This design comes from an exercise in tuning for small area, a short achievable clock period and few clock cycles per item on the open sky130 flow, not from production work.
Where RTL was checked, it was by simulation tests only, not by an equivalence proof against the original.
Not every run is shown, and edits may drop behaviour that the tests do not exercise.
Function not checked in runs 2 to 8: the RTL went through the layout flow alone.

`flow/design.v`:
```
module joinC #(parameter N = 2)(
	input [N - 1 : 0] valid_in,
	output reg  [N - 1 : 0] ready_in,
	output valid_out,
	input ready_out
);
	assign valid_out = &valid_in; 
	reg[N - 1 : 0] singleValid;
	integer i, j;
	always @(*)begin
		for(i = 0; i < N; i = i + 1)begin
			singleValid[i] = 1;
			for(j = 0; j < N; j = j + 1)
				if(i != j)
					singleValid[i] = singleValid[i] & valid_in[j];
		end
		for(i = 0; i < N; i = i + 1)begin
			ready_in[i] = singleValid[i] & ready_out;
		end
	end
endmodule
module OEHB #(parameter INPUTS = 2,
		parameter OUTPUTS = 1,
		parameter DATA_IN_SIZE = 32,
		parameter DATA_OUT_SIZE = 32)
	(
		input clk,
		input rst,
		input [INPUTS * (DATA_IN_SIZE)- 1 : 0]data_in_bus,
		input [INPUTS - 1 : 0]valid_in_bus,
		output [INPUTS - 1 : 0] ready_in_bus,
		output [OUTPUTS * (DATA_OUT_SIZE) - 1 : 0]data_out_bus,
		output reg [OUTPUTS - 1 : 0]valid_out_bus,
		input 	[OUTPUTS - 1 : 0] ready_out_bus
);
	wire reg_en;
	reg [DATA_IN_SIZE - 1 : 0] data_reg;
	always@(posedge clk, posedge rst)
		if(rst)
			valid_out_bus[0] <= 0;
		else
			valid_out_bus[0] <= valid_in_bus[0] | ~ready_in_bus[0];
	always@(posedge clk, posedge rst)
		if(rst)
			data_reg <= 0;
		else if(reg_en)
			data_reg <= data_in_bus[0 * DATA_IN_SIZE +: DATA_IN_SIZE];
	assign data_out_bus[0 * DATA_OUT_SIZE +: DATA_OUT_SIZE] = data_reg;
	assign ready_in_bus[0] = ~valid_out_bus[0] | ready_out_bus[0];
	assign reg_en = ready_in_bus[0] & valid_in_bus[0];
endmodule
module sdiv_op #(parameter INPUTS = 2,
		parameter OUTPUTS = 1,
		parameter DATA_IN_SIZE = 32,
		parameter DATA_OUT_SIZE = 32)
		(
		input clk,
		input rst,
		input [INPUTS * (DATA_IN_SIZE)- 1 : 0]data_in_bus,
		input [INPUTS - 1 : 0]valid_in_bus,
		output [INPUTS - 1 : 0] ready_in_bus,
		output [OUTPUTS * (DATA_OUT_SIZE) - 1 : 0]data_out_bus,
		output [OUTPUTS - 1 : 0]valid_out_bus,
		input [OUTPUTS - 1 : 0] ready_out_bus
);
	wire signed [(DATA_IN_SIZE)- 1 : 0] data_in_0, data_in_1;
	wire signed [(DATA_OUT_SIZE)- 1 : 0] data_out_0;
	assign data_in_0 = data_in_bus[0 * DATA_IN_SIZE +: DATA_IN_SIZE];
	assign data_in_1 = data_in_bus[1 * DATA_IN_SIZE +: DATA_IN_SIZE];
	assign data_out_0 = data_in_0 / data_in_1;
	wire join_valid, oehb_ready;
	joinC #(.N(INPUTS)) add_fork(.valid_in(valid_in_bus), .ready_in(ready_in_bus), .valid_out(join_valid), .ready_out(oehb_ready));
	OEHB #(.INPUTS(1), .OUTPUTS(1), .DATA_IN_SIZE(DATA_OUT_SIZE), .DATA_OUT_SIZE(DATA_OUT_SIZE)) oehb_buffer (.clk(clk), .rst(rst),
		.data_in_bus(data_out_0), .valid_in_bus(join_valid), .ready_in_bus(oehb_ready),
		.data_out_bus(data_out_bus[0 * DATA_OUT_SIZE +: DATA_OUT_SIZE]), .valid_out_bus(valid_out_bus[0]), .ready_out_bus(ready_out_bus[0]));
endmodule
```
`flow/run.sh`:
```
#!/bin/bash
# synth_recipe.tcl (not shown) runs the flow's synth.tcl, then flattens the netlist and writes it again
# the make line also repeats each setting of config.mk as NAME=value (left out here)
make -C /OpenROAD-flow-scripts/flow DESIGN_CONFIG=/design/flow/config.mk WORK_HOME=/design/flow/orfs CLKGATE_MAP_FILE= SYNTH_SCRIPT=/design/flow/synth_recipe.tcl finish
```
`flow/config.mk`:
```
export PLATFORM = sky130hd
export DESIGN_NAME = sdiv_op
export DESIGN_NICKNAME = sdiv_op
export VERILOG_FILES = /design/flow/design.v
export SDC_FILE = /design/flow/constraint.sdc
export NUM_CORES = 4
export LEC_CHECK = 0
export CAP_MARGIN = 20
export CORE_MARGIN = 2
export CORE_UTILIZATION = 40
export SLEW_MARGIN = 20
```
`flow/constraint.sdc`:
```
create_clock -name core_clock -period 90.0 [get_ports {clk}]
set_input_delay 18.0000 -clock core_clock [delete_from_list [all_inputs] [get_ports {clk}]]
set_output_delay 18.0000 -clock core_clock [all_outputs]
set_load 0.01 [all_outputs]
```
### Cell density map, run 1

29 x 29 tiles, from white (low) to dark blue (high), 0 to 100% covered.
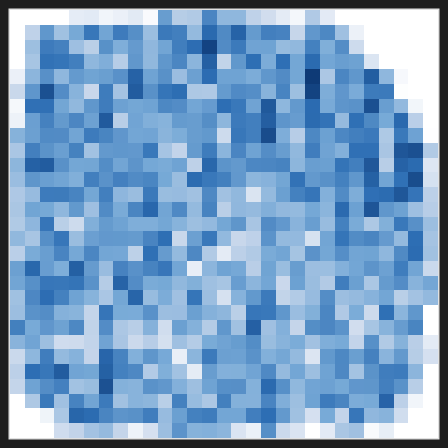
- tiles over 75% full: 6.7%
- fullest tile: 96%
- mean over tiles: 48%
- nearly empty tiles: 6.3%
post-layout util: 0.511
initial core utilization: 0.402
Core ar.: 80200 µm²

### Final layout, run 1

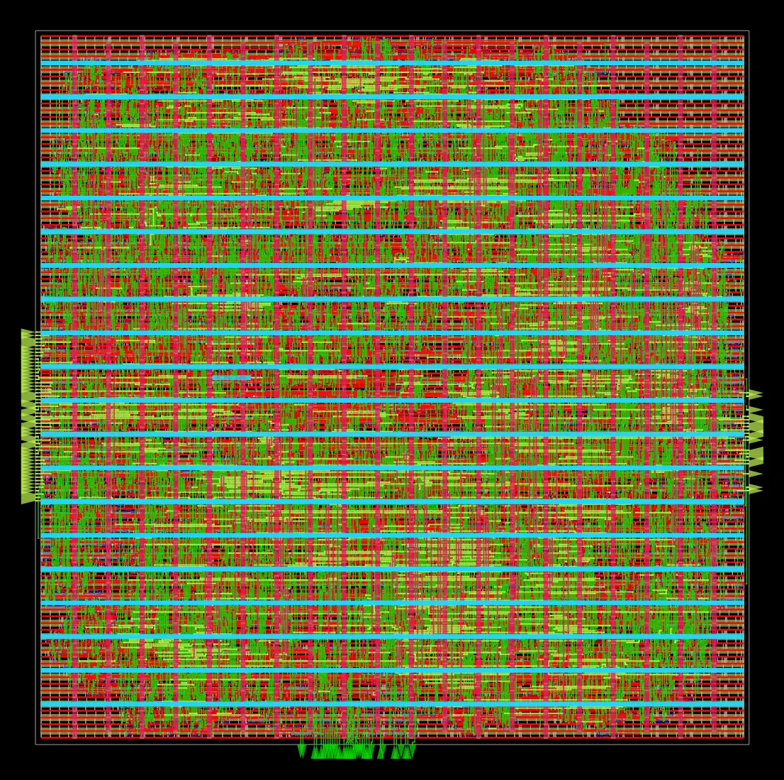
I/O pin total: 104
WL final: 156000 µm
number of core rows: 104
Die X: 288 µm

### The routed nets, run 1

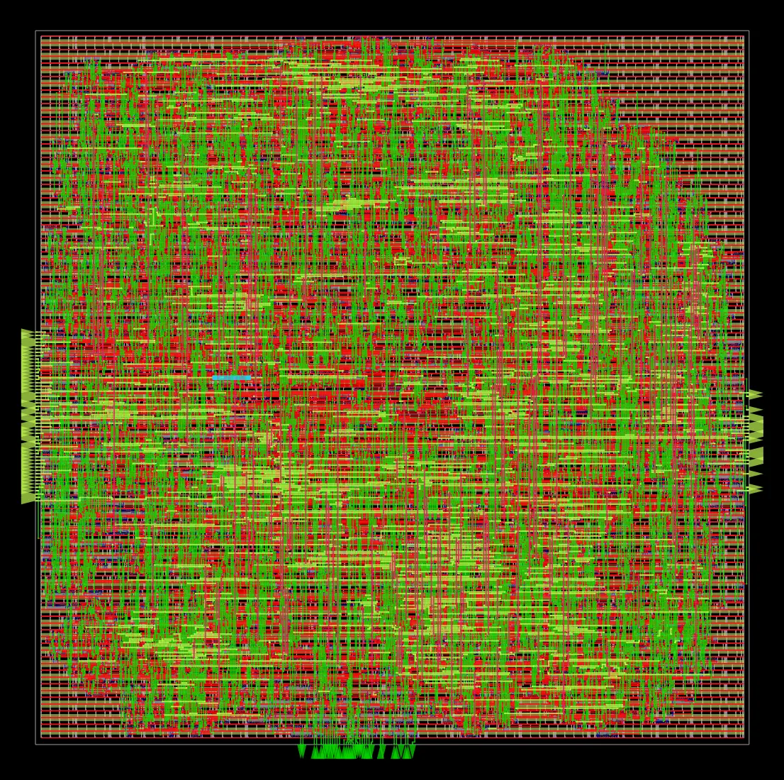
vias: 39300
routed metal-1 wirelength: 67100 µm
Routed met3 length: 13900 µm
Overall Global Routing Usage: 0.356

[run 1: worst max-delay path by stage]
stage	end	slack, ns
3_3_place_gp	oehb_buffer.data_reg[28]	-2.27
2_1_floorplan	oehb_buffer.data_reg[22]	0.04
6_report	oehb_buffer.data_reg[28]	2.58
3_5_place_dp	oehb_buffer.data_reg[28]	-3.25
5_1_grt	oehb_buffer.data_reg[28]	-0.57
4_1_cts	oehb_buffer.data_reg[28]	0.01
[run 1: cells by family after synthesis]
family	after synthesis	share of synthesized area
DFF	33	0.0256
muxes	99	0.0332
buffers and inverters	323	0.0399
and+or+nand+nor	1705	0.256
xor gates and xnor gates	437	0.119
adders and majority gates	532	0.207
AOI/OAI and AO/OA	1556	0.320
[run 1: per-stage QoR]
| stage | util | instance area (µm²) | setup WS (ns) |
|---|---|---|---|
| after floorplan | - | 32400 | 0.0351 |
| after global placement | 0.469 | 37600 | -2.27 |
| after detailed placement | 0.469 | 37600 | -3.25 |
| after CTS | 0.476 | 38200 | 0.0112 |
| after global routing | 0.511 | 40900 | -0.569 |
| final | 0.511 | 40900 | 2.58 |
[run 1: cell type report]
| type | count | area (µm²) | area share |
|---|---|---|---|
| clock inverters | 2 | 37.5 | 0.000917 |
| well taps | 1060 | 1330 | 0.0324 |
| inverters | 149 | 563 | 0.0138 |
| repair buffers | 651 | 5500 | 0.134 |
| multi-input cells | 4332 | 32500 | 0.795 |
| clock buffers | 6 | 139 | 0.00339 |
| flip-flops and latches | 33 | 826 | 0.0202 |
| diodes | 4 | 10.0 | 0.000244 |
[run 1: layer usage]
metal | global-route usage | up-vias
met5 | 0 | -
met1 | 0.482 | 18600
met3 | 0.0562 | 385
met2 | 0.572 | 1877
met4 | 0.118 | 2
li1 | - | 18500
[run 1: worst max-delay path, delay by kind of cell]
family                   cells  cell delay (ns)
multiplexers                 6             1.94
AO/OA/AOI/OAI              169            33.10
adder cells (fa/ha/maj)     33             9.30
AND/OR/NAND/NOR             94            18.24
XOR/XNOR                     2             0.40
buffers and inverters       38             6.44
[run 1: cell usage in the layout (no fill, tap or decap), types with 101 or more instances in the layout]
| cell type | instances |
|---|---|
| inv_1 | 146 |
| buf_4 | 506 |
| o21ai_0 | 244 |
| nor3_1 | 143 |
| a21oi_1 | 343 |
| clkdlybuf4s50_1 | 101 |
| xnor2_1 | 246 |
| o21a_1 | 117 |
| ha_1 | 509 |
| nand3_1 | 114 |
| xor2_1 | 170 |
| nand2_1 | 486 |
| a21o_1 | 160 |
| nor2_1 | 406 |
[run 1: synth_stat cells (all sizes together) (54+ instances only)]
library cell  count  area, µm²
buf              57        285
inv             148        556
o21a            121        916
clkbuf          117        440
xnor2           257       2250
nand2           499       1880
o31ai            62        485
nor2            429       1610
a21o            160       1200
mux2             59        668
ha              532       6660
xor2            180       1580
or3              65        412
a21oi           407       2050
nand2b           54        338
nor3            166        857
nor2b            71        444
nand4            67        434
o21ai           319       1600
nand3           122        616
a31oi            70        450
[run 1: timing repair]
action                                  in CTS  in global routing
pin swaps                                   11                121
endpoints found under the setup margin      32                 32
resized for setup                           67                391
cloned                                       0                  9
hold endpoints to repair                     0                  0
setup buffers                               15                104
==> summary.txt, run 1 <==
Post-CTS Hold Buffers=0; CTS Sinks=33; most used cell, CP=ha_1; H-tree Lvls=2; Detailed Route Iter0 Violations=3464; Post-synth EDFFs=0; crit path kind=input pin to flip-flop; Final GP Congestion=1.04; reg2reg setup slack=88.50 ns; origin of the critical flop-to-flop path=oehb_buffer.valid_out_bus; Yosys cell types=112; clock buffer depth=2; Finished Layout Cells=6237; minimum clock period=87.42 ns; most used flip-flop cell after synthesis=dfrtp_1; Syn. warnings=2; clock root buffer=clkbuf_16; Worst Path Arrival=87.58 ns; met2 WL post-DR=68400 µm; total CTS buffers=5; CP Launch Point=data_in_bus[32]; clock-pin transition on the worst setup and hold timing paths=0.07 ns; CP required=90.16 ns; crit end category=flip-flop; Hold Path Class=flip-flop to flip-flop; die footprint=82800 µm²; DR top layer=met5; Post-DP HPWL=123000 µm; worst-margin pin slew=1.21 ns; Synth Cell Area=32200 µm²; worst clock skew=0.0190 ns; vias in the first global route=36400; origin of the worst min-delay path=oehb_buffer.data_reg[29]; pin count of the biggest net entering global routing=65; Area growth syn-to-layout=27.1%; fin. max-slew vios=0; antenna-violating nets left=0; Hold Crit Depth=2; Final Net Count=5773; Max Clock Freq=11.4 MHz; max reg flops=32; synthesized flop and latch total=33; outcome=finished clean; DR vias/cell=6.30; fill cell count=8075; R2R Path End=oehb_buffer.data_reg[2]; final worst-path cycle share=0.971; MaxCap Viol Count=0; synthesized net count=5286; CTS tree=built; CP max FO=18; hold_ws=0.482 ns; final hold vios=0; Gate Count Post-Synth=4685; First-pass DRT Iterations=6; global-route wire length before repair=226000 µm; type of origin of the critical path=input pin; Post-synth ARST share=1.00; Placed Cells=6097; slowest stage delay, CP=0.58 ns; setup violators final=0; setup_tns=0 ns; fraction of layout cells with a size suffix above 1=0.209; CP max stage cell=or4_4; Hold Crit Endpoint=oehb_buffer.data_reg[29]; later-pin clock latency in the skew report=0.33 ns; grt total ovfl=0; DRC Markers=0; initial antenna violation count=3; Slew HR=0.192; Reg2Reg Depth=4; IO buf count=103; syn avg cell area=6.88 µm²; post-DR wirelength/cell=25.1 µm; post-synthesis sequential area ratio=0.0256
Testbench counts for the RTL of run 1, summed over its fixed seeds: cycles 2,408, items 2,400.
### Layout detail, run 1

Window x 124 to 164, y 181 to 221 µm. Cells in grey, sequential cells in the stronger grey; small squares are vias.
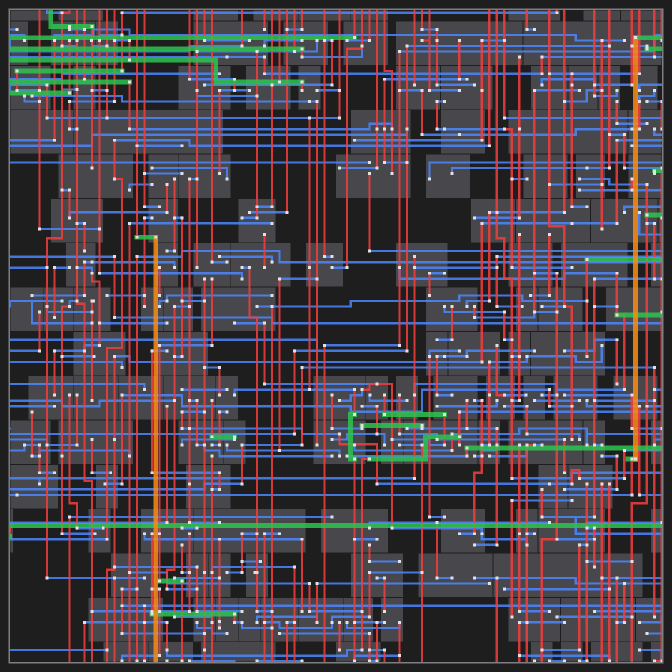

==> run 2: a larger rewrite; changed files in full <==
==> flow/design.v <==
module joinC #(parameter N = 2)(
	input [N - 1 : 0] valid_in,
	output reg  [N - 1 : 0] ready_in,
	output valid_out,
	input ready_out
);
	assign valid_out = &valid_in; 
	reg[N - 1 : 0] singleValid;
	integer i, j;
	always @(*)begin
		for(i = 0; i < N; i = i + 1)begin
			singleValid[i] = 1;
			for(j = 0; j < N; j = j + 1)
				if(i != j)
					singleValid[i] = singleValid[i] & valid_in[j];
		end
		for(i = 0; i < N; i = i + 1)begin
			ready_in[i] = singleValid[i] & ready_out;
		end
	end
endmodule
module OEHB #(parameter INPUTS = 2,
		parameter OUTPUTS = 1,
		parameter DATA_IN_SIZE = 32,
		parameter DATA_OUT_SIZE = 32)
	(
		input clk,
		input rst,
		input [INPUTS * (DATA_IN_SIZE)- 1 : 0]data_in_bus,
		input [INPUTS - 1 : 0]valid_in_bus,
		output [INPUTS - 1 : 0] ready_in_bus,
		output [OUTPUTS * (DATA_OUT_SIZE) - 1 : 0]data_out_bus,
		output reg [OUTPUTS - 1 : 0]valid_out_bus,
		input 	[OUTPUTS - 1 : 0] ready_out_bus
);
	wire reg_en;
	reg [DATA_IN_SIZE - 1 : 0] data_reg;
	always@(posedge clk, posedge rst)
		if(rst)
			valid_out_bus[0] <= 0;
		else
			valid_out_bus[0] <= valid_in_bus[0] | ~ready_in_bus[0];
	always@(posedge clk, posedge rst)
		if(rst)
			data_reg <= 0;
		else if(reg_en)
			data_reg <= data_in_bus[0 * DATA_IN_SIZE +: DATA_IN_SIZE];
	assign data_out_bus[0 * DATA_OUT_SIZE +: DATA_OUT_SIZE] = data_reg;
	assign ready_in_bus[0] = ~valid_out_bus[0] | ready_out_bus[0];
	assign reg_en = ready_in_bus[0] & valid_in_bus[0];
endmodule
module sdiv_op #(parameter INPUTS = 2,
		parameter OUTPUTS = 1,
		parameter DATA_IN_SIZE = 32,
		parameter DATA_OUT_SIZE = 32)
		(
		input clk,
		input rst,
		input [INPUTS * (DATA_IN_SIZE)- 1 : 0]data_in_bus,
		input [INPUTS - 1 : 0]valid_in_bus,
		output [INPUTS - 1 : 0] ready_in_bus,
		output [OUTPUTS * (DATA_OUT_SIZE) - 1 : 0]data_out_bus,
		output [OUTPUTS - 1 : 0]valid_out_bus,
		input [OUTPUTS - 1 : 0] ready_out_bus
);
	localparam K    = 4;                  
	localparam MODE = 1;                  
	localparam NC   = (32 + K - 1) / K;   
	localparam CW   = (NC > 1) ? $clog2(NC) : 1;
	localparam DW   = NC * K;             
	function [5:0] clz;
		input [31:0] x;
		integer i;
		begin
			clz = 6'd32;
			for (i = 0; i < 32; i = i + 1)
				if (x[i]) clz = 6'd31 - i;
		end
	endfunction
	reg [31:0] ia, ib;
	reg f0, f1;           
	reg rdy0, rdy1;       
	reg          busy;
	reg          fin;     
	reg [CW-1:0] cnt;     
	reg [30:0]   rem;
	reg [DW-1:0] dq;      
	reg [31:0]   dvs;     
	reg          dsn;     
	reg          neg;     
	reg [31:0] qout;
	reg        qvalid;
	assign ready_in_bus  = {rdy1, rdy0};
	assign data_out_bus  = qout;
	assign valid_out_bus = qvalid;
	wire start    = ~busy & f0 & f1;
	wire [31:0] amag = ia[31] ? -ia : ia;
	wire [31:0] bx   = ib ^ {32{ib[31]}};    
	wire [31:0] bmag = bx + ib[31];
	reg [CW-1:0] c1;      
	reg [30:0]   rem0;
	reg [DW-1:0] dq0;
	reg [6:0]    nb;      
	integer c;
	always @(*) begin
		c1 = NC - 1;
		if (MODE == 0) begin
			for (c = NC - 1; c >= 1; c = c - 1)
				if ((amag >> (c * K)) < bmag)
					c1 = c - 1;
		end else begin
			if (MODE == 1)
				nb = {1'b0, clz(bx)} - {1'b0, clz(amag)} + 7'd1;
			else
				nb = {1'b0, clz(bx)} - {1'b0, clz(ia ^ {32{ia[31]}})} + ia[31] + 7'd1;
			for (c = NC - 1; c >= 1; c = c - 1)
				if ($signed(nb) <= c * K)
					c1 = c - 1;
		end
		rem0 = 31'd0;
		dq0  = {DW{1'b0}};
		for (c = 1; c <= NC; c = c + 1)
			if (c1 == c - 1) begin
				rem0 = (c * K >= 32) ? 31'd0 : (amag >> (c * K));
				dq0  = {{(DW-32){1'b0}}, amag} << (DW - c * K);
			end
	end
	reg [30:0]   r;
	reg [DW-1:0] d;
	reg [31:0]   bv;
	reg          bs;
	reg [33:0]   sum;
	integer j;
	always @(*) begin
		r  = busy ? rem : rem0;
		d  = busy ? dq  : dq0;
		bv = busy ? dvs : bx;
		bs = busy ? dsn : ib[31];
		for (j = 0; j < K; j = j + 1) begin
			sum = {1'b0, r, d[DW-1], 1'b1} + {1'b0, ~bv, ~bs};
			r   = sum[33] ? sum[31:1] : {r[29:0], d[DW-1]};
			d   = {d[DW-2:0], sum[33]};
		end
	end
	wire        last = busy ? ((cnt == 0) | fin) : (c1 == 0);
	wire        sgn  = busy ? neg : (ia[31] ^ ib[31]);
	wire [31:0] qf   = (busy & fin) ? dq[31:0] : d[31:0];
	wire [31:0] res  = sgn ? -qf : qf;
	wire take    = start | busy;                   
	wire wload   = start | (busy & ~last);         
	wire hold_o  = qvalid & ~ready_out_bus[0];     
	wire busy_n  = (take & ~last) | (take & last & hold_o);
	wire f0_n    = rdy0 ? valid_in_bus[0] : f0;
	wire f1_n    = rdy1 ? valid_in_bus[1] : f1;
	always @(posedge clk, posedge rst)
		if (rst) begin
			f0 <= 1'b0; f1 <= 1'b0;
			rdy0 <= 1'b1; rdy1 <= 1'b1;
			busy <= 1'b0;
			qvalid <= 1'b0;
		end else begin
			f0 <= f0_n; f1 <= f1_n;
			rdy0 <= ~f0_n | (f1_n & ~busy_n);
			rdy1 <= ~f1_n | (f0_n & ~busy_n);
			busy <= busy_n;
			qvalid <= hold_o | (take & last);
		end
	always @(posedge clk) begin
		if (~f0 | start) ia <= data_in_bus[31:0];    
		if (~f1 | start) ib <= data_in_bus[63:32];   
		if (~hold_o) qout <= res;
		if (start) begin
			dvs <= bx;
			dsn <= ib[31];
			neg <= ia[31] ^ ib[31];
		end
		if (wload) begin
			rem <= r;
			dq  <= d;
			cnt <= busy ? cnt - 1'b1 : c1 - 1'b1;
			fin <= ~busy & last;
		end
	end
endmodule
### Layout detail, run 2

Window x 93 to 133, y 139 to 179 µm. Cells in grey, sequential cells in the stronger grey; small squares are vias.
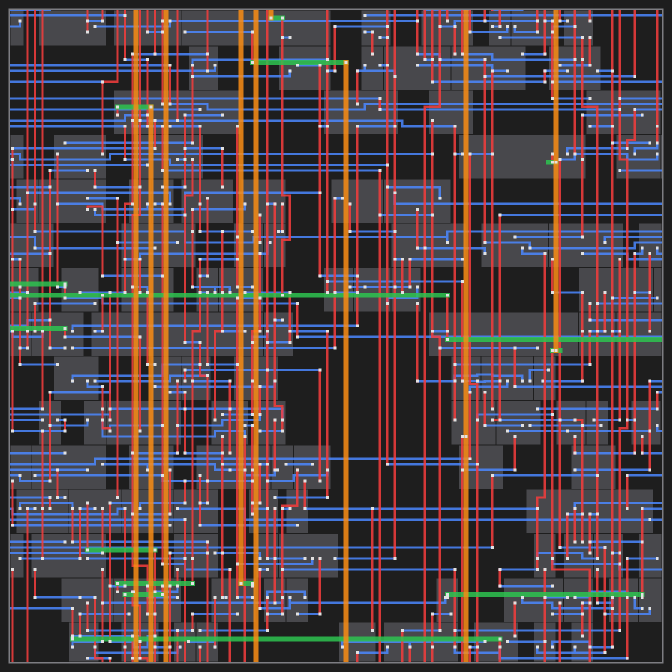
- metal 2: red
- metal 1: blue
- metal 4: orange
- metal 3: green
- sequential cells in the window: 0
- most frequent: nand2_1 (12), ha_1 (11), a21oi_1 (10)
- cells with their middle in the window: 113

### Metal 1, run 2

Bar = 50 µm.
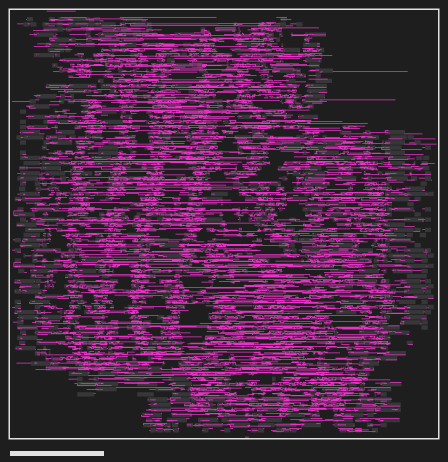
- main direction: horizontal
- longest straight run: 108 µm
- share of all routed wire: 44%
- nets with wire on the layer: 2358
met1 Usage GRT: 0.323
WL final: 64000 µm
vias: 17600

==> summary.txt, run 2 <==
outcome=finished clean; post-CTS setup buffers=0; CP required=90.31 ns; type of origin of the critical path=flip-flop; I/O pin total=104; Post-synth ARST share=0.0297; DRC Markers=0; Final Net Count=2495; commonest cells after routing, fill and taps aside=a21oi_1 (206), edfxtp_1 (196), nand2_1 (191), nor2_1 (175), ha_1 (145); final worst-path cycle share=0.260; clock buffer depth=3; mux share of post-synthesis cell area=0.0928; most frequent cell after synthesis=a21oi_1; final hold vios=0; CP max FO=38; grt total ovfl=0; crit end category=flip-flop; most used flip-flop cell after synthesis=edfxtp_1; slowest stage delay, CP=0.89 ns; Core ar.=49000 µm²; CP max stage cell=ha_1; worst clock skew=0.0187 ns; DR vias/cell=5.95; post-layout util=0.458; R2R Path End=qout[28]; Overall Global Routing Usage=0.246; Yosys cell types=100; Compound-Gate Fraction of Synth Area=0.237; Final GP Congestion=0.988; Slew HR=0.247; fraction of layout cells with a size suffix above 1=0.0971; synthesized net count=2431; Post-synth EDFFs=196; Post-DP HPWL=50100 µm; share of the synthesized area in the top cell type=0.297; antenna-violating nets left=0; post-cts sizing count=0; Area growth syn-to-layout=13.3%; most used cell, CP=ha_1; Reg2Reg Depth=73; reg2reg setup slack=66.56 ns; Gate Count Post-Synth=2212; pin count of the biggest net entering global routing=56; leading cell type in the layout, fill and taps excluded=a21oi_1; Hold Path Class=flip-flop to flip-flop; Synth Area in XOR/XNOR=0.0897; Syn. warnings=1; Worst Path Arrival=23.75 ns; Hold Crit Endpoint=dq[22]; Detailed Route Iter0 Violations=1317; later-pin clock latency in the skew report=0.58 ns; post-DR wirelength/cell=21.6 µm; Hold Crit Depth=1; setup violators final=0; First-pass DRT Iterations=6; Post-CTS Hold Buffers=0; Antenna Cells=0; syn avg cell area=8.96 µm²; synth cell count leaders=a21oi_1 (206), edfxtp_1 (196), nand2_1 (191); CTS Sinks=202; post-synthesis adder-cell area fraction=0.0966; crit path kind=flip-flop to flip-flop; initial antenna violation count=0; minimum clock period=23.44 ns
==> run 2: cell types whose count changed after synthesis, sizes merged, moves of 96 or more <==
cell,delta
ha,-387
nand2,-308
nor2,-253
a21oi,-201
edfxtp,+196
o21ai,-178
xnor2,-159
nor3,-125
a21o,-96
==> run 2: metrics by stage <==
step	area [µm²]	std cells	setup slack (ns)
2_1_floorplan	19800	2212	70.93
3_3_place_gp	21500	2911	67.29
3_5_place_dp	21500	2911	66.88
4_1_cts	22400	2959	66.77
5_1_grt	22400	2960	64.79
6_report	22400	2960	66.56
==> run 2: layer usage <==
metal	GRT usage	up-vias	part of all wire	wire length [µm]
met5	0	-	0	0
met4	0.0938	0	0.042	2680
met3	0.0273	113	0.053	3390
met2	0.416	531	0.46	29700
met1	0.323	8509	0.44	28300
li1	-	8445	-	-
==> run 2: cell type report <==
class | instances | area, µm² | area share
tap | 664 | 831 | 0.0370
inverter | 81 | 307 | 0.0137
clock inverter | 16 | 190 | 0.00848
timing repair buffer | 127 | 1230 | 0.0549
sequential | 202 | 6040 | 0.269
clock buffer | 32 | 694 | 0.0309
multi-input combinational | 1838 | 13100 | 0.586
==> run 2: worst max path at each step <==
stage,cells past startpoint,slack (ns),to,start
2_1_floorplan,2,70.93,qout[0],ready_out_bus[0]
4_1_cts,72,66.77,qout[28],ia[6]
5_1_grt,73,64.79,qout[28],ia[6]
3_3_place_gp,72,67.29,qout[28],ia[6]
3_5_place_dp,72,66.88,qout[28],ia[6]
6_report,73,66.56,qout[28],ia[6]
==> run 2: worst max-delay path: cells and delay by family (launching register included) <==
family / cells / cell delay (ns)
muxes: 4 / 1.25
adders and majority gates: 9 / 3.38
DFF: 1 / 0.52
and+or+nand+nor: 21 / 6.05
AOI/OAI and AO/OA: 33 / 9.54
xor gates and xnor gates: 3 / 1.08
buffers and inverters: 3 / 1.24
==> run 2: cell families after synthesis <==
| group | after synthesis |
|---|---|
| AO/OA/AOI/OAI | 709 |
| AND/OR/NAND/NOR | 611 |
| multiplexers | 166 |
| buffers and inverters | 172 |
| XOR/XNOR | 202 |
| flip-flops | 202 |
| adder cells (fa/ha/maj) | 150 |
### Final layout, run 2

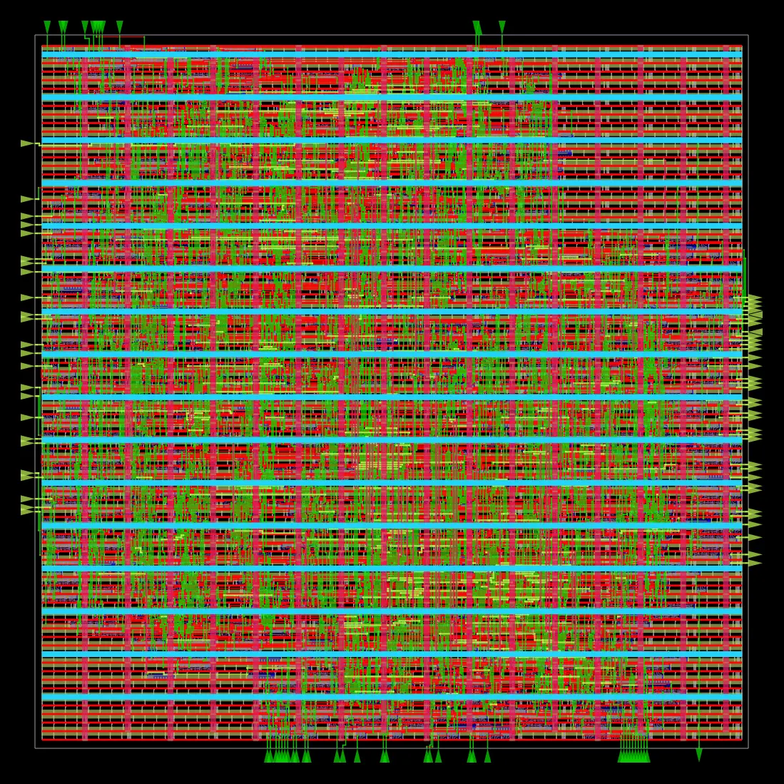

==> run 3: changes to the inputs <==
--- a/flow/design.v
+++ b/flow/design.v
@@ -64,7 +64,6 @@
 		input [OUTPUTS - 1 : 0] ready_out_bus
 );
 	localparam K    = 4;                  
-	localparam MODE = 1;                  
 	localparam NC   = (32 + K - 1) / K;   
 	localparam CW   = (NC > 1) ? $clog2(NC) : 1;
 	localparam DW   = NC * K;             
@@ -97,26 +96,18 @@
 	wire [31:0] amag = ia[31] ? -ia : ia;
 	wire [31:0] bx   = ib ^ {32{ib[31]}};    
 	wire [31:0] bmag = bx + ib[31];
+	wire [31:0] ax   = ia ^ {32{ia[31]}};
+	wire        apow = ia[31] & ~|(ia[30:0] & ~ia[31:1]);    
+	wire [6:0]  nb   = {1'b0, clz(bx)} - {1'b0, clz(ax)} + {6'd0, apow} + 7'd1;
 	reg [CW-1:0] c1;      
 	reg [30:0]   rem0;
 	reg [DW-1:0] dq0;
-	reg [6:0]    nb;      
 	integer c;
 	always @(*) begin
 		c1 = NC - 1;
-		if (MODE == 0) begin
-			for (c = NC - 1; c >= 1; c = c - 1)
-				if ((amag >> (c * K)) < bmag)
-					c1 = c - 1;
-		end else begin
-			if (MODE == 1)
-				nb = {1'b0, clz(bx)} - {1'b0, clz(amag)} + 7'd1;
-			else
-				nb = {1'b0, clz(bx)} - {1'b0, clz(ia ^ {32{ia[31]}})} + ia[31] + 7'd1;
-			for (c = NC - 1; c >= 1; c = c - 1)
-				if ($signed(nb) <= c * K)
-					c1 = c - 1;
-		end
+		for (c = NC - 1; c >= 1; c = c - 1)
+			if ($signed(nb) <= c * K)
+				c1 = c - 1;
 		rem0 = 31'd0;
 		dq0  = {DW{1'b0}};
 		for (c = 1; c <= NC; c = c + 1)
--- a/flow/config.mk
+++ b/flow/config.mk
@@ -7,5 +7,6 @@
 export LEC_CHECK = 0
 export CAP_MARGIN = 20
 export CORE_MARGIN = 2
-export CORE_UTILIZATION = 40
+export CORE_UTILIZATION = 70
+export PLACE_DENSITY = 0.75
 export SLEW_MARGIN = 20
### Final layout, run 3

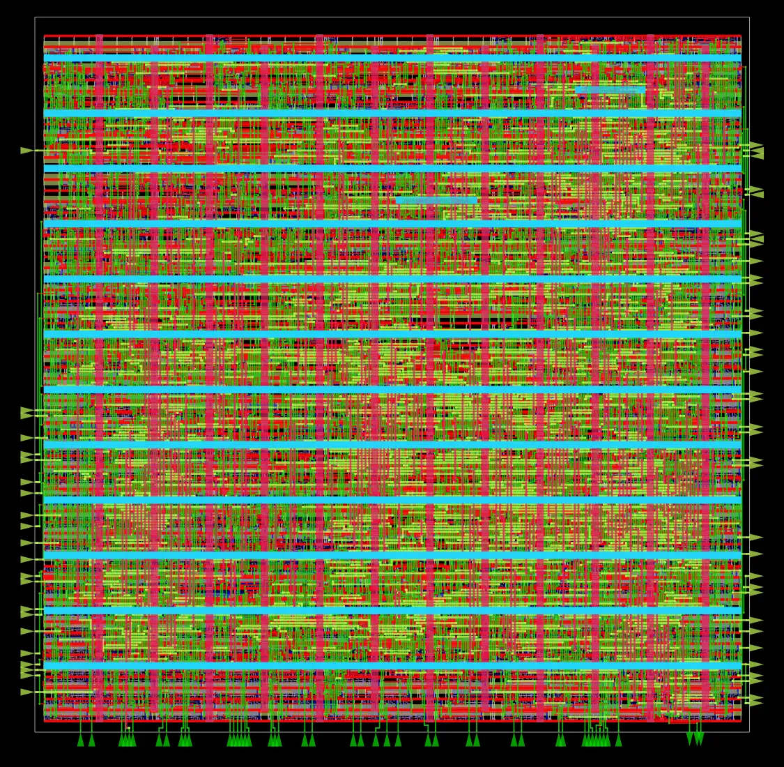
post-layout util: 0.786
number of core rows: 62

==> summary.txt, run 3 <==
outcome=finished clean; most frequent cell after synthesis=nand2_1; CTS tree=built; gr busiest metal=met2; H-tree Lvls=1; minimum clock period=24.61 ns; CTS Sinks=202; Syn. warnings=1; antenna-violating nets left=0; synth cell count leaders=nand2_1 (244), edfxtp_1 (196), a21oi_1 (186); CP max stage cell=a2111oi_1; Final Net Count=2610; leading cell type in the layout, fill and taps excluded=nand2_1; post-synthesis sequential area ratio=0.292; total CTS buffers=23; most used flip-flop cell after synthesis=edfxtp_1; commonest cells after routing, fill and taps aside=nand2_1 (243), edfxtp_1 (196), a21oi_1 (186), nor2_1 (160), ha_1 (143); Synth Area in XOR/XNOR=0.0929; syn avg cell area=8.80 µm²; vias=20800; global-route wire length before repair=112000 µm; post-synthesis adder-cell area fraction=0.0928; slowest stage delay, CP=0.72 ns; grt total ovfl=0; final worst-path cycle share=0.273; post-CTS setup buffers=0; I/O pin total=104; Slew HR=0.190; grt met2 use=0.722; DR vias/cell=7.43; Post-synth EDFFs=196; largest family of logic cells by synthesized area=compound AO/OA/AOI/OAI gates; Die H=176 µm; Post-synth ARST share=0.0297; CP required=90.26 ns; worst clock skew=0.0130 ns; CP max FO=75; initial antenna violation count=3; post-DR wirelength/cell=26.3 µm; fill cell count=1820; Post-DP HPWL=52500 µm; design area=22700 µm²; clock-pin transition on the worst setup and hold timing paths=0.07 ns; Post-CTS Hold Buffers=0; First-pass DRT Iterations=7; share of the synthesized area in the top cell type=0.284; Die X=176 µm; die footprint=31000 µm²; post-cts sizing count=0; Max Clock Freq=40.6 MHz; MaxCap Viol Count=0; mux share of post-synthesis cell area=0.0847; Compound-Gate Fraction of Synth Area=0.248; worst-margin pin slew=1.21 ns; type of origin of the critical path=flip-flop; setup_tns=0 ns; Hold Path Class=flip-flop to flip-flop; final hold vios=0; later-pin clock latency in the skew report=0.53 ns; synthesized net count=2573; M3 GR Usage=0.138; Core ar.=28900 µm²; RSZ-0062 raised after global routing=false; Overall Global Routing Usage=0.464; Placed Area=21900 µm²; crit path kind=flip-flop to flip-flop; Yosys cell types=100; met1 Usage GRT=0.570; Final GP Congestion=1.09; IO buf count=103; fin. max-slew vios=0; synthesized flop and latch total=202; clock root buffer=clkbuf_16; fraction of layout cells with a size suffix above 1=0.0914; Detailed Route Iter0 Violations=3482; Worst Path Arrival=24.87 ns; Synth Cell Area=20700 µm²; DRC Markers=0; Synth area leader=edfxtp_1; WL final=73500 µm; crit end category=flip-flop; initial core utilization=0.716; synth top area cells=edfxtp_1 (28%), ha_1 (8.7%), mux2_2 (5.3%); setup violators final=0; Post-Synth Simple-Gate Area=0.150; clock buffer depth=3; pin count of the biggest net entering global routing=76; vias in the first global route=19500; Area growth syn-to-layout=9.87%; Gate Count Post-Synth=2354
### Layout detail, run 3

Window x 68 to 108, y 103 to 143 µm. Cells in grey, sequential cells in the stronger grey; small squares are vias.
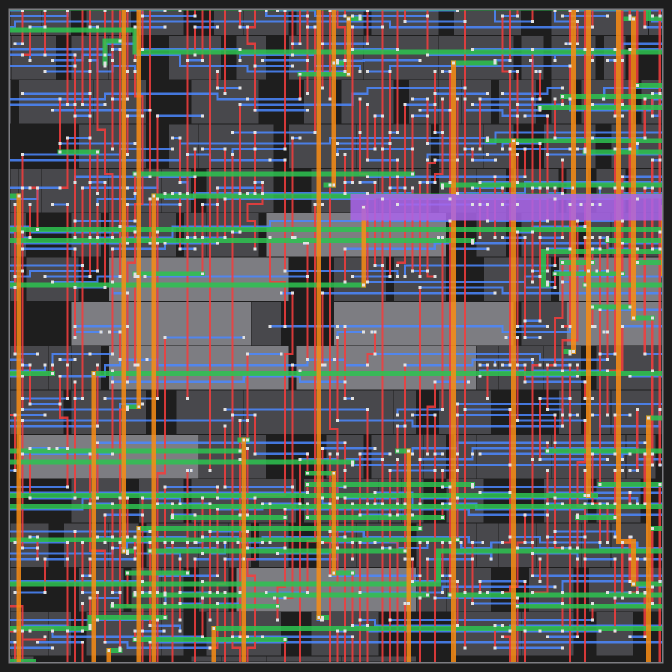
- metal 5: purple
- metal 3: green
- metal 1: blue
- metal 4: orange
- metal 2: red
- cells with their middle in the window: 146
- sequential cells in the window: 10
- netlist names of flops here include: `rem` (10)
- most frequent: a21oi_1 (17), mux2_2 (17), ha_1 (14)

-- run 3: kinds of logic (layout without fill, tap and decap cells) --
logic type | Yosys count | count (layout)
mux | 160 | 160
compound gates | 760 | 760
fa+ha+maj | 150 | 150
simple gates | 662 | 662
xor+xnor | 217 | 217
buf+inv | 203 | 255
flops | 202 | 202
other cells | 0 | 2
-- run 3: per-layer routing --
layer,up-vias,part of all wire
met4,4,0.078
li1,8892,-
met5,-,0.00046
met1,9376,0.35
met2,1958,0.43
met3,521,0.14
-- run 3: final timing paths --
path                             start       end  slack, ns  cells past startpoint
worst max-delay path            ia[31]  qout[28]      65.39                     81
worst min-delay path            dq[19]    dq[23]       0.60                      2
worst max register to register  ia[31]  qout[28]      65.39                     81
worst min register to register  dq[19]    dq[23]       0.60                      2
max in group asynchronous          rst      rdy0      72.04                      2
min in group asynchronous          rst        f1      17.70                      2
-- run 3: final cells by class --
cell class	instances	area, µm²	share of cell area
Inverter	84	315	0.0139
Tap cell	384	480	0.0211
Multi-Input combinational cell	1949	13900	0.610
Timing Repair Buffer	131	1260	0.0554
Clock inverter	12	163	0.00715
Clock buffer	28	594	0.0261
Sequential cell	202	6040	0.266
Antenna cell	2	5.00	0.000220
-- run 3: worst max-delay path, delay by kind of cell, from the launching register on --
| kind | cells | cell delay [ns] |
|---|---|---|
| AND/OR/NAND/NOR | 21 | 5.99 |
| AO/OA/AOI/OAI | 37 | 9.44 |
| adder cells (fa/ha/maj) | 8 | 2.41 |
| XOR/XNOR | 1 | 0.16 |
| flip-flops | 1 | 0.34 |
| multiplexers | 4 | 1.62 |
| buffers and inverters | 10 | 4.22 |
-- run 3: through the flow --
stage	utilization	instances	setup slack, ns	hold slack [ns]
global route	0.786	2790	64.46	0.614
CTS	0.785	2788	66.43	0.587
global placement	0.758	2748	67.80	0.562
detailed placement	0.758	2748	66.89	0.563
finish	0.786	2792	65.39	0.600
floorplan	-	2354	70.61	0.421
### The metal 3 layer, run 3

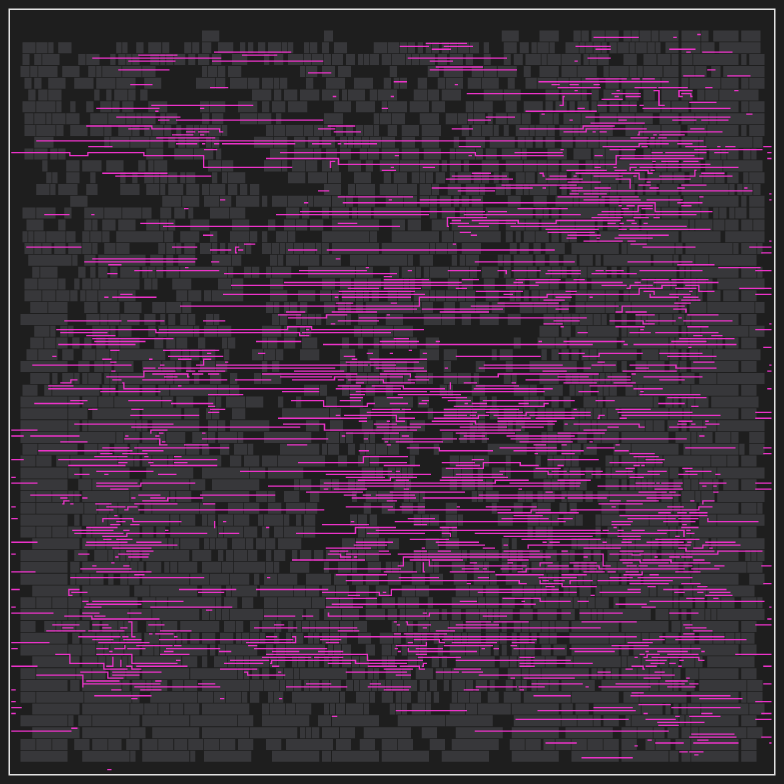

==> run 4: changes to the inputs <==
--- a/flow/config.mk
+++ b/flow/config.mk
@@ -5,8 +5,8 @@
 export SDC_FILE = /design/flow/constraint.sdc
 export NUM_CORES = 4
 export LEC_CHECK = 0
-export CAP_MARGIN = 20
+export CAP_MARGIN = 60
 export CORE_MARGIN = 2
 export CORE_UTILIZATION = 70
 export PLACE_DENSITY = 0.75
-export SLEW_MARGIN = 20
+export SLEW_MARGIN = 60
### The metal 3 layer, run 4

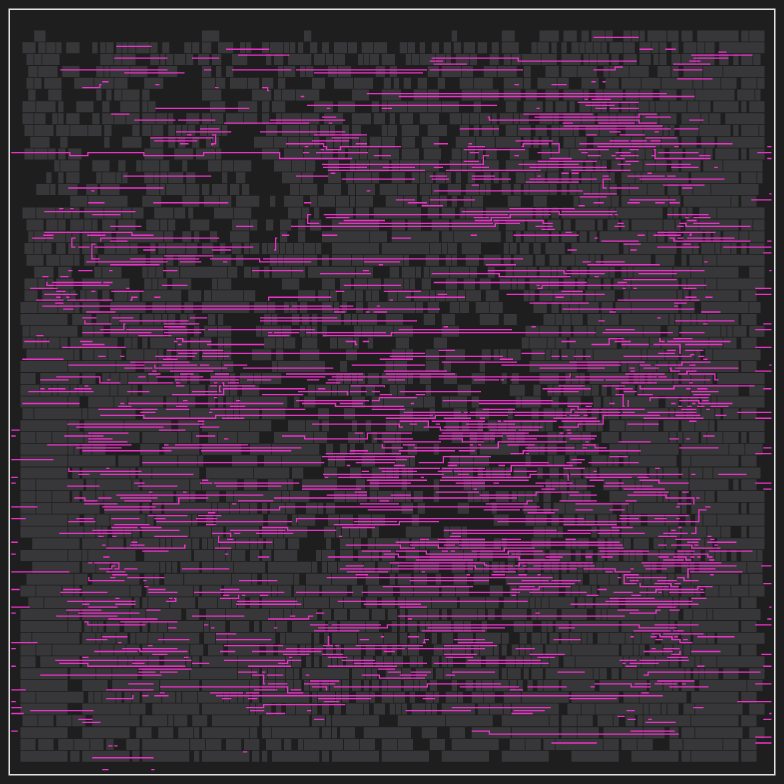
- main direction: horizontal
- nets with wire on the layer: 647
- longest straight run: 103 µm
- wire length on this layer: 10100 µm
- share of all routed wire: 13%
M3 GR Usage: 0.128
vias: 20900
WL final: 74800 µm

### Sequential cells grouped by signal name, run 4

Other sequential cells in the stronger grey, the rest of the logic in the fainter grey.
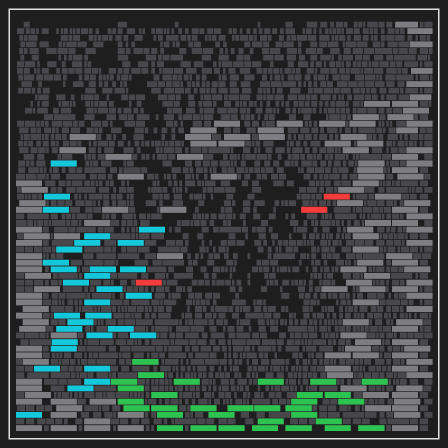
- `ia`: green (flops 32)
- `dvs`: cyan (flops 31)
- `cnt`: red (flops 3)
- not coloured: 136
FF/Latch Area: 6040 µm²
post-layout util: 0.807
Seq area share: 0.259

==> summary.txt, run 4 <==
clock root buffer=clkbuf_16; Worst Path Arrival=23.08 ns; initial antenna violation count=1; CTS Sinks=202; CP required=90.29 ns; die footprint=31000 µm²; CTS tree=built; First-pass DRT Iterations=10; synthesized flop and latch total=202; vias in the first global route=19600; Max Clock Freq=43.9 MHz; hold_ws=0.595 ns; post-DR wirelength/cell=26.8 µm; syn avg cell area=8.80 µm²; synth cell count leaders=nand2_1 (244), edfxtp_1 (196), a21oi_1 (186); Synth area leader=edfxtp_1; final hold vios=0; setup_tns=0 ns; Overall Global Routing Usage=0.457; synth top area cells=edfxtp_1 (28%), ha_1 (8.7%), mux2_2 (5.3%); setup violators final=0; clock-pin transition on the worst setup and hold timing paths=0.07 ns; clock buffer depth=3; minimum clock period=22.80 ns; crit path kind=flip-flop to flip-flop; MaxCap Viol Count=0; RSZ-0062 raised after global routing=false; most frequent cell after synthesis=nand2_1; CP max FO=58; IO buf count=103; Core ar.=28900 µm²; I/O pin total=104; leading cell type in the layout, fill and taps excluded=nand2_1; setup slack after layout=67.20 ns; Yosys cell types=100; DRC Markers=0; total CTS buffers=22; Syn. warnings=1; slowest stage delay, CP=0.65 ns; outcome=finished clean; Post-DP HPWL=53800 µm; Slew HR=0.549; most used flip-flop cell after synthesis=edfxtp_1; design area=23300 µm²; Synth Cell Area=20700 µm²; Hold Path Class=flip-flop to flip-flop; worst-margin pin slew=0.674 ns; Post-CTS Hold Buffers=0; pre-CTS WS=67.69 ns; Final GP Congestion=1.09; CP max stage cell=edfxtp_1; type of origin of the critical path=flip-flop; most used cell, CP=a21oi_1; Placed Area=22500 µm²; fin. max-slew vios=0; Post-synth EDFFs=196; number of core rows=62; worst clock skew=0.0420 ns; post-cts sizing count=0; Gate Count Post-Synth=2354; share of the synthesized area in the top cell type=0.284; antenna-violating nets left=0; fraction of layout cells with a size suffix above 1=0.126; crit end category=flip-flop; fill cell count=1748; Detailed Route Iter0 Violations=3514; Area growth syn-to-layout=12.7%; grt total ovfl=0; commonest cells after routing, fill and taps aside=nand2_1 (242), edfxtp_1 (196), a21oi_1 (184), nor2_1 (157), ha_1 (142); final worst-path cycle share=0.253; post-CTS setup buffers=0; initial core utilization=0.716; multi-input logic area=14500 µm²; Die X=176 µm; DR vias/cell=7.50; Die H=176 µm; Antenna Cells=0; global-route wire length before repair=110000 µm; later-pin clock latency in the skew report=0.55 ns; H-tree Lvls=1; post-synthesis sequential area ratio=0.292; pin count of the biggest net entering global routing=76; Final Net Count=2615; synthesized net count=2573; Post-synth ARST share=0.0297
run 4: changes by cell type in the layout (fill, tap and decap cells not counted), sizes merged:
| cell | delta |
|---|---|
| diode | -2 |
| clkinvlp | +1 |
| bufinv | -4 |
| inv | +2 |
| buf | +5 |
| clkinv | -2 |
| clkbuf | +1 |
run 4: through the flow:
step                      utilization  cells
after floorplan                     -   2354
after global placement          0.758   2748
after detailed placement        0.777   2756
after CTS                       0.800   2793
after global routing            0.807   2793
final                           0.807   2793
run 4: cell type report:
class                   count  share of cell area
well taps                 384              0.0206
inverters                  84              0.0142
repair buffers            137              0.0568
clock buffers              28              0.0255
clock inverters             9             0.00247
multi-input cells        1949               0.622
flip-flops and latches    202               0.259
run 4: worst max-delay path, delay by kind of cell (launching register included):
family,cells,cell delay [ns]
AOI/OAI and AO/OA,36,8.51
xor gates and xnor gates,2,0.82
adders and majority gates,8,2.45
buffers and inverters,9,2.77
DFF,1,0.65
muxes,4,1.51
and+or+nand+nor,21,5.73
run 4: metal layers:
metal  up-vias  wire [µm]  GRT usage
li1       8937          -          -
met1      9620      25700      0.560
met2      1861      32600      0.721
met3       529      10100      0.128
met4         2       6360      0.275
met5         -         16          0
run 4: final timing paths:
kind	startpoint	endpoint	slack, ns	depth (start not counted)
max	ib[31]	qout[18]	67.20	80
min	dq[24]	dq[28]	0.59	1
max reg2reg	ib[31]	qout[18]	67.20	80
min reg2reg	dq[24]	dq[28]	0.59	1
max in group asynchronous	rst	rdy0	72.07	2
min in group asynchronous	rst	f0	17.67	2
run 4: kinds of logic after synthesis:
family          count (synthesis)  synth area share
mux                           160            0.0847
fa+ha+maj                     150            0.0928
flops                         202             0.292
simple gates                  662             0.150
buf+inv                       203            0.0391
xor+xnor                      217            0.0929
compound gates                760             0.248
### Layout detail, run 4

Window x 68 to 108, y 103 to 143 µm. Cells in grey, sequential cells in the stronger grey; small squares are vias.
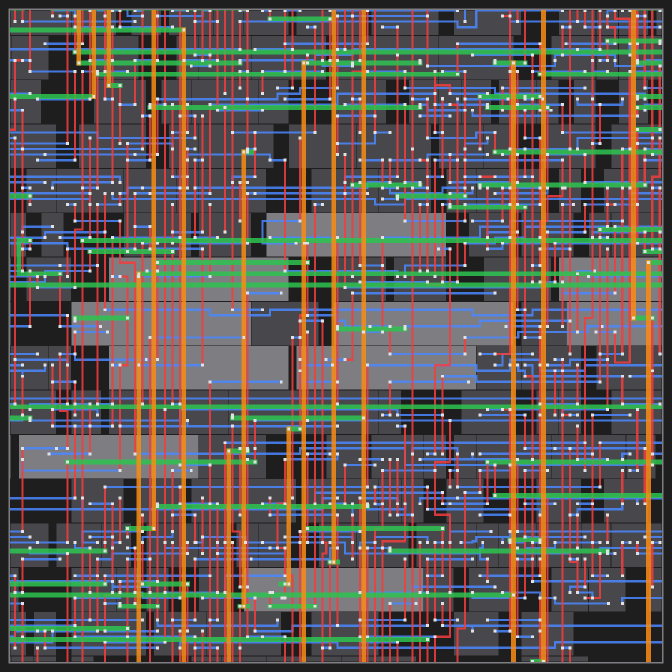

--- run 5 (changed files replaced; the others as in run 4) ---
==> flow/design.v <==
module joinC #(parameter N = 2)(
	input [N - 1 : 0] valid_in,
	output reg  [N - 1 : 0] ready_in,
	output valid_out,
	input ready_out
);
	assign valid_out = &valid_in; 
	reg[N - 1 : 0] singleValid;
	integer i, j;
	always @(*)begin
		for(i = 0; i < N; i = i + 1)begin
			singleValid[i] = 1;
			for(j = 0; j < N; j = j + 1)
				if(i != j)
					singleValid[i] = singleValid[i] & valid_in[j];
		end
		for(i = 0; i < N; i = i + 1)begin
			ready_in[i] = singleValid[i] & ready_out;
		end
	end
endmodule
module OEHB #(parameter INPUTS = 2,
		parameter OUTPUTS = 1,
		parameter DATA_IN_SIZE = 32,
		parameter DATA_OUT_SIZE = 32)
	(
		input clk,
		input rst,
		input [INPUTS * (DATA_IN_SIZE)- 1 : 0]data_in_bus,
		input [INPUTS - 1 : 0]valid_in_bus,
		output [INPUTS - 1 : 0] ready_in_bus,
		output [OUTPUTS * (DATA_OUT_SIZE) - 1 : 0]data_out_bus,
		output reg [OUTPUTS - 1 : 0]valid_out_bus,
		input 	[OUTPUTS - 1 : 0] ready_out_bus
);
	wire reg_en;
	reg [DATA_IN_SIZE - 1 : 0] data_reg;
	always@(posedge clk, posedge rst)
		if(rst)
			valid_out_bus[0] <= 0;
		else
			valid_out_bus[0] <= valid_in_bus[0] | ~ready_in_bus[0];
	always@(posedge clk, posedge rst)
		if(rst)
			data_reg <= 0;
		else if(reg_en)
			data_reg <= data_in_bus[0 * DATA_IN_SIZE +: DATA_IN_SIZE];
	assign data_out_bus[0 * DATA_OUT_SIZE +: DATA_OUT_SIZE] = data_reg;
	assign ready_in_bus[0] = ~valid_out_bus[0] | ready_out_bus[0];
	assign reg_en = ready_in_bus[0] & valid_in_bus[0];
endmodule
module sdiv_op #(parameter INPUTS = 2,
		parameter OUTPUTS = 1,
		parameter DATA_IN_SIZE = 32,
		parameter DATA_OUT_SIZE = 32)
		(
		input clk,
		input rst,
		input [INPUTS * (DATA_IN_SIZE)- 1 : 0]data_in_bus,
		input [INPUTS - 1 : 0]valid_in_bus,
		output [INPUTS - 1 : 0] ready_in_bus,
		output [OUTPUTS * (DATA_OUT_SIZE) - 1 : 0]data_out_bus,
		output [OUTPUTS - 1 : 0]valid_out_bus,
		input [OUTPUTS - 1 : 0] ready_out_bus
);
	localparam K    = 4;                  
	localparam K1   = 3;                  
	localparam NC   = 1 + (32 - K1 + K - 1) / K;   
	localparam CW   = (NC > 1) ? $clog2(NC) : 1;
	localparam DW   = K1 + (NC - 1) * K;  
	function [5:0] clz;
		input [31:0] x;
		integer i;
		begin
			clz = 6'd32;
			for (i = 0; i < 32; i = i + 1)
				if (x[i]) clz = 6'd31 - i;
		end
	endfunction
	function [32:0] add32;
		input [31:0] x, y;
		input        cin;
		reg [31:0] g, p, G, P;
		reg [32:0] cy;
		integer i, l, w;
		begin
			g = x & y;
			p = x ^ y;
			G = g;
			P = p;
			for (l = 0; l < 5; l = l + 1) begin
				w = 1 << l;
				for (i = 31; i >= 0; i = i - 1)
					if (i % (2 * w) == 2 * w - 1) begin
						G[i] = G[i] | (P[i] & G[i - w]);
						P[i] = P[i] & P[i - w];
					end
			end
			for (l = 3; l >= 0; l = l - 1) begin
				w = 1 << l;
				for (i = 31; i >= 0; i = i - 1)
					if (i >= 3 * w - 1 && i % (2 * w) == w - 1) begin
						G[i] = G[i] | (P[i] & G[i - w]);
						P[i] = P[i] & P[i - w];
					end
			end
			cy[0] = cin;
			for (i = 0; i < 32; i = i + 1)
				cy[i + 1] = G[i] | (P[i] & cin);
			add32 = {cy[32], p ^ cy[31:0]};
		end
	endfunction
	reg        sa, sb;
	reg [30:0] ma, mb;
	reg f0, f1;           
	reg rdy0, rdy1;       
	reg          busy;
	reg          fin;     
	reg [CW-1:0] cnt;     
	reg [31:0]   rem;     
	reg [DW-1:0] dq;      
	reg [31:0]   dvs;     
	reg          dsn;     
	reg          neg;     
	reg [31:0] qout;
	reg        qvalid;
	assign ready_in_bus  = {rdy1, rdy0};
	assign data_out_bus  = qout;
	assign valid_out_bus = qvalid;
	wire start    = ~busy & f0 & f1;
	wire [31:0] ax   = {1'b0, ma};            
	wire [31:0] bx   = {1'b0, mb};            
	wire [31:0] amag = ax + sa;
	wire [32:0] adif = {1'b0, amag} + {1'b0, ~bx} + {32'd0, ~sb};    
	wire        sgn1 = (sa ^ sb) & adif[32];
	wire [31:0] dvd  = sgn1 ? adif[31:0] : amag;
	wire        apow = sa & ~|(ma[30:1] & ~ma[29:0]);    
	wire [6:0]  nb   = {1'b0, clz(bx)} - {1'b0, clz(ax)} + {6'd0, apow} + 7'd1;
	reg [CW-1:0] c1;      
	reg [30:0]   rem0;
	reg [DW-1:0] dq0;
	integer c;
	always @(*) begin
		c1 = NC - 1;
		for (c = NC - 1; c >= 1; c = c - 1)
			if ($signed(nb) <= K1 + (c - 1) * K)
				c1 = c - 1;
		rem0 = 31'd0;
		dq0  = {DW{1'b0}};
		for (c = 0; c < NC; c = c + 1)
			if (c1 == c) begin
				rem0 = (K1 + c * K >= 32) ? 31'd0 : (dvd >> (K1 + c * K));
				dq0  = {{(DW-32){1'b0}}, dvd} << (DW - K1 - c * K);
			end
	end
	reg [31:0]   w;
	reg [DW-1:0] d;
	reg [31:0]   bv;
	reg          bs;
	reg          op;
	reg [32:0]   sum;
	integer j;
	always @(*) begin
		w  = rem;
		d  = dq;
		bv = dvs;
		bs = dsn;
		for (j = 0; j < K; j = j + 1) begin
			if (j == K - K1 && !busy) begin
				w  = {1'b0, rem0};
				d  = dq0;
				bv = bx;
				bs = sb;
			end
			op  = ~w[31];
			sum = add32({w[30:0], d[DW-1]}, bv ^ {32{op}}, op ^ bs);
			w   = sum[31:0];
			d   = {d[DW-2:0], ~w[31]};
		end
	end
	wire        last = busy ? ((cnt == 0) | fin) : (c1 == 0);
	wire        sgn  = busy ? neg : sgn1;
	wire [31:0] qf   = (busy & fin) ? dq[31:0] : d[31:0];
	wire [31:0] res  = qf ^ {32{sgn}};
	wire take    = start | busy;                   
	wire wload   = start | (busy & ~last);         
	wire hold_o  = qvalid & ~ready_out_bus[0];     
	wire busy_n  = (take & ~last) | (take & last & hold_o);
	wire f0_n    = (~f0 | start) ? valid_in_bus[0] : f0;    
	wire f1_n    = (~f1 | start) ? valid_in_bus[1] : f1;
	always @(posedge clk, posedge rst)
		if (rst) begin
			f0 <= 1'b0; f1 <= 1'b0;
			rdy0 <= 1'b1; rdy1 <= 1'b1;
			busy <= 1'b0;
			qvalid <= 1'b0;
		end else begin
			f0 <= f0_n; f1 <= f1_n;
			rdy0 <= ~f0_n | (f1_n & ~busy_n);
			rdy1 <= ~f1_n | (f0_n & ~busy_n);
			busy <= busy_n;
			qvalid <= hold_o | (take & last);
		end
	always @(posedge clk) begin
		if (~f0 | start) begin                       
			sa <= data_in_bus[31];
			ma <= data_in_bus[30:0] ^ {31{data_in_bus[31]}};
		end
		if (~f1 | start) begin                       
			sb <= data_in_bus[63];
			mb <= data_in_bus[62:32] ^ {31{data_in_bus[63]}};
		end
		if (~hold_o) qout <= res;
		if (start) begin
			dvs <= bx;
			dsn <= sb;
			neg <= sgn1;
		end
		if (wload) begin
			rem <= w;
			dq  <= d;
			cnt <= busy ? cnt - 1'b1 : c1 - 1'b1;
			fin <= ~busy & last;
		end
	end
endmodule
==> flow/config.mk <==
export PLATFORM = sky130hd
export DESIGN_NAME = sdiv_op
export DESIGN_NICKNAME = sdiv_op
export VERILOG_FILES = /design/flow/design.v
export SDC_FILE = /design/flow/constraint.sdc
export NUM_CORES = 4
export LEC_CHECK = 0
export CAP_MARGIN = 20
export CORE_MARGIN = 2
export CORE_UTILIZATION = 40
export SLEW_MARGIN = 20
### Layout detail, run 5

Window x 97 to 137, y 143 to 183 µm. Cells in grey, sequential cells in the stronger grey; small squares are vias.
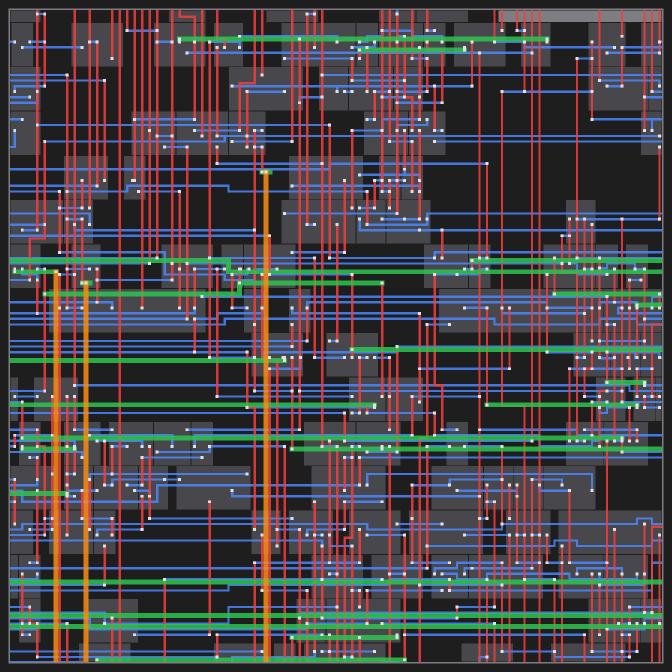
- metal 1: blue
- metal 3: green
- metal 4: orange
- metal 2: red
- sequential cells in the window: 0
- most frequent: nor2_1 (14), ha_1 (11)
- cells with their middle in the window: 102

==> summary.txt, run 5 <==
Overall Global Routing Usage=0.255; CTS tree=built; initial antenna violation count=0; DR vias/cell=5.96; global-route wire length before repair=107000 µm; crit end category=output port; die footprint=54600 µm²; post-cts sizing count=0; synthesized flop and latch total=207; synthesized net count=2637; number of core rows=84; Post-CTS Hold Buffers=0; Core ar.=52300 µm²; total CTS buffers=26; syn avg cell area=8.82 µm²; Finished Layout Cells=3163; Die X=234 µm; Final GP Congestion=0.962; Worst Path Arrival=1.62 ns; vias in the first global route=18000; CTS Sinks=207; worst-margin pin slew=1.13 ns; type of origin of the critical path=flip-flop; post-CTS setup buffers=0; fraction of layout cells with a size suffix above 1=0.0517; multi-input logic area=14000 µm²; max reg flops=35; post-DR wirelength/cell=22.4 µm; Post-DP HPWL=53600 µm; CP required=72.00 ns; FF/Latch Area=6190 µm²; later-pin clock latency in the skew report=0.59 ns; clock-pin transition on the worst setup and hold timing paths=0.06 ns; final hold vios=0; Hold Crit Depth=2; R2R Path End=qout[0]; reg2reg setup slack=71.85 ns; Hold Path Class=flip-flop to flip-flop; Syn. warnings=1; H-tree Lvls=1; final worst-path cycle share=0.218; post-synthesis sequential area ratio=0.294; MaxCap Viol Count=0; antenna-violating nets left=0; Area growth syn-to-layout=12.9%; minimum clock period=19.62 ns; Buf+Inv Stages, Crit Path=1; slowest stage delay, CP=0.53 ns; Final Net Count=2704; RSZ-0062 raised after global routing=false; Reg2Reg Depth=78; CP top delay family=buffers and inverters; First-pass DRT Iterations=6; Die H=234 µm; share of the synthesized area in the top cell type=0.286; most used flip-flop cell after synthesis=edfxtp_1; commonest cells after routing, fill and taps aside=xnor2_1 (259), edfxtp_1 (201), nor2_1 (191), ha_1 (171), a21oi_1 (167); setup violators final=0; Hold Crit Endpoint=f1; CP max stage cell=clkdlybuf4s50_1; clock buffer depth=3; Yosys cell types=91; outcome=finished clean; Antenna Cells=0; grt total ovfl=0; crit path kind=flip-flop to output port; Synth Cell Area=21100 µm²; clock root buffer=clkbuf_16; hold_ws=0.560 ns; Max Clock Freq=51.0 MHz
### The metal 3 layer, run 5

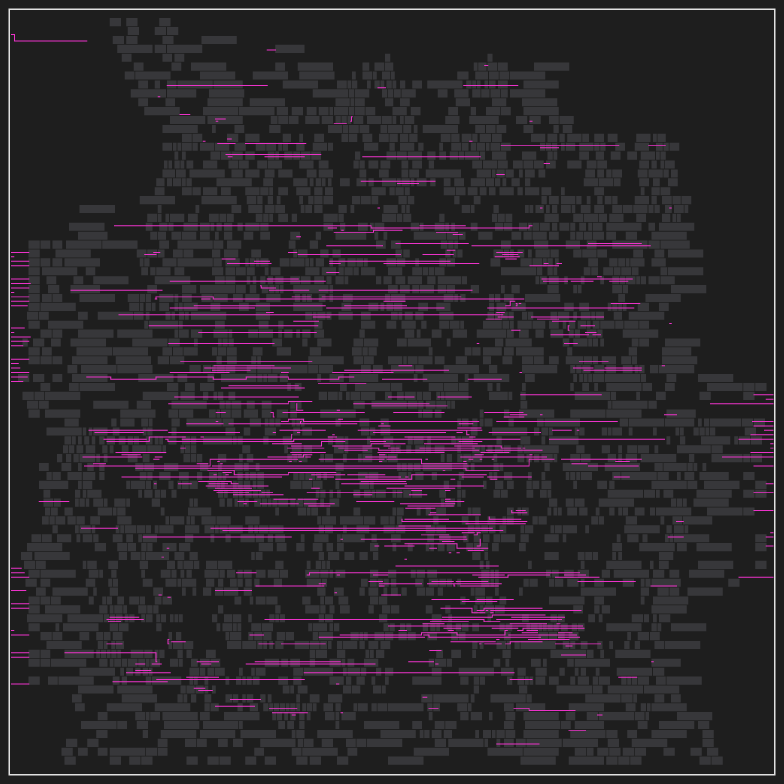
- share of all routed wire: 8.6%
- nets with wire on the layer: 296
- longest straight run: 117 µm
- main direction: horizontal
- wire length on this layer: 6130 µm
WL final: 70900 µm
M3 GR Usage: 0.0494
vias: 18800

-- run 5: changes by cell type after synthesis, sizes merged, moves of 20 or more --
cell | previous run | this run
nor3 | 40 | 67
mux2 | 98 | 2
ha | 144 | 171
a21oi | 189 | 168
nor2 | 162 | 193
o31ai | 34 | 14
xnor2 | 117 | 262
nand4 | 11 | 33
a21o | 80 | 57
nand2 | 244 | 151
inv | 83 | 130
o22ai | 22 | 60
-- run 5: worst max-delay path by stage --
stage               cells after the start  slack, ns               to             start
finish                                  1      70.38  ready_in_bus[0]              rdy0
global route                            1      70.34  ready_in_bus[1]              rdy1
CTS                                     1      70.34  ready_in_bus[0]              rdy0
detailed placement                      4      70.53           qvalid  ready_out_bus[0]
global placement                        4      70.09           qvalid  ready_out_bus[0]
floorplan                               3      70.88           qvalid  ready_out_bus[0]
-- run 5: layout make-up --
| type | instances | area share |
|---|---|---|
| repair buffers | 145 | 0.0562 |
| clock inverters | 16 | 0.00931 |
| inverters | 130 | 0.0206 |
| well taps | 688 | 0.0362 |
| multi-input cells | 1946 | 0.589 |
| flip-flops and latches | 207 | 0.260 |
| clock buffers | 31 | 0.0281 |
-- run 5: worst register-to-register path, delay by kind of cell, from the launching register on --
family                   cells  cell delay (ns)
AO/OA/AOI/OAI               41             8.21
buffers and inverters        7             1.61
AND/OR/NAND/NOR             17             4.14
adder cells (fa/ha/maj)      7             2.31
XOR/XNOR                     6             1.03
flip-flops                   1             0.60
-- run 5: layer usage --
metal	up-vias	routed length (µm)
li1	8927	-
met4	0	3430
met1	8912	31100
met3	173	6130
met5	-	0
met2	827	30200
-- run 5: cell families after synthesis --
group / count (synthesis) / share of synthesized area
AOI/OAI and AO/OA: 692 / 0.219
and+or+nand+nor: 619 / 0.139
xor gates and xnor gates: 382 / 0.160
buffers and inverters: 236 / 0.0435
adders and majority gates: 179 / 0.109
muxes: 74 / 0.0353
DFF: 207 / 0.294
-- run 5: stage by stage --
step                      cell area (µm²)  utilization  worst slack [ns]
after CTS                           23800        0.454             70.34
after floorplan                     21100            -             70.88
after detailed placement            22900        0.437             70.53
after global placement              22900        0.437             70.09
final                               23800        0.455             70.38
after global routing                23800        0.455             70.34
### Sequential cells grouped by signal name, run 5

Other sequential cells in the stronger grey, the rest of the logic in the fainter grey.
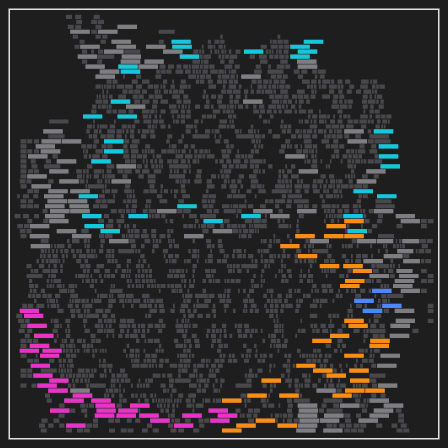

==> run 6: changes to the inputs <==
--- a/flow/config.mk
+++ b/flow/config.mk
@@ -5,7 +5,7 @@
 export SDC_FILE = /design/flow/constraint.sdc
 export NUM_CORES = 4
 export LEC_CHECK = 0
-export CAP_MARGIN = 20
+export CAP_MARGIN = 80
 export CORE_MARGIN = 2
 export CORE_UTILIZATION = 40
-export SLEW_MARGIN = 20
+export SLEW_MARGIN = 80
### Sequential cells grouped by signal name, run 6

Other sequential cells in the stronger grey, the rest of the logic in the fainter grey.
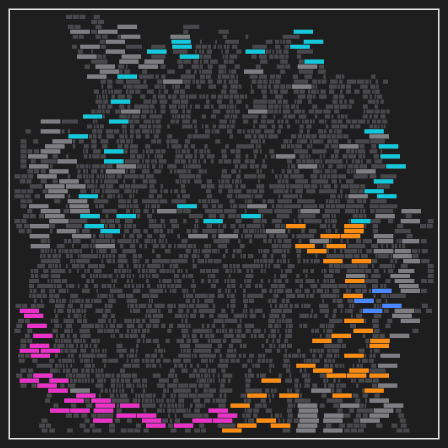
- `cnt`: blue (flops 4)
- `rem`: cyan (flops 32)
- `ma`: magenta (flops 31; where bottom left)
- `dq`: orange (flops 35)
- not coloured: 105
post-layout util: 0.525
FF/Latch Area: 6190 µm²
Seq area share: 0.225

### The routed nets, run 6

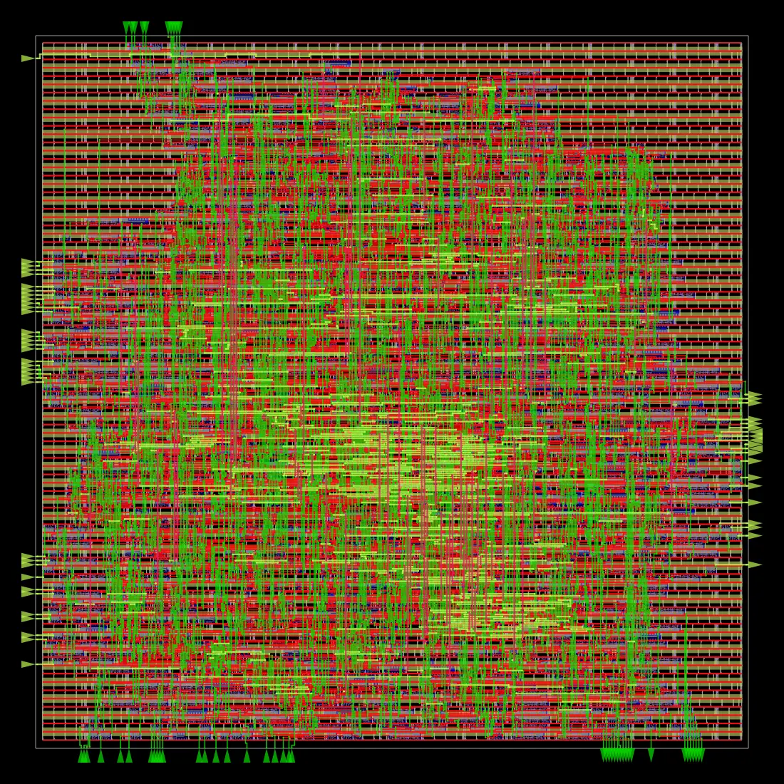
vias: 19800
routed metal-1 wirelength: 32700 µm
met2 WL post-DR: 32500 µm
Routed met3 length: 5590 µm
DR top layer: met4

==> summary.txt, run 6 <==
worst clock skew=0.0195 ns; clock root buffer=clkbuf_16; CTS Sinks=207; initial antenna violation count=1; antenna-violating nets left=0; post-DR wirelength/cell=22.1 µm; die footprint=54600 µm²; Stages on worst setup path=1; Antenna Cells=0; Final Net Count=2887; vias in the first global route=19200; outcome=finished clean; Buf+Inv Stages, Crit Path=1; Synth Cell Area=21100 µm²; most used flip-flop cell after synthesis=edfxtp_1; Reg2Reg Depth=74; setup slack after layout=70.37 ns; post-CTS setup buffers=0; CP required=72.00 ns; MaxCap Viol Count=0; total CTS buffers=27; reg2reg setup slack=73.30 ns; clock buffer depth=3; setup violators final=0; setup_tns=0 ns; synthesized net count=2637; Detailed Route Iter0 Violations=1930; Worst Path Arrival=1.63 ns; IO buf count=103; DR vias/cell=5.91; grt total ovfl=0; CP max FO=1; initial core utilization=0.403; Slew HR=0.785; fin. max-slew vios=0; CP max stage cell=clkdlybuf4s50_1; Placed Cells=3272; post-synthesis sequential area ratio=0.294; commonest cells after routing, fill and taps aside=xnor2_1 (237), edfxtp_1 (201), nor2_1 (175), ha_1 (166), a21oi_1 (150); share of the synthesized area in the top cell type=0.286; synthesized flop and latch total=207; Post-DP HPWL=58000 µm; Yosys cell types=91; number of core rows=84; post-cts sizing count=0; crit-path cells=clkdlybuf4s50_1; CP Capture Point=ready_in_bus[0]; RSZ-0062 raised after global routing=false; synth cell count leaders=xnor2_1 (261), edfxtp_1 (201), nor2_1 (192); DRC Markers=0; Post-synth ARST share=0.0290; fraction of layout cells with a size suffix above 1=0.192; R2R Path End=dq[0]; clock-pin transition on the worst setup and hold timing paths=0.06 ns; Core ar.=52300 µm²; Gate Count Post-Synth=2389; slowest stage delay, CP=0.53 ns; pin count of the biggest net entering global routing=47; global-route wire length before repair=112000 µm; Hold Path Class=flip-flop to flip-flop; Finished Layout Cells=3346; CTS tree=built; WL final=73800 µm; synth top area cells=edfxtp_1 (29%), xnor2_1 (11%), ha_1 (10%); origin of the critical flop-to-flop path=sa; Post-synth EDFFs=201; worst-margin pin slew=0.319 ns; crit path kind=flip-flop to output port; Die X=234 µm; CP Launch Point=rdy0; H-tree Lvls=1; First-pass DRT Iterations=8; Die H=234 µm; leading cell type in the layout, fill and taps excluded=xnor2_1; Area growth syn-to-layout=30.4%; final worst-path cycle share=0.218; syn avg cell area=8.82 µm²; crit end category=output port; minimum clock period=19.63 ns; later-pin clock latency in the skew report=0.59 ns; Final GP Congestion=0.962; type of origin of the critical path=flip-flop; final hold vios=0; Syn. warnings=1; I/O pin total=104; Post-CTS Hold Buffers=0; max reg flops=35; CP top delay family=buffers and inverters; Overall Global Routing Usage=0.265; most frequent cell after synthesis=xnor2_1; Synth area leader=edfxtp_1; Max Clock Freq=51.0 MHz; pre-CTS WS=70.78 ns
-- run 6: cell count changes in the layout (fill, tap and decap cells not counted), sizes merged --
cell           before  now
buf                44  173
bufinv              4    2
clkbuf             31   51
clkdlybuf4s15       0    7
clkdlybuf4s18       0   16
clkdlybuf4s25       0    3
clkdlybuf4s50     101  110
dlymetal6s2s        0    1
-- run 6: final cells by class --
cell class,instances,area (µm²)
tap,688,861
clock inverter,14,146
clock buffer,34,702
fill,4784,24800
multi-input combinational,1946,16100
sequential,207,6190
timing repair buffer,327,2940
inverter,130,527
-- run 6: cells by family (layout without fill, tap and decap cells) --
group,after synthesis,in the layout,synth area share
AOI/OAI and AO/OA,692,692,0.219
xor gates and xnor gates,382,382,0.160
buffers and inverters,236,505,0.0435
DFF,207,207,0.294
and+or+nand+nor,619,619,0.139
adders and majority gates,179,179,0.109
muxes,74,74,0.0353
-- run 6: worst min path at each step --
stage	endpoint	slack, ns	startpoint	cells after the start
6_report	dvs[13]	0.54	mb[13]	0
3_3_place_gp	f1	0.53	f1	2
2_1_floorplan	dvs[10]	0.47	mb[10]	0
5_1_grt	dvs[13]	0.57	mb[13]	0
3_5_place_dp	dvs[13]	0.54	mb[13]	0
4_1_cts	dvs[13]	0.55	mb[13]	0
-- run 6: per-stage QoR --
stage / area, µm² / hold WS [ns]
detailed placement: 26000 / 0.538
CTS: 26800 / 0.548
global route: 27500 / 0.569
global placement: 22900 / 0.526
floorplan: 21100 / 0.473
finish: 27500 / 0.544
-- run 6: worst reg2reg max path: cells and delay by family, from the launching register on --
kind / cells / cell delay [ns]
AO/OA/AOI/OAI: 30 / 5.74
XOR/XNOR: 6 / 1.14
adder cells (fa/ha/maj): 6 / 1.69
buffers and inverters: 17 / 4.01
flip-flops: 1 / 0.36
multiplexers: 1 / 0.28
AND/OR/NAND/NOR: 14 / 3.24
-- run 6: per-layer routing --
metal	global-route usage	part of all wire	vias to the layer above
met5	0	0	-
met4	0.105	0.040	0
met3	0.0414	0.076	163
met2	0.416	0.44	851
met1	0.365	0.44	9460
li1	-	-	9311
### Layout detail, run 6

Window x 97 to 137, y 143 to 183 µm. Cells in grey, sequential cells in the stronger grey; small squares are vias.
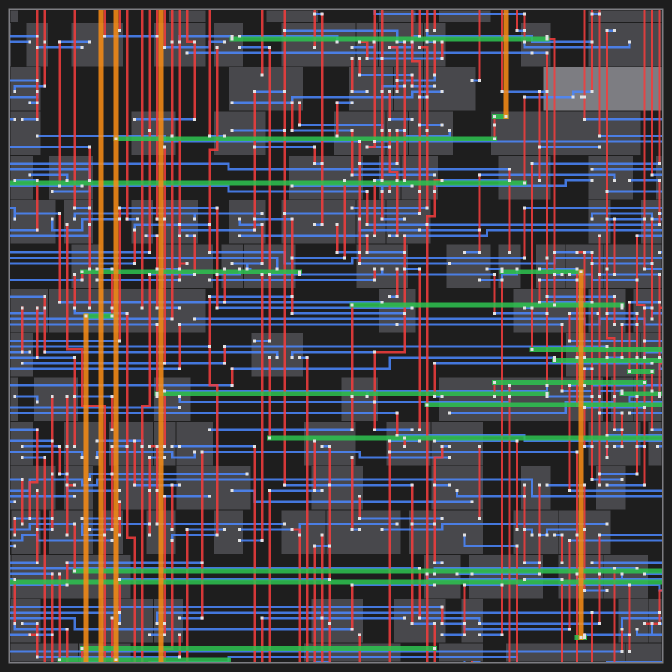

==> run 7: changes to the inputs <==
--- a/flow/design.v
+++ b/flow/design.v
@@ -183,7 +183,6 @@
 	wire [31:0] qf   = (busy & fin) ? dq[31:0] : d[31:0];
 	wire [31:0] res  = qf ^ {32{sgn}};
 	wire take    = start | busy;                   
-	wire wload   = start | (busy & ~last);         
 	wire hold_o  = qvalid & ~ready_out_bus[0];     
 	wire busy_n  = (take & ~last) | (take & last & hold_o);
 	wire f0_n    = (~f0 | start) ? valid_in_bus[0] : f0;    
@@ -191,16 +190,17 @@
 	always @(posedge clk, posedge rst)
 		if (rst) begin
 			f0 <= 1'b0; f1 <= 1'b0;
-			rdy0 <= 1'b1; rdy1 <= 1'b1;
 			busy <= 1'b0;
 			qvalid <= 1'b0;
 		end else begin
 			f0 <= f0_n; f1 <= f1_n;
-			rdy0 <= ~f0_n | (f1_n & ~busy_n);
-			rdy1 <= ~f1_n | (f0_n & ~busy_n);
 			busy <= busy_n;
 			qvalid <= hold_o | (take & last);
 		end
+	always @(posedge clk) begin
+		rdy0 <= ~f0_n | (f1_n & ~busy_n);
+		rdy1 <= ~f1_n | (f0_n & ~busy_n);
+	end
 	always @(posedge clk) begin
 		if (~f0 | start) begin                       
 			sa <= data_in_bus[31];
@@ -211,16 +211,14 @@
 			mb <= data_in_bus[62:32] ^ {31{data_in_bus[63]}};
 		end
 		if (~hold_o) qout <= res;
-		if (start) begin
+		if (~busy) begin
 			dvs <= bx;
 			dsn <= sb;
 			neg <= sgn1;
 		end
-		if (wload) begin
-			rem <= w;
-			dq  <= d;
-			cnt <= busy ? cnt - 1'b1 : c1 - 1'b1;
-			fin <= ~busy & last;
-		end
+		rem <= w;
+		if (~(busy & fin)) dq <= d;
+		fin <= last;
+		if (start | busy) cnt <= busy ? cnt - 1'b1 : c1 - 1'b1;
 	end
 endmodule
--- a/flow/config.mk
+++ b/flow/config.mk
@@ -5,7 +5,7 @@
 export SDC_FILE = /design/flow/constraint.sdc
 export NUM_CORES = 4
 export LEC_CHECK = 0
-export CAP_MARGIN = 80
+export CAP_MARGIN = 20
 export CORE_MARGIN = 2
 export CORE_UTILIZATION = 40
-export SLEW_MARGIN = 80
+export SLEW_MARGIN = 20
### Layout detail, run 7

Window x 94 to 134, y 140 to 180 µm. Cells in grey, sequential cells in the stronger grey; small squares are vias.
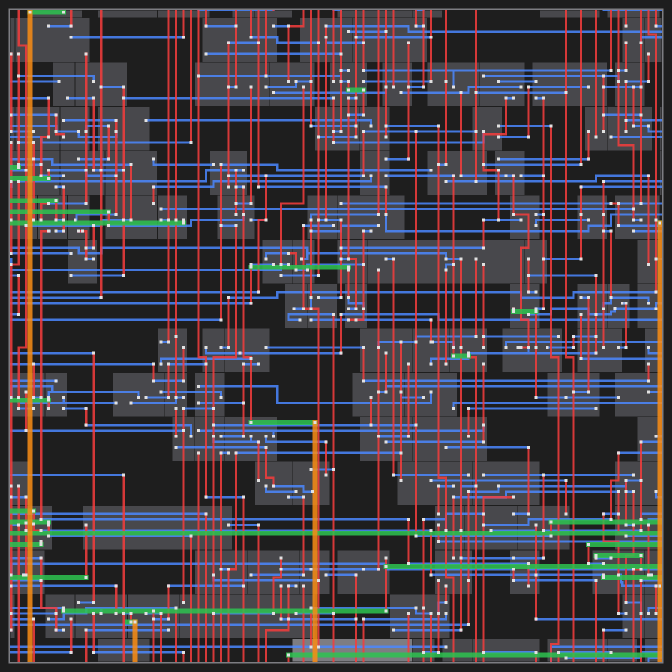
- metal 3: green
- metal 4: orange
- metal 1: blue
- metal 2: red
- netlist names of flops here include: `dsn` (1)
- cells with their middle in the window: 110
- sequential cells in the window: 1
- most frequent: a21oi_1 (13), xnor2_1 (11)

==> summary.txt, run 7 <==
CTS tree=built; Post-synth ARST share=0.0192; initial antenna violation count=1; origin of the critical flop-to-flop path=mb[1]; I/O pin total=104; crit-path cells=clkdlybuf4s50_1; CP top delay family=buffers and inverters; First-pass DRT Iterations=9; max reg flops=35; Buf+Inv Stages, Crit Path=1; setup_tns=0 ns; Synth Area in XOR/XNOR=0.171; Synth area leader=edfxtp_1; die footprint=52200 µm²; Compound-Gate Fraction of Synth Area=0.212; Synth Cell Area=20100 µm²; number of core rows=82; synthesized net count=2599; Syn. warnings=1; later-pin clock latency in the skew report=0.56 ns; vias=18100; mux share of post-synthesis cell area=0.0445; type of origin of the critical path=flip-flop; vias in the first global route=17300; design area=22800 µm²; Slew HR=0.163; Area growth syn-to-layout=13.1%; Placed Area=21900 µm²; pre-CTS WS=70.38 ns; leading cell type in the layout, fill and taps excluded=xnor2_1; multi-input logic area=13600 µm²; syn avg cell area=8.57 µm²; post-synthesis adder-cell area fraction=0.114; DRC Markers=0; pin count of the biggest net entering global routing=60; Post-CTS Hold Buffers=0; DR vias/cell=5.85; Max Clock Freq=51.4 MHz; synthesized flop and latch total=208; final worst-path cycle share=0.216; Worst Path Arrival=1.47 ns; clock buffer depth=3; CP max stage cell=clkdlybuf4s50_1; slowest stage delay, CP=0.56 ns; most used flip-flop cell after synthesis=edfxtp_1; post-cts sizing count=0; outcome=finished clean; total CTS buffers=26; CTS Sinks=208; Post-synth EDFFs=135; CP Launch Point=qout[1]; post-synthesis sequential area ratio=0.275; Detailed Route Iter0 Violations=1670; Post-DP HPWL=52100 µm; post-CTS setup buffers=0; Post-Synth Simple-Gate Area=0.130; Core ar.=50000 µm²
### Metal 1, run 7

Bar = 50 µm.
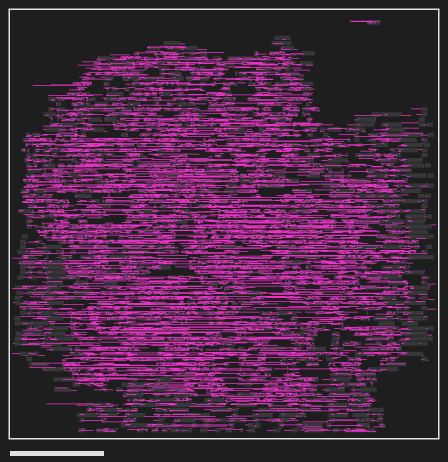
- wire length on this layer: 30.0 mm
- main direction: horizontal
- share of all routed wire: 45%
WL final: 67100 µm
met1 Usage GRT: 0.345

==> run 7: cell types whose count changed in the layout (fill, tap and decap cells not counted), sizes merged, moves of 16 or more <==
cell           before  now
inv               131  185
nor2              193  170
buf               173   32
nand2             151  134
dfxtp               0   69
a21oi             168  188
o211ai             26   10
clkbuf             51   34
clkdlybuf4s18      16    0
edfxtp            201  135
==> run 7: area by class of cell <==
| type | count | area share |
|---|---|---|
| repair buffers | 133 | 0.0547 |
| well taps | 672 | 0.0369 |
| clock buffers | 34 | 0.0317 |
| flip-flops and latches | 208 | 0.243 |
| clock inverters | 14 | 0.00807 |
| inverters | 183 | 0.0301 |
| multi-input cells | 1857 | 0.595 |
==> run 7: cells by family (layout without fill, tap and decap cells) <==
logic type | count (synthesis) | in the layout
adder cells (fa/ha/maj) | 179 | 179
XOR/XNOR | 386 | 386
multiplexers | 88 | 88
buffers and inverters | 286 | 364
flip-flops | 208 | 208
AO/OA/AOI/OAI | 649 | 649
AND/OR/NAND/NOR | 555 | 555
==> run 7: per-stage QoR <==
stage / hold WS (ns) / util
after floorplan: 0.482 / -
after global placement: 0.546 / 0.438
after detailed placement: 0.562 / 0.438
after CTS: 0.577 / 0.456
after global routing: 0.605 / 0.456
final: 0.580 / 0.456
==> run 7: worst paths after layout <==
| check | to | depth (start not counted) |
|---|---|---|
| min | dq[7] | 1 |
| max in group asynchronous | busy | 2 |
| max reg2reg | qout[0] | 71 |
| min reg2reg | dq[7] | 1 |
| min in group asynchronous | busy | 2 |
| max | data_out_bus[1] | 1 |
==> run 7: layer usage <==
layer	part of all wire	GRT usage	wire, µm	vias to the layer above
met5	0.00022	0	15	-
met2	0.44	0.398	29300	773
met3	0.081	0.0485	5440	147
met1	0.45	0.345	30000	8640
met4	0.035	0.0764	2340	2
li1	-	-	-	8582
### Final layout, run 7

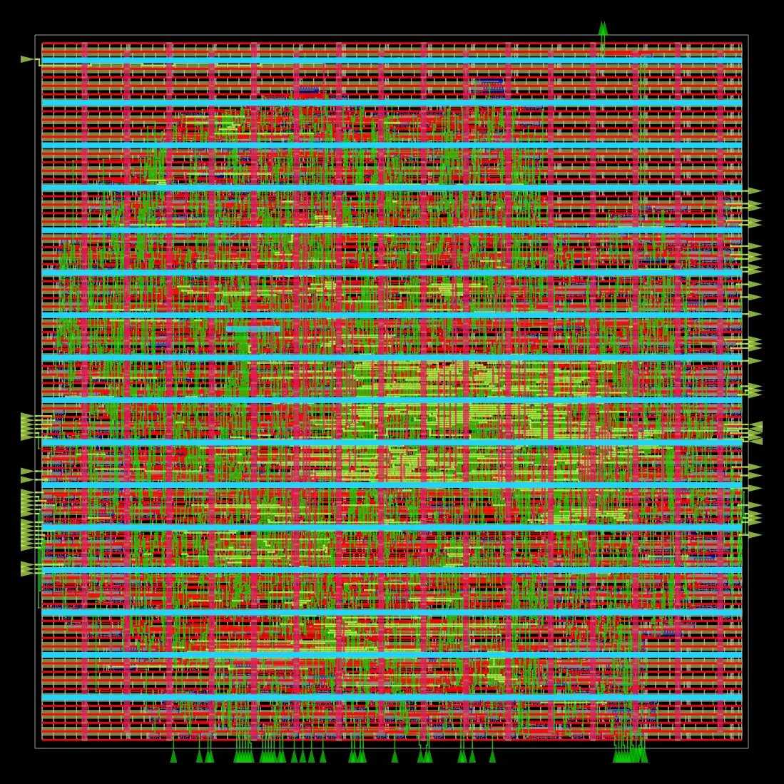

==> run 8: changes to the inputs <==
--- a/flow/config.mk
+++ b/flow/config.mk
@@ -8,4 +8,5 @@
 export CAP_MARGIN = 20
 export CORE_MARGIN = 2
 export CORE_UTILIZATION = 40
+export CTS_BUF_LIST = sky130_fd_sc_hd__clkbuf_4
 export SLEW_MARGIN = 20
### Final layout, run 8

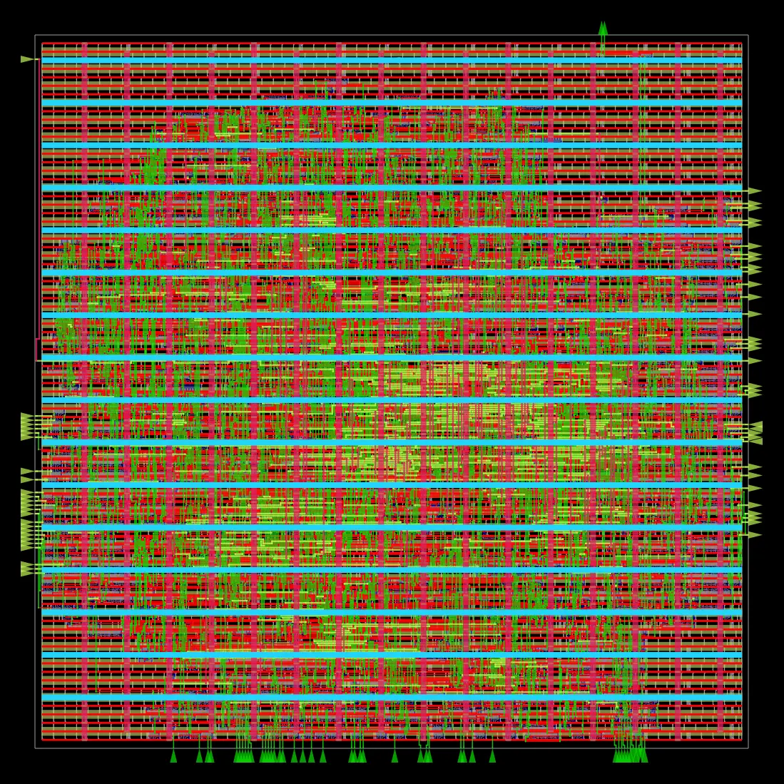
number of core rows: 82
Die X: 228 µm
design area: 22700 µm²

### Layout detail, run 8

Window x 94 to 134, y 140 to 180 µm. Cells in grey, sequential cells in the stronger grey; small squares are vias.
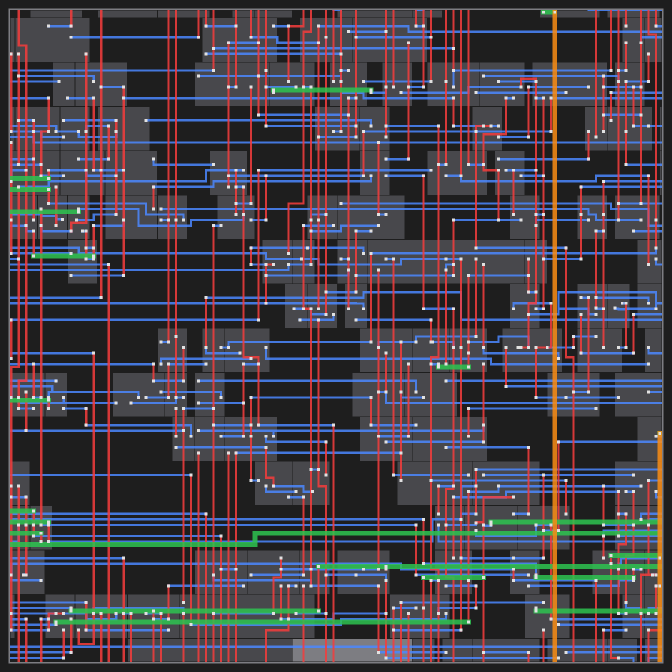
- metal 2: red
- metal 1: blue
- metal 4: orange
- metal 3: green
- cells with their middle in the window: 110
- sequential cells in the window: 1
- most frequent: a21oi_1 (13), xnor2_1 (11)
- netlist names of flops here include: `dsn` (1)

==> summary.txt, run 8 <==
CP max FO=2; Synth area leader=edfxtp_1; CP max stage cell=clkdlybuf4s50_1; type of origin of the critical path=flip-flop; IO buf count=103; Final GP Congestion=0.963; commonest cells after routing, fill and taps aside=xnor2_1 (274), a21oi_1 (187), inv_1 (179), ha_1 (171), nor2_1 (170); First-pass DRT Iterations=9; Overall Global Routing Usage=0.255; final hold vios=0; hold_ws=0.580 ns; vias=18300; Max Clock Freq=50.7 MHz; grt total ovfl=0; Slew HR=0.113; WL final=67700 µm; Post-synth ARST share=0.0192; minimum clock period=19.72 ns; total CTS buffers=56; fraction of layout cells with a size suffix above 1=0.0684; Hold Path Class=flip-flop to flip-flop; DRC Markers=0; I/O pin total=104; clock buffer depth=3; slowest stage delay, CP=0.55 ns; setup slack after layout=70.28 ns; post-cts sizing count=0; vias in the first global route=17600; crit end category=output port; share of the synthesized area in the top cell type=0.201; mux share of post-synthesis cell area=0.0445; Worst Path Arrival=1.72 ns; crit path kind=flip-flop to output port; crit-path cells=clkdlybuf4s50_1; most frequent cell after synthesis=xnor2_1; initial core utilization=0.403; worst-margin pin slew=1.33 ns; post-DR wirelength/cell=21.4 µm; MaxCap Viol Count=0; largest family of logic cells by synthesized area=compound AO/OA/AOI/OAI gates; CP top delay family=buffers and inverters; RSZ-0062 raised after global routing=false; outcome=finished clean; pin count of the biggest net entering global routing=60; die footprint=52200 µm²; Yosys cell types=81; Gate Count Post-Synth=2351; most used flip-flop cell after synthesis=edfxtp_1; pre-CTS WS=70.38 ns; later-pin clock latency in the skew report=0.85 ns; Core ar.=50000 µm²; fin. max-slew vios=0; post-synthesis sequential area ratio=0.275; max reg flops=35; synth cell count leaders=xnor2_1 (274), a21oi_1 (188), inv_1 (179); final worst-path cycle share=0.219; Post-Synth Simple-Gate Area=0.130; post-synthesis adder-cell area fraction=0.114; CTS tree=built; clock root buffer=clkbuf_4; leading cell type in the layout, fill and taps excluded=xnor2_1; antenna-violating nets left=0; setup_tns=0 ns; Buf+Inv Stages, Crit Path=1; CTS Sinks=208; Syn. warnings=1; clock-pin transition on the worst setup and hold timing paths=0.07 ns; setup violators final=0; Post-DP HPWL=52100 µm; Synth Cell Area=20100 µm²; post-CTS setup buffers=0; Area growth syn-to-layout=12.7%; initial antenna violation count=2; Post-synth EDFFs=135; worst clock skew=0.0508 ns; Detailed Route Iter0 Violations=1498; global-route wire length before repair=104000 µm; DR vias/cell=5.79; syn avg cell area=8.57 µm²; synthesized flop and latch total=208; Final Net Count=2687; Post-CTS Hold Buffers=0; Synth Area in XOR/XNOR=0.171; synth top area cells=edfxtp_1 (20%), xnor2_1 (12%), ha_1 (11%); H-tree Lvls=2; Compound-Gate Fraction of Synth Area=0.212; synthesized net count=2599; post-layout util=0.454; CP required=72.00 ns
-- run 8: cell counts after synthesis --
Identical to the previous run, type by type.
-- run 8: logic make-up after synthesis --
| family | after synthesis |
|---|---|
| AOI/OAI and AO/OA | 649 |
| xor gates and xnor gates | 386 |
| adders and majority gates | 179 |
| buffers and inverters | 286 |
| DFF | 208 |
| muxes | 88 |
| and+or+nand+nor | 555 |
-- run 8: per-layer routing --
metal | share of wire | vias to the layer above | global-route usage
met5 | 0 | - | 0
met4 | 0.037 | 0 | 0.101
met3 | 0.084 | 171 | 0.0599
met2 | 0.43 | 788 | 0.395
met1 | 0.45 | 8653 | 0.341
li1 | - | 8665 | -
-- run 8: final timing paths --
check,start,end,slack [ns],depth (start not counted)
worst min-delay path,dvs[31],dvs[31],0.58,2
worst min register to register,dvs[31],dvs[31],0.58,2
worst max register to register,mb[1],qout[0],71.33,71
min in group asynchronous,rst,busy,17.35,2
max in group asynchronous,rst,busy,72.49,2
worst max-delay path,qvalid,valid_out_bus[0],70.28,1
-- run 8: layout make-up --
| cell class | instances | area [µm²] |
|---|---|---|
| Tap cell | 672 | 841 |
| Clock buffer | 77 | 578 |
| Clock inverter | 27 | 245 |
| Multi-Input combinational cell | 1857 | 13600 |
| Timing Repair Buffer | 133 | 1250 |
| Fill cell | 4992 | 27300 |
| Inverter | 183 | 687 |
| Antenna cell | 1 | 2.50 |
| Sequential cell | 208 | 5540 |
-- run 8: per-stage QoR --
stage / instances / instance area [µm²]
3_3_place_gp: 3053 / 21900
4_1_cts: 3157 / 22700
3_5_place_dp: 3053 / 21900
2_1_floorplan: 2351 / 20100
5_1_grt: 3158 / 22700
6_report: 3158 / 22700
### Metal 1, run 8

Bar = 50 µm.
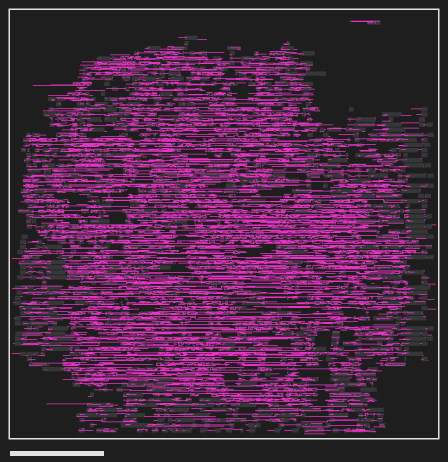

==> run 9: changes to the inputs <==
--- a/flow/design.v
+++ b/flow/design.v
@@ -66,7 +66,7 @@
 	localparam K    = 4;                  
 	localparam K1   = 3;                  
 	localparam NC   = 1 + (32 - K1 + K - 1) / K;   
-	localparam CW   = (NC > 1) ? $clog2(NC) : 1;
+	localparam CW   = (NC > 8) ? 4 : (NC > 4) ? 3 : (NC > 2) ? 2 : 1;
 	localparam DW   = K1 + (NC - 1) * K;  
 	function [5:0] clz;
 		input [31:0] x;
@@ -143,7 +143,7 @@
 	always @(*) begin
 		c1 = NC - 1;
 		for (c = NC - 1; c >= 1; c = c - 1)
-			if ($signed(nb) <= K1 + (c - 1) * K)
+			if (nb[6] || nb <= K1 + (c - 1) * K)        
 				c1 = c - 1;
 		rem0 = 31'd0;
 		dq0  = {DW{1'b0}};
--- a/flow/config.mk
+++ b/flow/config.mk
@@ -8,5 +8,4 @@
 export CAP_MARGIN = 20
 export CORE_MARGIN = 2
 export CORE_UTILIZATION = 40
-export CTS_BUF_LIST = sky130_fd_sc_hd__clkbuf_4
 export SLEW_MARGIN = 20
### Metal 1, run 9

Bar = 50 µm.
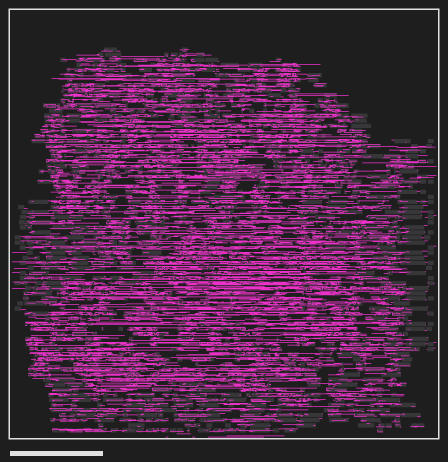
- longest straight run: 62.1 µm
- nets with wire on the layer: 2528
- wire length on this layer: 30.4 mm
- share of all routed wire: 45%
- main direction: horizontal
met1 Usage GRT: 0.346
vias: 18000
WL final: 67200 µm

### Sequential cells grouped by signal name, run 9

Other sequential cells in the stronger grey, the rest of the logic in the fainter grey.
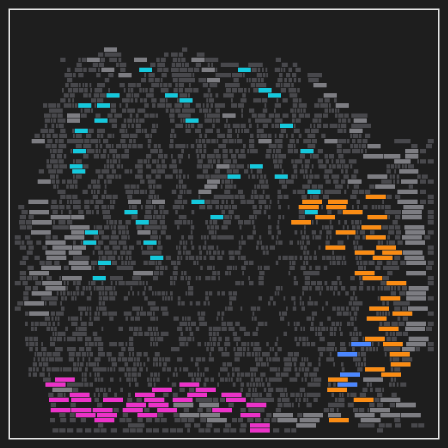
- `dvs`: cyan (flops 32)
- `cnt`: blue (flops 4; where bottom right)
- `dq`: orange (flops 35)
- `ma`: magenta (flops 31)
- not coloured: 106
Seq area share: 0.242
post-layout util: 0.456
FF/Latch Area: 5540 µm²

==> summary.txt, run 9 <==
synth cell count leaders=xnor2_1 (274), a21oi_1 (191), ha_1 (171), inv_1 (171), nor2_1 (159); design area=22900 µm²; slowest stage delay, CP=0.54 ns; gr busiest metal=met2; Buf+Inv Stages, Crit Path=1; later-pin clock latency in the skew report=0.56 ns; most frequent cell after synthesis=xnor2_1; synthesized net count=2601; outcome=finished clean; Final GP Congestion=0.966; Placed Area=22000 µm²; CTS tree=built; worst clock skew=0.0186 ns; antenna-violating nets left=0; commonest cells after routing, fill and taps aside=xnor2_1 (273), a21oi_1 (191), inv_1 (171), ha_1 (171), nor2_1 (159); origin of the critical flop-to-flop path=mb[2]; setup_tns=0 ns; Core ar.=50200 µm²; vias in the first global route=18000; Slew HR=0.162; Yosys cell types=98; M3 GR Usage=0.0426; origin of the worst min-delay path=dvs[31]; Synth area leader=edfxtp_1; crit path kind=flip-flop to output port; Synth Cell Area=20300 µm²; Max Clock Freq=51.4 MHz; Post-synth ARST share=0.0192; R2R Path End=qout[0]; CP required=72.00 ns; RSZ-0062 raised after global routing=false; I/O pin total=104; fraction of layout cells with a size suffix above 1=0.0531; worst-margin pin slew=1.25 ns; initial antenna violation count=1; leading cell type in the layout, fill and taps excluded=xnor2_1; final hold vios=0; Gate Count Post-Synth=2353; fin. max-slew vios=0; Stages on worst setup path=1; initial core utilization=0.405; die footprint=52600 µm²; hold_ws=0.570 ns; CP top delay family=buffers and inverters; setup violators final=0; synthesized flop and latch total=208; clock root buffer=clkbuf_16; minimum clock period=19.44 ns; Detailed Route Iter0 Violations=1712; syn avg cell area=8.63 µm²; DRC Markers=0; Worst Path Arrival=1.44 ns; pin count of the biggest net entering global routing=68; H-tree Lvls=1; Post-DP HPWL=51900 µm; MaxCap Viol Count=0; setup slack after layout=70.56 ns; First-pass DRT Iterations=9; CTS Sinks=208; Hold Crit Endpoint=dvs[31]; max reg flops=35; Area growth syn-to-layout=12.6%; total CTS buffers=25; clock-pin transition on the worst setup and hold timing paths=0.06 ns; grt met2 use=0.396; pre-CTS WS=70.60 ns; crit-path cells=clkdlybuf4s50_1; DR vias/cell=5.81; share of the synthesized area in the top cell type=0.200; global-route wire length before repair=105000 µm
Testbench counts for the RTL of run 9, summed over its fixed seeds: cycles 5,387, items 2,400.
## run 9: changes by cell type after synthesis, moves of 9 or more
cell and change:
o21ai_1 +27, a31oi_1 -12, o221ai_1 -12, buf_1 -11, nor2_1 -11, a21boi_0 -9
## run 9: logic make-up after synthesis
kind of cell / count (synthesis) / synth area share
buffers and inverters: 276 / 0.0534
DFF: 208 / 0.273
muxes: 90 / 0.0468
xor gates and xnor gates: 394 / 0.174
and+or+nand+nor: 539 / 0.126
adders and majority gates: 180 / 0.114
AOI/OAI and AO/OA: 666 / 0.213
## run 9: per-layer routing
metal | part of all wire | vias to the layer above
met3 | 0.072 | 160
met4 | 0.043 | 0
met1 | 0.45 | 8570
met5 | 0 | -
met2 | 0.43 | 724
li1 | - | 8587
## run 9: worst max-delay path by stage
stage,start,end,slack (ns)
2_1_floorplan,ready_out_bus[0],rdy1,70.71
6_report,qout[1],data_out_bus[1],70.56
3_5_place_dp,ready_out_bus[0],rdy1,70.60
3_3_place_gp,ready_out_bus[0],rdy1,70.60
4_1_cts,qout[1],data_out_bus[1],70.52
5_1_grt,qout[2],data_out_bus[2],70.52
## run 9: area by class of cell
| type | count | area (µm²) |
|---|---|---|
| clock inverter | 17 | 208 |
| fill | 4930 | 27300 |
| sequential | 208 | 5540 |
| clock buffer | 27 | 633 |
| timing repair buffer | 135 | 1260 |
| multi-input combinational | 1869 | 13700 |
| antenna | 1 | 2.50 |
| inverter | 175 | 657 |
| tap | 672 | 841 |
### Final layout, run 9

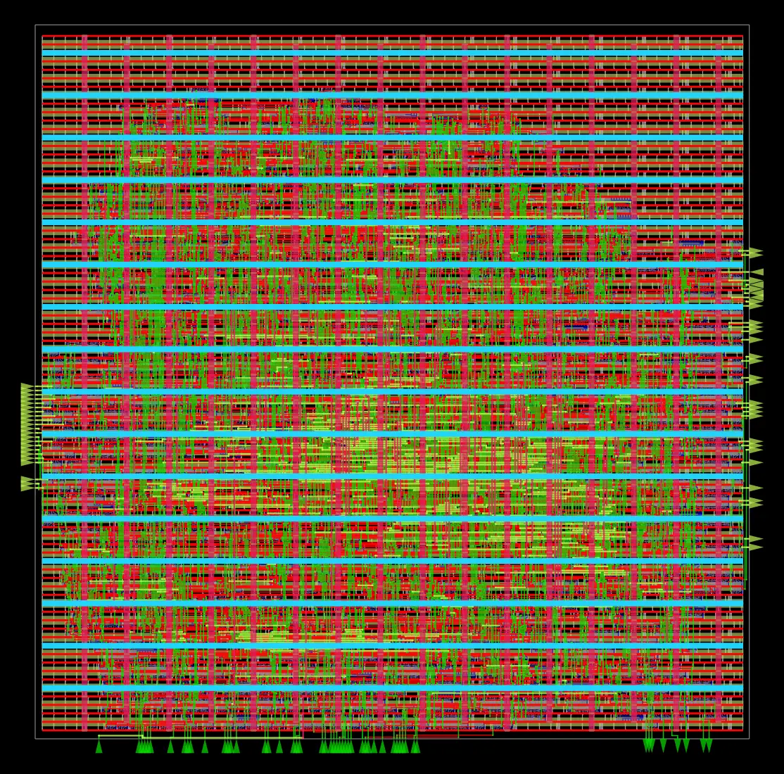

==> run 10: changes to the inputs <==
==> flow/flow/run.sh (new file) <==
#!/bin/bash
# The standard layout, except that the port buffers are buf_2 cells
# rather than the cell buffer_ports picks by default (clkdlybuf4s50_1).
set -euo pipefail
export BUFFER_PORTS_ARGS="-buffer_cell sky130_fd_sc_hd__buf_2"
bash standard.sh > standard_make.log 2>&1
==> flow/standard.sh (new file) <==
#!/bin/bash
# synth_recipe.tcl (not shown) runs the flow's synth.tcl, then flattens the netlist and writes it again
# the make line also repeats each setting of config.mk as NAME=value (left out here)
make -C /OpenROAD-flow-scripts/flow DESIGN_CONFIG=/design/flow/config.mk WORK_HOME=/design/flow/orfs CLKGATE_MAP_FILE= SYNTH_SCRIPT=/design/flow/synth_recipe.tcl "${@:-finish}"
removed: flow/run.sh
### Final layout, run 10

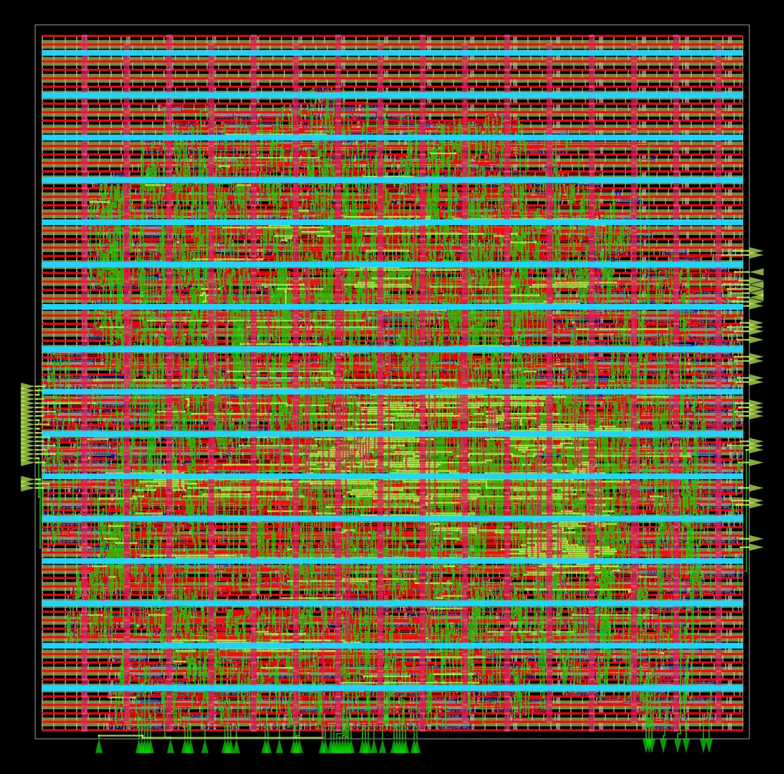
die footprint: 52600 µm²
post-layout util: 0.445
Die H: 229 µm

### Metal 1, run 10

Bar = 50 µm.
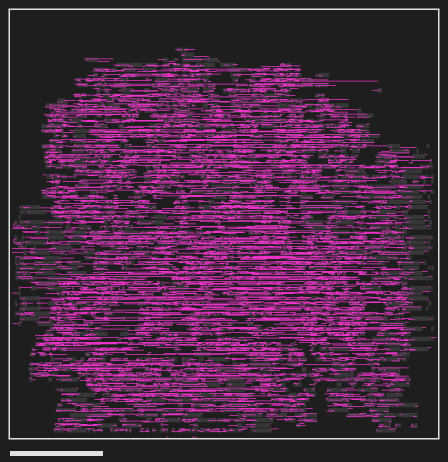
- nets with wire on the layer: 2543
- main direction: horizontal
- share of all routed wire: 45%
WL final: 66300 µm
vias: 18000
met1 Usage GRT: 0.340

==> summary.txt, run 10 <==
outcome=finished clean; grt total ovfl=0; antenna-violating nets left=0; Post-CTS Hold Buffers=0; Max Clock Freq=52.4 MHz; Die X=229 µm; worst-margin pin slew=1.17 ns; post-cts sizing count=0; initial core utilization=0.405; final hold vios=0; Slew HR=0.197; total CTS buffers=25; Core ar.=50200 µm²; Synth area leader=edfxtp_1; clock buffer depth=3; post-synthesis sequential area ratio=0.273; Reg2Reg Depth=77; I/O pin total=104; fraction of layout cells with a size suffix above 1=0.0942; CP Capture Point=data_out_bus[23]; initial antenna violation count=0; pre-CTS WS=70.81 ns; Worst Path Arrival=1.08 ns; CTS Sinks=208; commonest cells after routing, fill and taps aside=xnor2_1 (273), a21oi_1 (191), inv_1 (171), ha_1 (171), nor2_1 (159); pin count of the biggest net entering global routing=53; crit end category=output port; Post-synth ARST share=0.0192; H-tree Lvls=1; post-DR wirelength/cell=21.4 µm; synthesized flop and latch total=208; DRC Markers=0; Area growth syn-to-layout=9.89%; number of core rows=82; setup_tns=0 ns; DR vias/cell=5.81; fin. max-slew vios=0; slowest stage delay, CP=0.38 ns; origin of the worst min-delay path=dq[3]; worst clock skew=0.0205 ns; clock root buffer=clkbuf_16; setup slack after layout=70.92 ns; hold_ws=0.582 ns; Antenna Cells=0; Synth Cell Area=20300 µm²; vias in the first global route=17400; Buf+Inv Stages, Crit Path=1; IO buf count=103; First-pass DRT Iterations=6; leading cell type in the layout, fill and taps excluded=xnor2_1; Gate Count Post-Synth=2353; CP Launch Point=qout[23]; R2R Path End=qout[0]; synth top area cells=edfxtp_1 (20%), xnor2_1 (12%), ha_1 (11%); Post-DP HPWL=51300 µm; Syn. warnings=1; share of the synthesized area in the top cell type=0.200; synth cell count leaders=xnor2_1 (274), a21oi_1 (191), ha_1 (171), inv_1 (171), nor2_1 (159); most frequent cell after synthesis=xnor2_1; clock-pin transition on the worst setup and hold timing paths=0.06 ns; Final GP Congestion=0.955; Yosys cell types=98; MaxCap Viol Count=0; CTS tree=built; later-pin clock latency in the skew report=0.56 ns; reg2reg setup slack=72.00 ns; Final Net Count=2661; crit path kind=flip-flop to output port; CP top delay family=flip-flops; CP max FO=1; CP required=72.00 ns; most used flip-flop cell after synthesis=edfxtp_1; setup violators final=0; RSZ-0062 raised after global routing=false; CP max stage cell=edfxtp_1; Hold Path Class=flip-flop to flip-flop; synthesized net count=2601; Post-synth EDFFs=135; global-route wire length before repair=102000 µm; Overall Global Routing Usage=0.245; final worst-path cycle share=0.212; origin of the critical flop-to-flop path=mb[1]; syn avg cell area=8.63 µm²; Stages on worst setup path=1; post-CTS setup buffers=0; type of origin of the critical path=flip-flop; minimum clock period=19.08 ns; Detailed Route Iter0 Violations=1606; crit-path cells=buf_2; max reg flops=35
run 10: cell types whose count changed in the layout (fill, tap and decap cells not counted), moves of 2 or more:
cell and delta:
buf_2 +101, clkdlybuf4s50_1 -101, clkbuf_1 +4, clkinv_1 -3, clkinv_4 +3, bufinv_16 -2
run 10: worst min path at each step:
stage | end | slack, ns | cells after the start
2_1_floorplan | dvs[31] | 0.49 | 2
3_3_place_gp | dq[7] | 0.57 | 1
3_5_place_dp | dvs[31] | 0.56 | 2
4_1_cts | dvs[31] | 0.58 | 2
5_1_grt | dq[7] | 0.60 | 1
6_report | dq[7] | 0.58 | 1
run 10: layout make-up:
cell class,count,area [µm²]
Fill cell,4963,27900
Multi-Input combinational cell,1869,13700
Sequential cell,208,5540
Tap cell,672,841
Timing Repair Buffer,134,748
Clock buffer,32,662
Inverter,175,657
Clock inverter,13,150
run 10: cell families (layout without fill, tap and decap cells):
group | Yosys count | in the layout | synth area share
adder cells (fa/ha/maj) | 180 | 180 | 0.114
flip-flops | 208 | 208 | 0.273
AND/OR/NAND/NOR | 539 | 539 | 0.126
AO/OA/AOI/OAI | 666 | 666 | 0.213
multiplexers | 90 | 90 | 0.0468
XOR/XNOR | 394 | 394 | 0.174
buffers and inverters | 276 | 354 | 0.0534
run 10: through the flow:
step	cells	area (µm²)
after floorplan	2353	20300
after global placement	3058	21500
after detailed placement	3058	21500
after CTS	3103	22300
after global routing	3103	22300
final	3103	22300
run 10: per-layer routing:
metal | global-route usage | routed length, µm
met2 | 0.393 | 29500
met3 | 0.0369 | 4880
met5 | 0 | 0
met4 | 0.0743 | 2150
met1 | 0.340 | 29800
### The routed nets, run 10

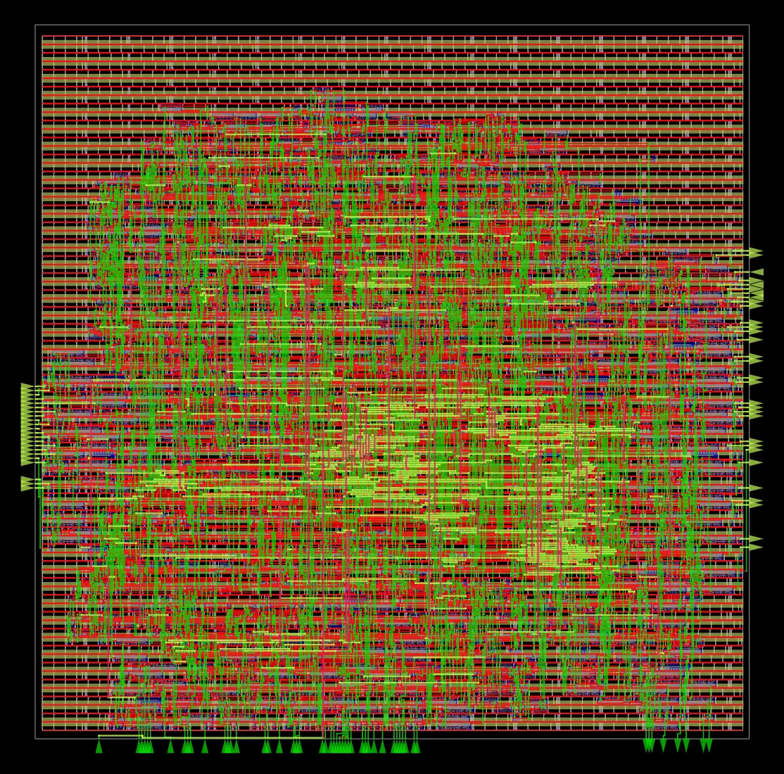

==> run 11: changes to the inputs <==
--- a/flow/design.v
+++ b/flow/design.v
@@ -65,7 +65,7 @@
 );
 	localparam K    = 4;                  
 	localparam K1   = 3;                  
-	localparam NC   = 1 + (32 - K1 + K - 1) / K;   
+	localparam NC   = 1 + (31 - K1 + K - 1) / K;   
 	localparam CW   = (NC > 8) ? 4 : (NC > 4) ? 3 : (NC > 2) ? 2 : 1;
 	localparam DW   = K1 + (NC - 1) * K;  
 	function [5:0] clz;
@@ -149,8 +149,8 @@
 		dq0  = {DW{1'b0}};
 		for (c = 0; c < NC; c = c + 1)
 			if (c1 == c) begin
-				rem0 = (K1 + c * K >= 32) ? 31'd0 : (dvd >> (K1 + c * K));
-				dq0  = {{(DW-32){1'b0}}, dvd} << (DW - K1 - c * K);
+				rem0 = dvd >> (K1 + c * K);
+				dq0  = dvd << (DW - K1 - c * K);
 			end
 	end
 	reg [31:0]   w;
@@ -180,8 +180,8 @@
 	end
 	wire        last = busy ? ((cnt == 0) | fin) : (c1 == 0);
 	wire        sgn  = busy ? neg : sgn1;
-	wire [31:0] qf   = (busy & fin) ? dq[31:0] : d[31:0];
-	wire [31:0] res  = qf ^ {32{sgn}};
+	wire [30:0] qf   = (busy & fin) ? dq[30:0] : d[30:0];    
+	wire [31:0] res  = {1'b0, qf} ^ {32{sgn}};
 	wire take    = start | busy;                   
 	wire hold_o  = qvalid & ~ready_out_bus[0];     
 	wire busy_n  = (take & ~last) | (take & last & hold_o);
### The routed nets, run 11

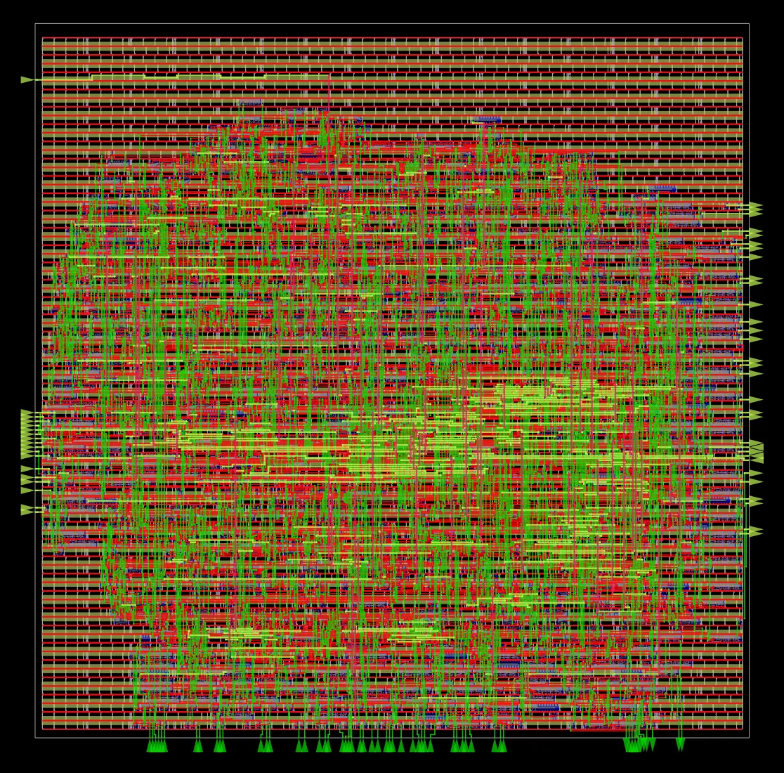
routed metal-1 wirelength: 27200 µm
post-DR wirelength/cell: 20.6 µm
vias: 17700
Routed met3 length: 4450 µm

### Metal 1, run 11

Bar = 50 µm.
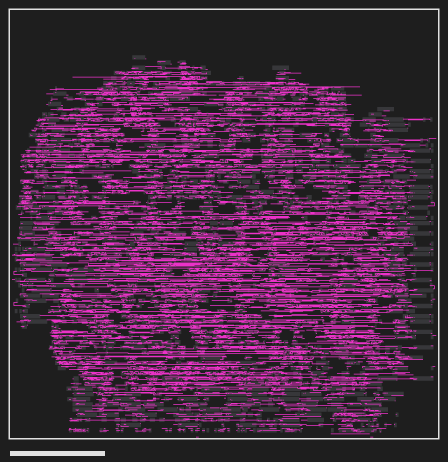
- longest straight run: 69.9 µm
- nets with wire on the layer: 2491
- wire length on this layer: 27.2 mm
- main direction: horizontal
- share of all routed wire: 44%
met1 Usage GRT: 0.315
WL final: 62100 µm

==> summary.txt, run 11 <==
outcome=finished clean; H-tree Lvls=1; worst-margin pin slew=1.09 ns; antenna-violating nets left=0; post-cts sizing count=0; CTS Sinks=203; IO buf count=103; CP max FO=1; CTS tree=built; type of origin of the critical path=flip-flop; clock-pin transition on the worst setup and hold timing paths=0.06 ns; Yosys cell types=81; RSZ-0062 raised after global routing=false; slowest stage delay, CP=0.37 ns; Slew HR=0.274; minimum clock period=19.09 ns; worst clock skew=0.0240 ns; clock buffer depth=3; Max Clock Freq=52.4 MHz; Worst Path Arrival=1.09 ns; Gate Count Post-Synth=2300; later-pin clock latency in the skew report=0.57 ns; global-route wire length before repair=96000 µm; Post-synth EDFFs=99; Placed Area=20800 µm²; commonest cells after routing, fill and taps aside=xnor2_1 (241), ha_1 (173), a21oi_1 (165), nor2_1 (161), inv_1 (148); post-synthesis adder-cell area fraction=0.119; crit end category=output port; DR vias/cell=5.88; synthesized flop and latch total=203; fill cell count=4655; synthesized net count=2550; Synth Cell Area=19500 µm²; die footprint=50500 µm²; final worst-path cycle share=0.212; CP required=72.00 ns; Core ar.=47900 µm²; Synth Area in XOR/XNOR=0.173; CP top delay family=flip-flops; grt total ovfl=0; CP max stage cell=edfxtp_1; Detailed Route Iter0 Violations=1585; reg2reg setup slack=71.89 ns
Testbench counts for the RTL of run 11, summed over its fixed seeds: cycles 5,387, items 2,400.
==> run 11: changes by cell type in the layout (fill, tap and decap cells not counted), moves of 13 or more <==
cell and change:
o22ai_1 -29, edfxtp_1 -36, o21ai_1 -18, xor2_1 +27, a21oi_1 -26, xnor2_1 -32
nand3_1 +14, mux2_2 +13, inv_1 -23, o21bai_1 -13, dfxtp_1 +30
==> run 11: path summary, 6_finish.rpt <==
check	startpoint	end	depth (start not counted)
setup / recovery	qout[26]	data_out_bus[26]	1
hold / removal	dq[2]	dq[2]	1
setup reg to reg	mb[0]	qout[0]	73
hold reg to reg	dq[2]	dq[2]	1
max in group asynchronous	rst	busy	2
min in group asynchronous	rst	busy	2
==> run 11: per-layer routing <==
metal	wire [µm]	share of wire	global-route usage
met1	27200	0.44	0.315
met2	27800	0.45	0.398
met3	4450	0.072	0.0436
met4	2580	0.041	0.0882
met5	0	0	0
==> run 11: through the flow <==
step           hold slack, ns  cells  setup slack [ns]
6_report                0.531   3014             70.91
5_1_grt                 0.553   3014             70.71
4_1_cts                 0.537   3014             70.87
3_5_place_dp            0.522   2968             70.76
3_3_place_gp            0.526   2967             70.81
2_1_floorplan           0.486   2300             70.71
==> run 11: kinds of logic after synthesis <==
logic type	count (synthesis)
xor gates and xnor gates	382
AOI/OAI and AO/OA	628
muxes	87
adders and majority gates	181
and+or+nand+nor	580
buffers and inverters	239
DFF	203
==> run 11: final cells by class <==
| type | instances | area, µm² | area share |
|---|---|---|---|
| flip-flops and latches | 203 | 5080 | 0.234 |
| inverters | 149 | 559 | 0.0258 |
| well taps | 615 | 769 | 0.0355 |
| multi-input cells | 1858 | 13600 | 0.625 |
| repair buffers | 143 | 836 | 0.0385 |
| clock inverters | 14 | 153 | 0.00704 |
| clock buffers | 32 | 724 | 0.0334 |
### Layout detail, run 11

Window x 92 to 132, y 137 to 177 µm. Cells in grey, sequential cells in the stronger grey; small squares are vias.
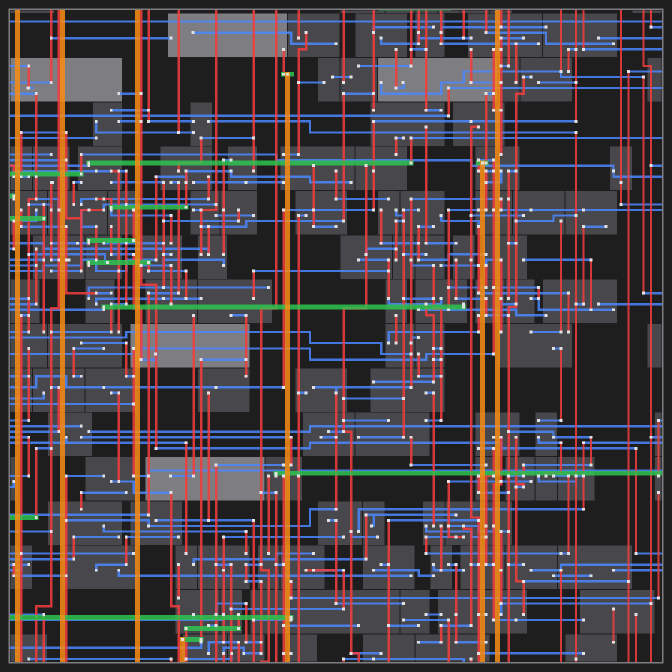

==> run 12: changes to the inputs <==
--- a/flow/config.mk
+++ b/flow/config.mk
@@ -8,4 +8,6 @@
 export CAP_MARGIN = 20
 export CORE_MARGIN = 2
 export CORE_UTILIZATION = 40
+export CTS_CLUSTER_DIAMETER = 100
+export CTS_CLUSTER_SIZE = 20
 export SLEW_MARGIN = 20
### Layout detail, run 12

Window x 92 to 132, y 137 to 177 µm. Cells in grey, sequential cells in the stronger grey; small squares are vias.
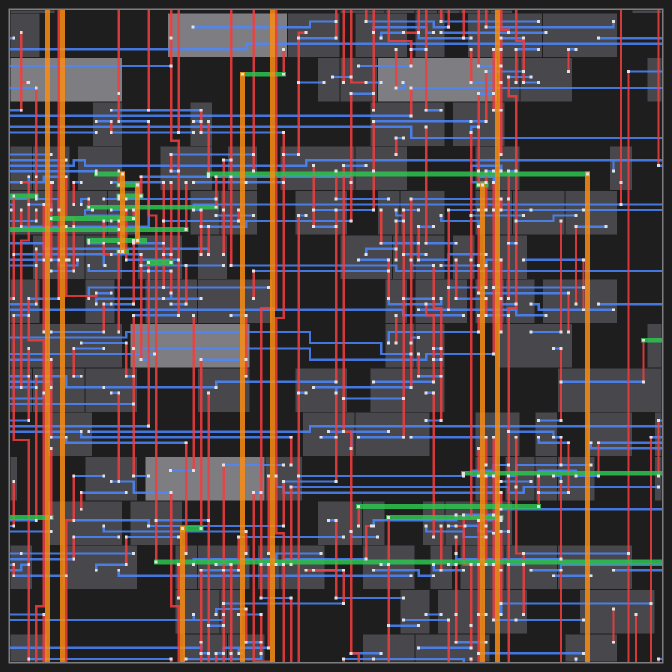
- metal 4: orange
- metal 3: green
- metal 1: blue
- metal 2: red
- sequential cells in the window: 5
- cells with their middle in the window: 110
- most frequent: xnor2_1 (22), ha_1 (17), nor2_1 (14)
- netlist names of flops here include: `rem` (4), `dsn` (1)

==> summary.txt, run 12 <==
outcome=finished clean; reg2reg setup slack=71.92 ns; CP Launch Point=qout[26]; Stages on worst setup path=1; Post-DP HPWL=48300 µm; commonest cells after routing, fill and taps aside=xnor2_1 (241), ha_1 (173), a21oi_1 (165), nor2_1 (161), inv_1 (148); synthesized net count=2550; Final GP Congestion=0.968; CP required=72.00 ns; First-pass DRT Iterations=6; setup violators final=0; Core ar.=47900 µm²; slowest stage delay, CP=0.38 ns; Post-CTS Hold Buffers=0; FF/Latch Area=5080 µm²; origin of the worst min-delay path=dq[2]; Reg2Reg Depth=71; Die X=225 µm; I/O pin total=104; post-CTS setup buffers=0; RSZ-0062 raised after global routing=false; hold_ws=0.537 ns; MaxCap Viol Count=0; synth cell count leaders=xnor2_1 (241), ha_1 (173), a21oi_1 (166); Hold Crit Depth=1; origin of the critical flop-to-flop path=mb[0]; initial antenna violation count=0; multi-input logic area=13600 µm²; setup slack after layout=70.93 ns; die footprint=50500 µm²; fin. max-slew vios=0; DR vias/cell=5.92; Syn. warnings=1; worst-margin pin slew=1.10 ns; IO buf count=103; Placed Cells=2968; CTS tree=built; vias in the first global route=17000
### The routed nets, run 12

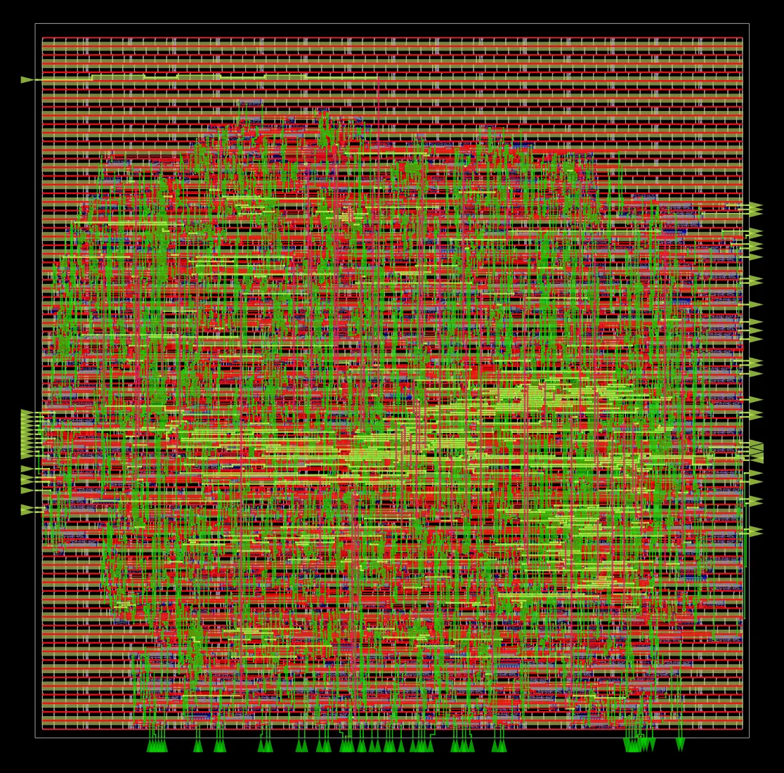
Overall Global Routing Usage: 0.241
WL final: 61900 µm
Routed met3 length: 4560 µm
routed metal-1 wirelength: 27000 µm

-- run 12: changes by cell type in the layout (fill, tap and decap cells not counted) --
cell / before / now
inv_8: 2 / 3
inv_16: 0 / 1
clkinvlp_4: 3 / 1
clkbuf_16: 27 / 17
bufinv_16: 2 / 0
clkbuf_8: 3 / 0
clkinv_1: 2 / 0
-- run 12: layout make-up --
| cell class | count | area share |
|---|---|---|
| Multi-Input combinational cell | 1858 | 0.635 |
| Sequential cell | 203 | 0.238 |
| Timing Repair Buffer | 143 | 0.0392 |
| Tap cell | 615 | 0.0361 |
| Inverter | 149 | 0.0262 |
| Clock buffer | 19 | 0.0203 |
| Clock inverter | 10 | 0.00475 |
-- run 12: cells by family after synthesis --
group	Yosys count	synth area share
AO/OA/AOI/OAI	628	0.213
AND/OR/NAND/NOR	580	0.142
XOR/XNOR	382	0.173
buffers and inverters	239	0.0469
flip-flops	203	0.260
adder cells (fa/ha/maj)	181	0.119
multiplexers	87	0.0460
-- run 12: routing by layer --
metal / vias to the layer above / wire length (µm)
met5: - / 0
li1: 8457 / -
met3: 141 / 4560
met4: 0 / 2550
met1: 8464 / 27000
met2: 683 / 27800

==> separate check: timing with driven ports <==
The flow's constraints put no driver on any port. The routed layouts listed below were extracted and timed again, unchanged, in two steps.
Step 1: set_driving_cell puts a clkbuf_16 on clk and a buf_2 on each other input, an assumption about the parent block.
Step 2 times the ports against the registers' clock, not the clock port: input delays grow and output delays shrink by t, the midpoint of the rising clock arrivals with the driver on.
a / b / c = ideal ports / drivers / drivers and shift; a / b = the first two.
run | shift t [ns] | setup slack, ns | worst setup path at the end
run 1 | 0.376 | 2.579 / 2.617 / 2.241 | input to register
run 2 | 0.619 | 66.555 / 66.555 / 66.555 | register to register
run 3 | 0.571 | 65.390 / 65.390 / 65.390 | register to register
run 4 | 0.581 | 67.205 / 67.205 / 67.205 | register to register
run 5 | 0.629 | 70.378 / 70.321 / 70.553 | input to register
run 6 | 0.640 | 70.373 / 70.315 / 70.866 | input to register
run 7 | 0.611 | 70.530 / 70.470 / 70.416 | input to register
run 8 | 0.875 | 70.275 / 70.222 / 70.424 | input to register
run 9 | 0.609 | 70.561 / 70.507 / 70.607 | input to register
run 10 | 0.597 | 70.916 / 70.864 / 70.817 | input to register
run 11 | 0.615 | 70.910 / 70.853 / 70.739 | input to register
run 12 | 0.586 | 70.929 / 70.874 / 70.756 | input to register
After both steps setup and hold are still met in every run listed. The setup slack of run 1, which loses most, moves by +0.038 ns with the drivers and by -0.338 ns with both steps.
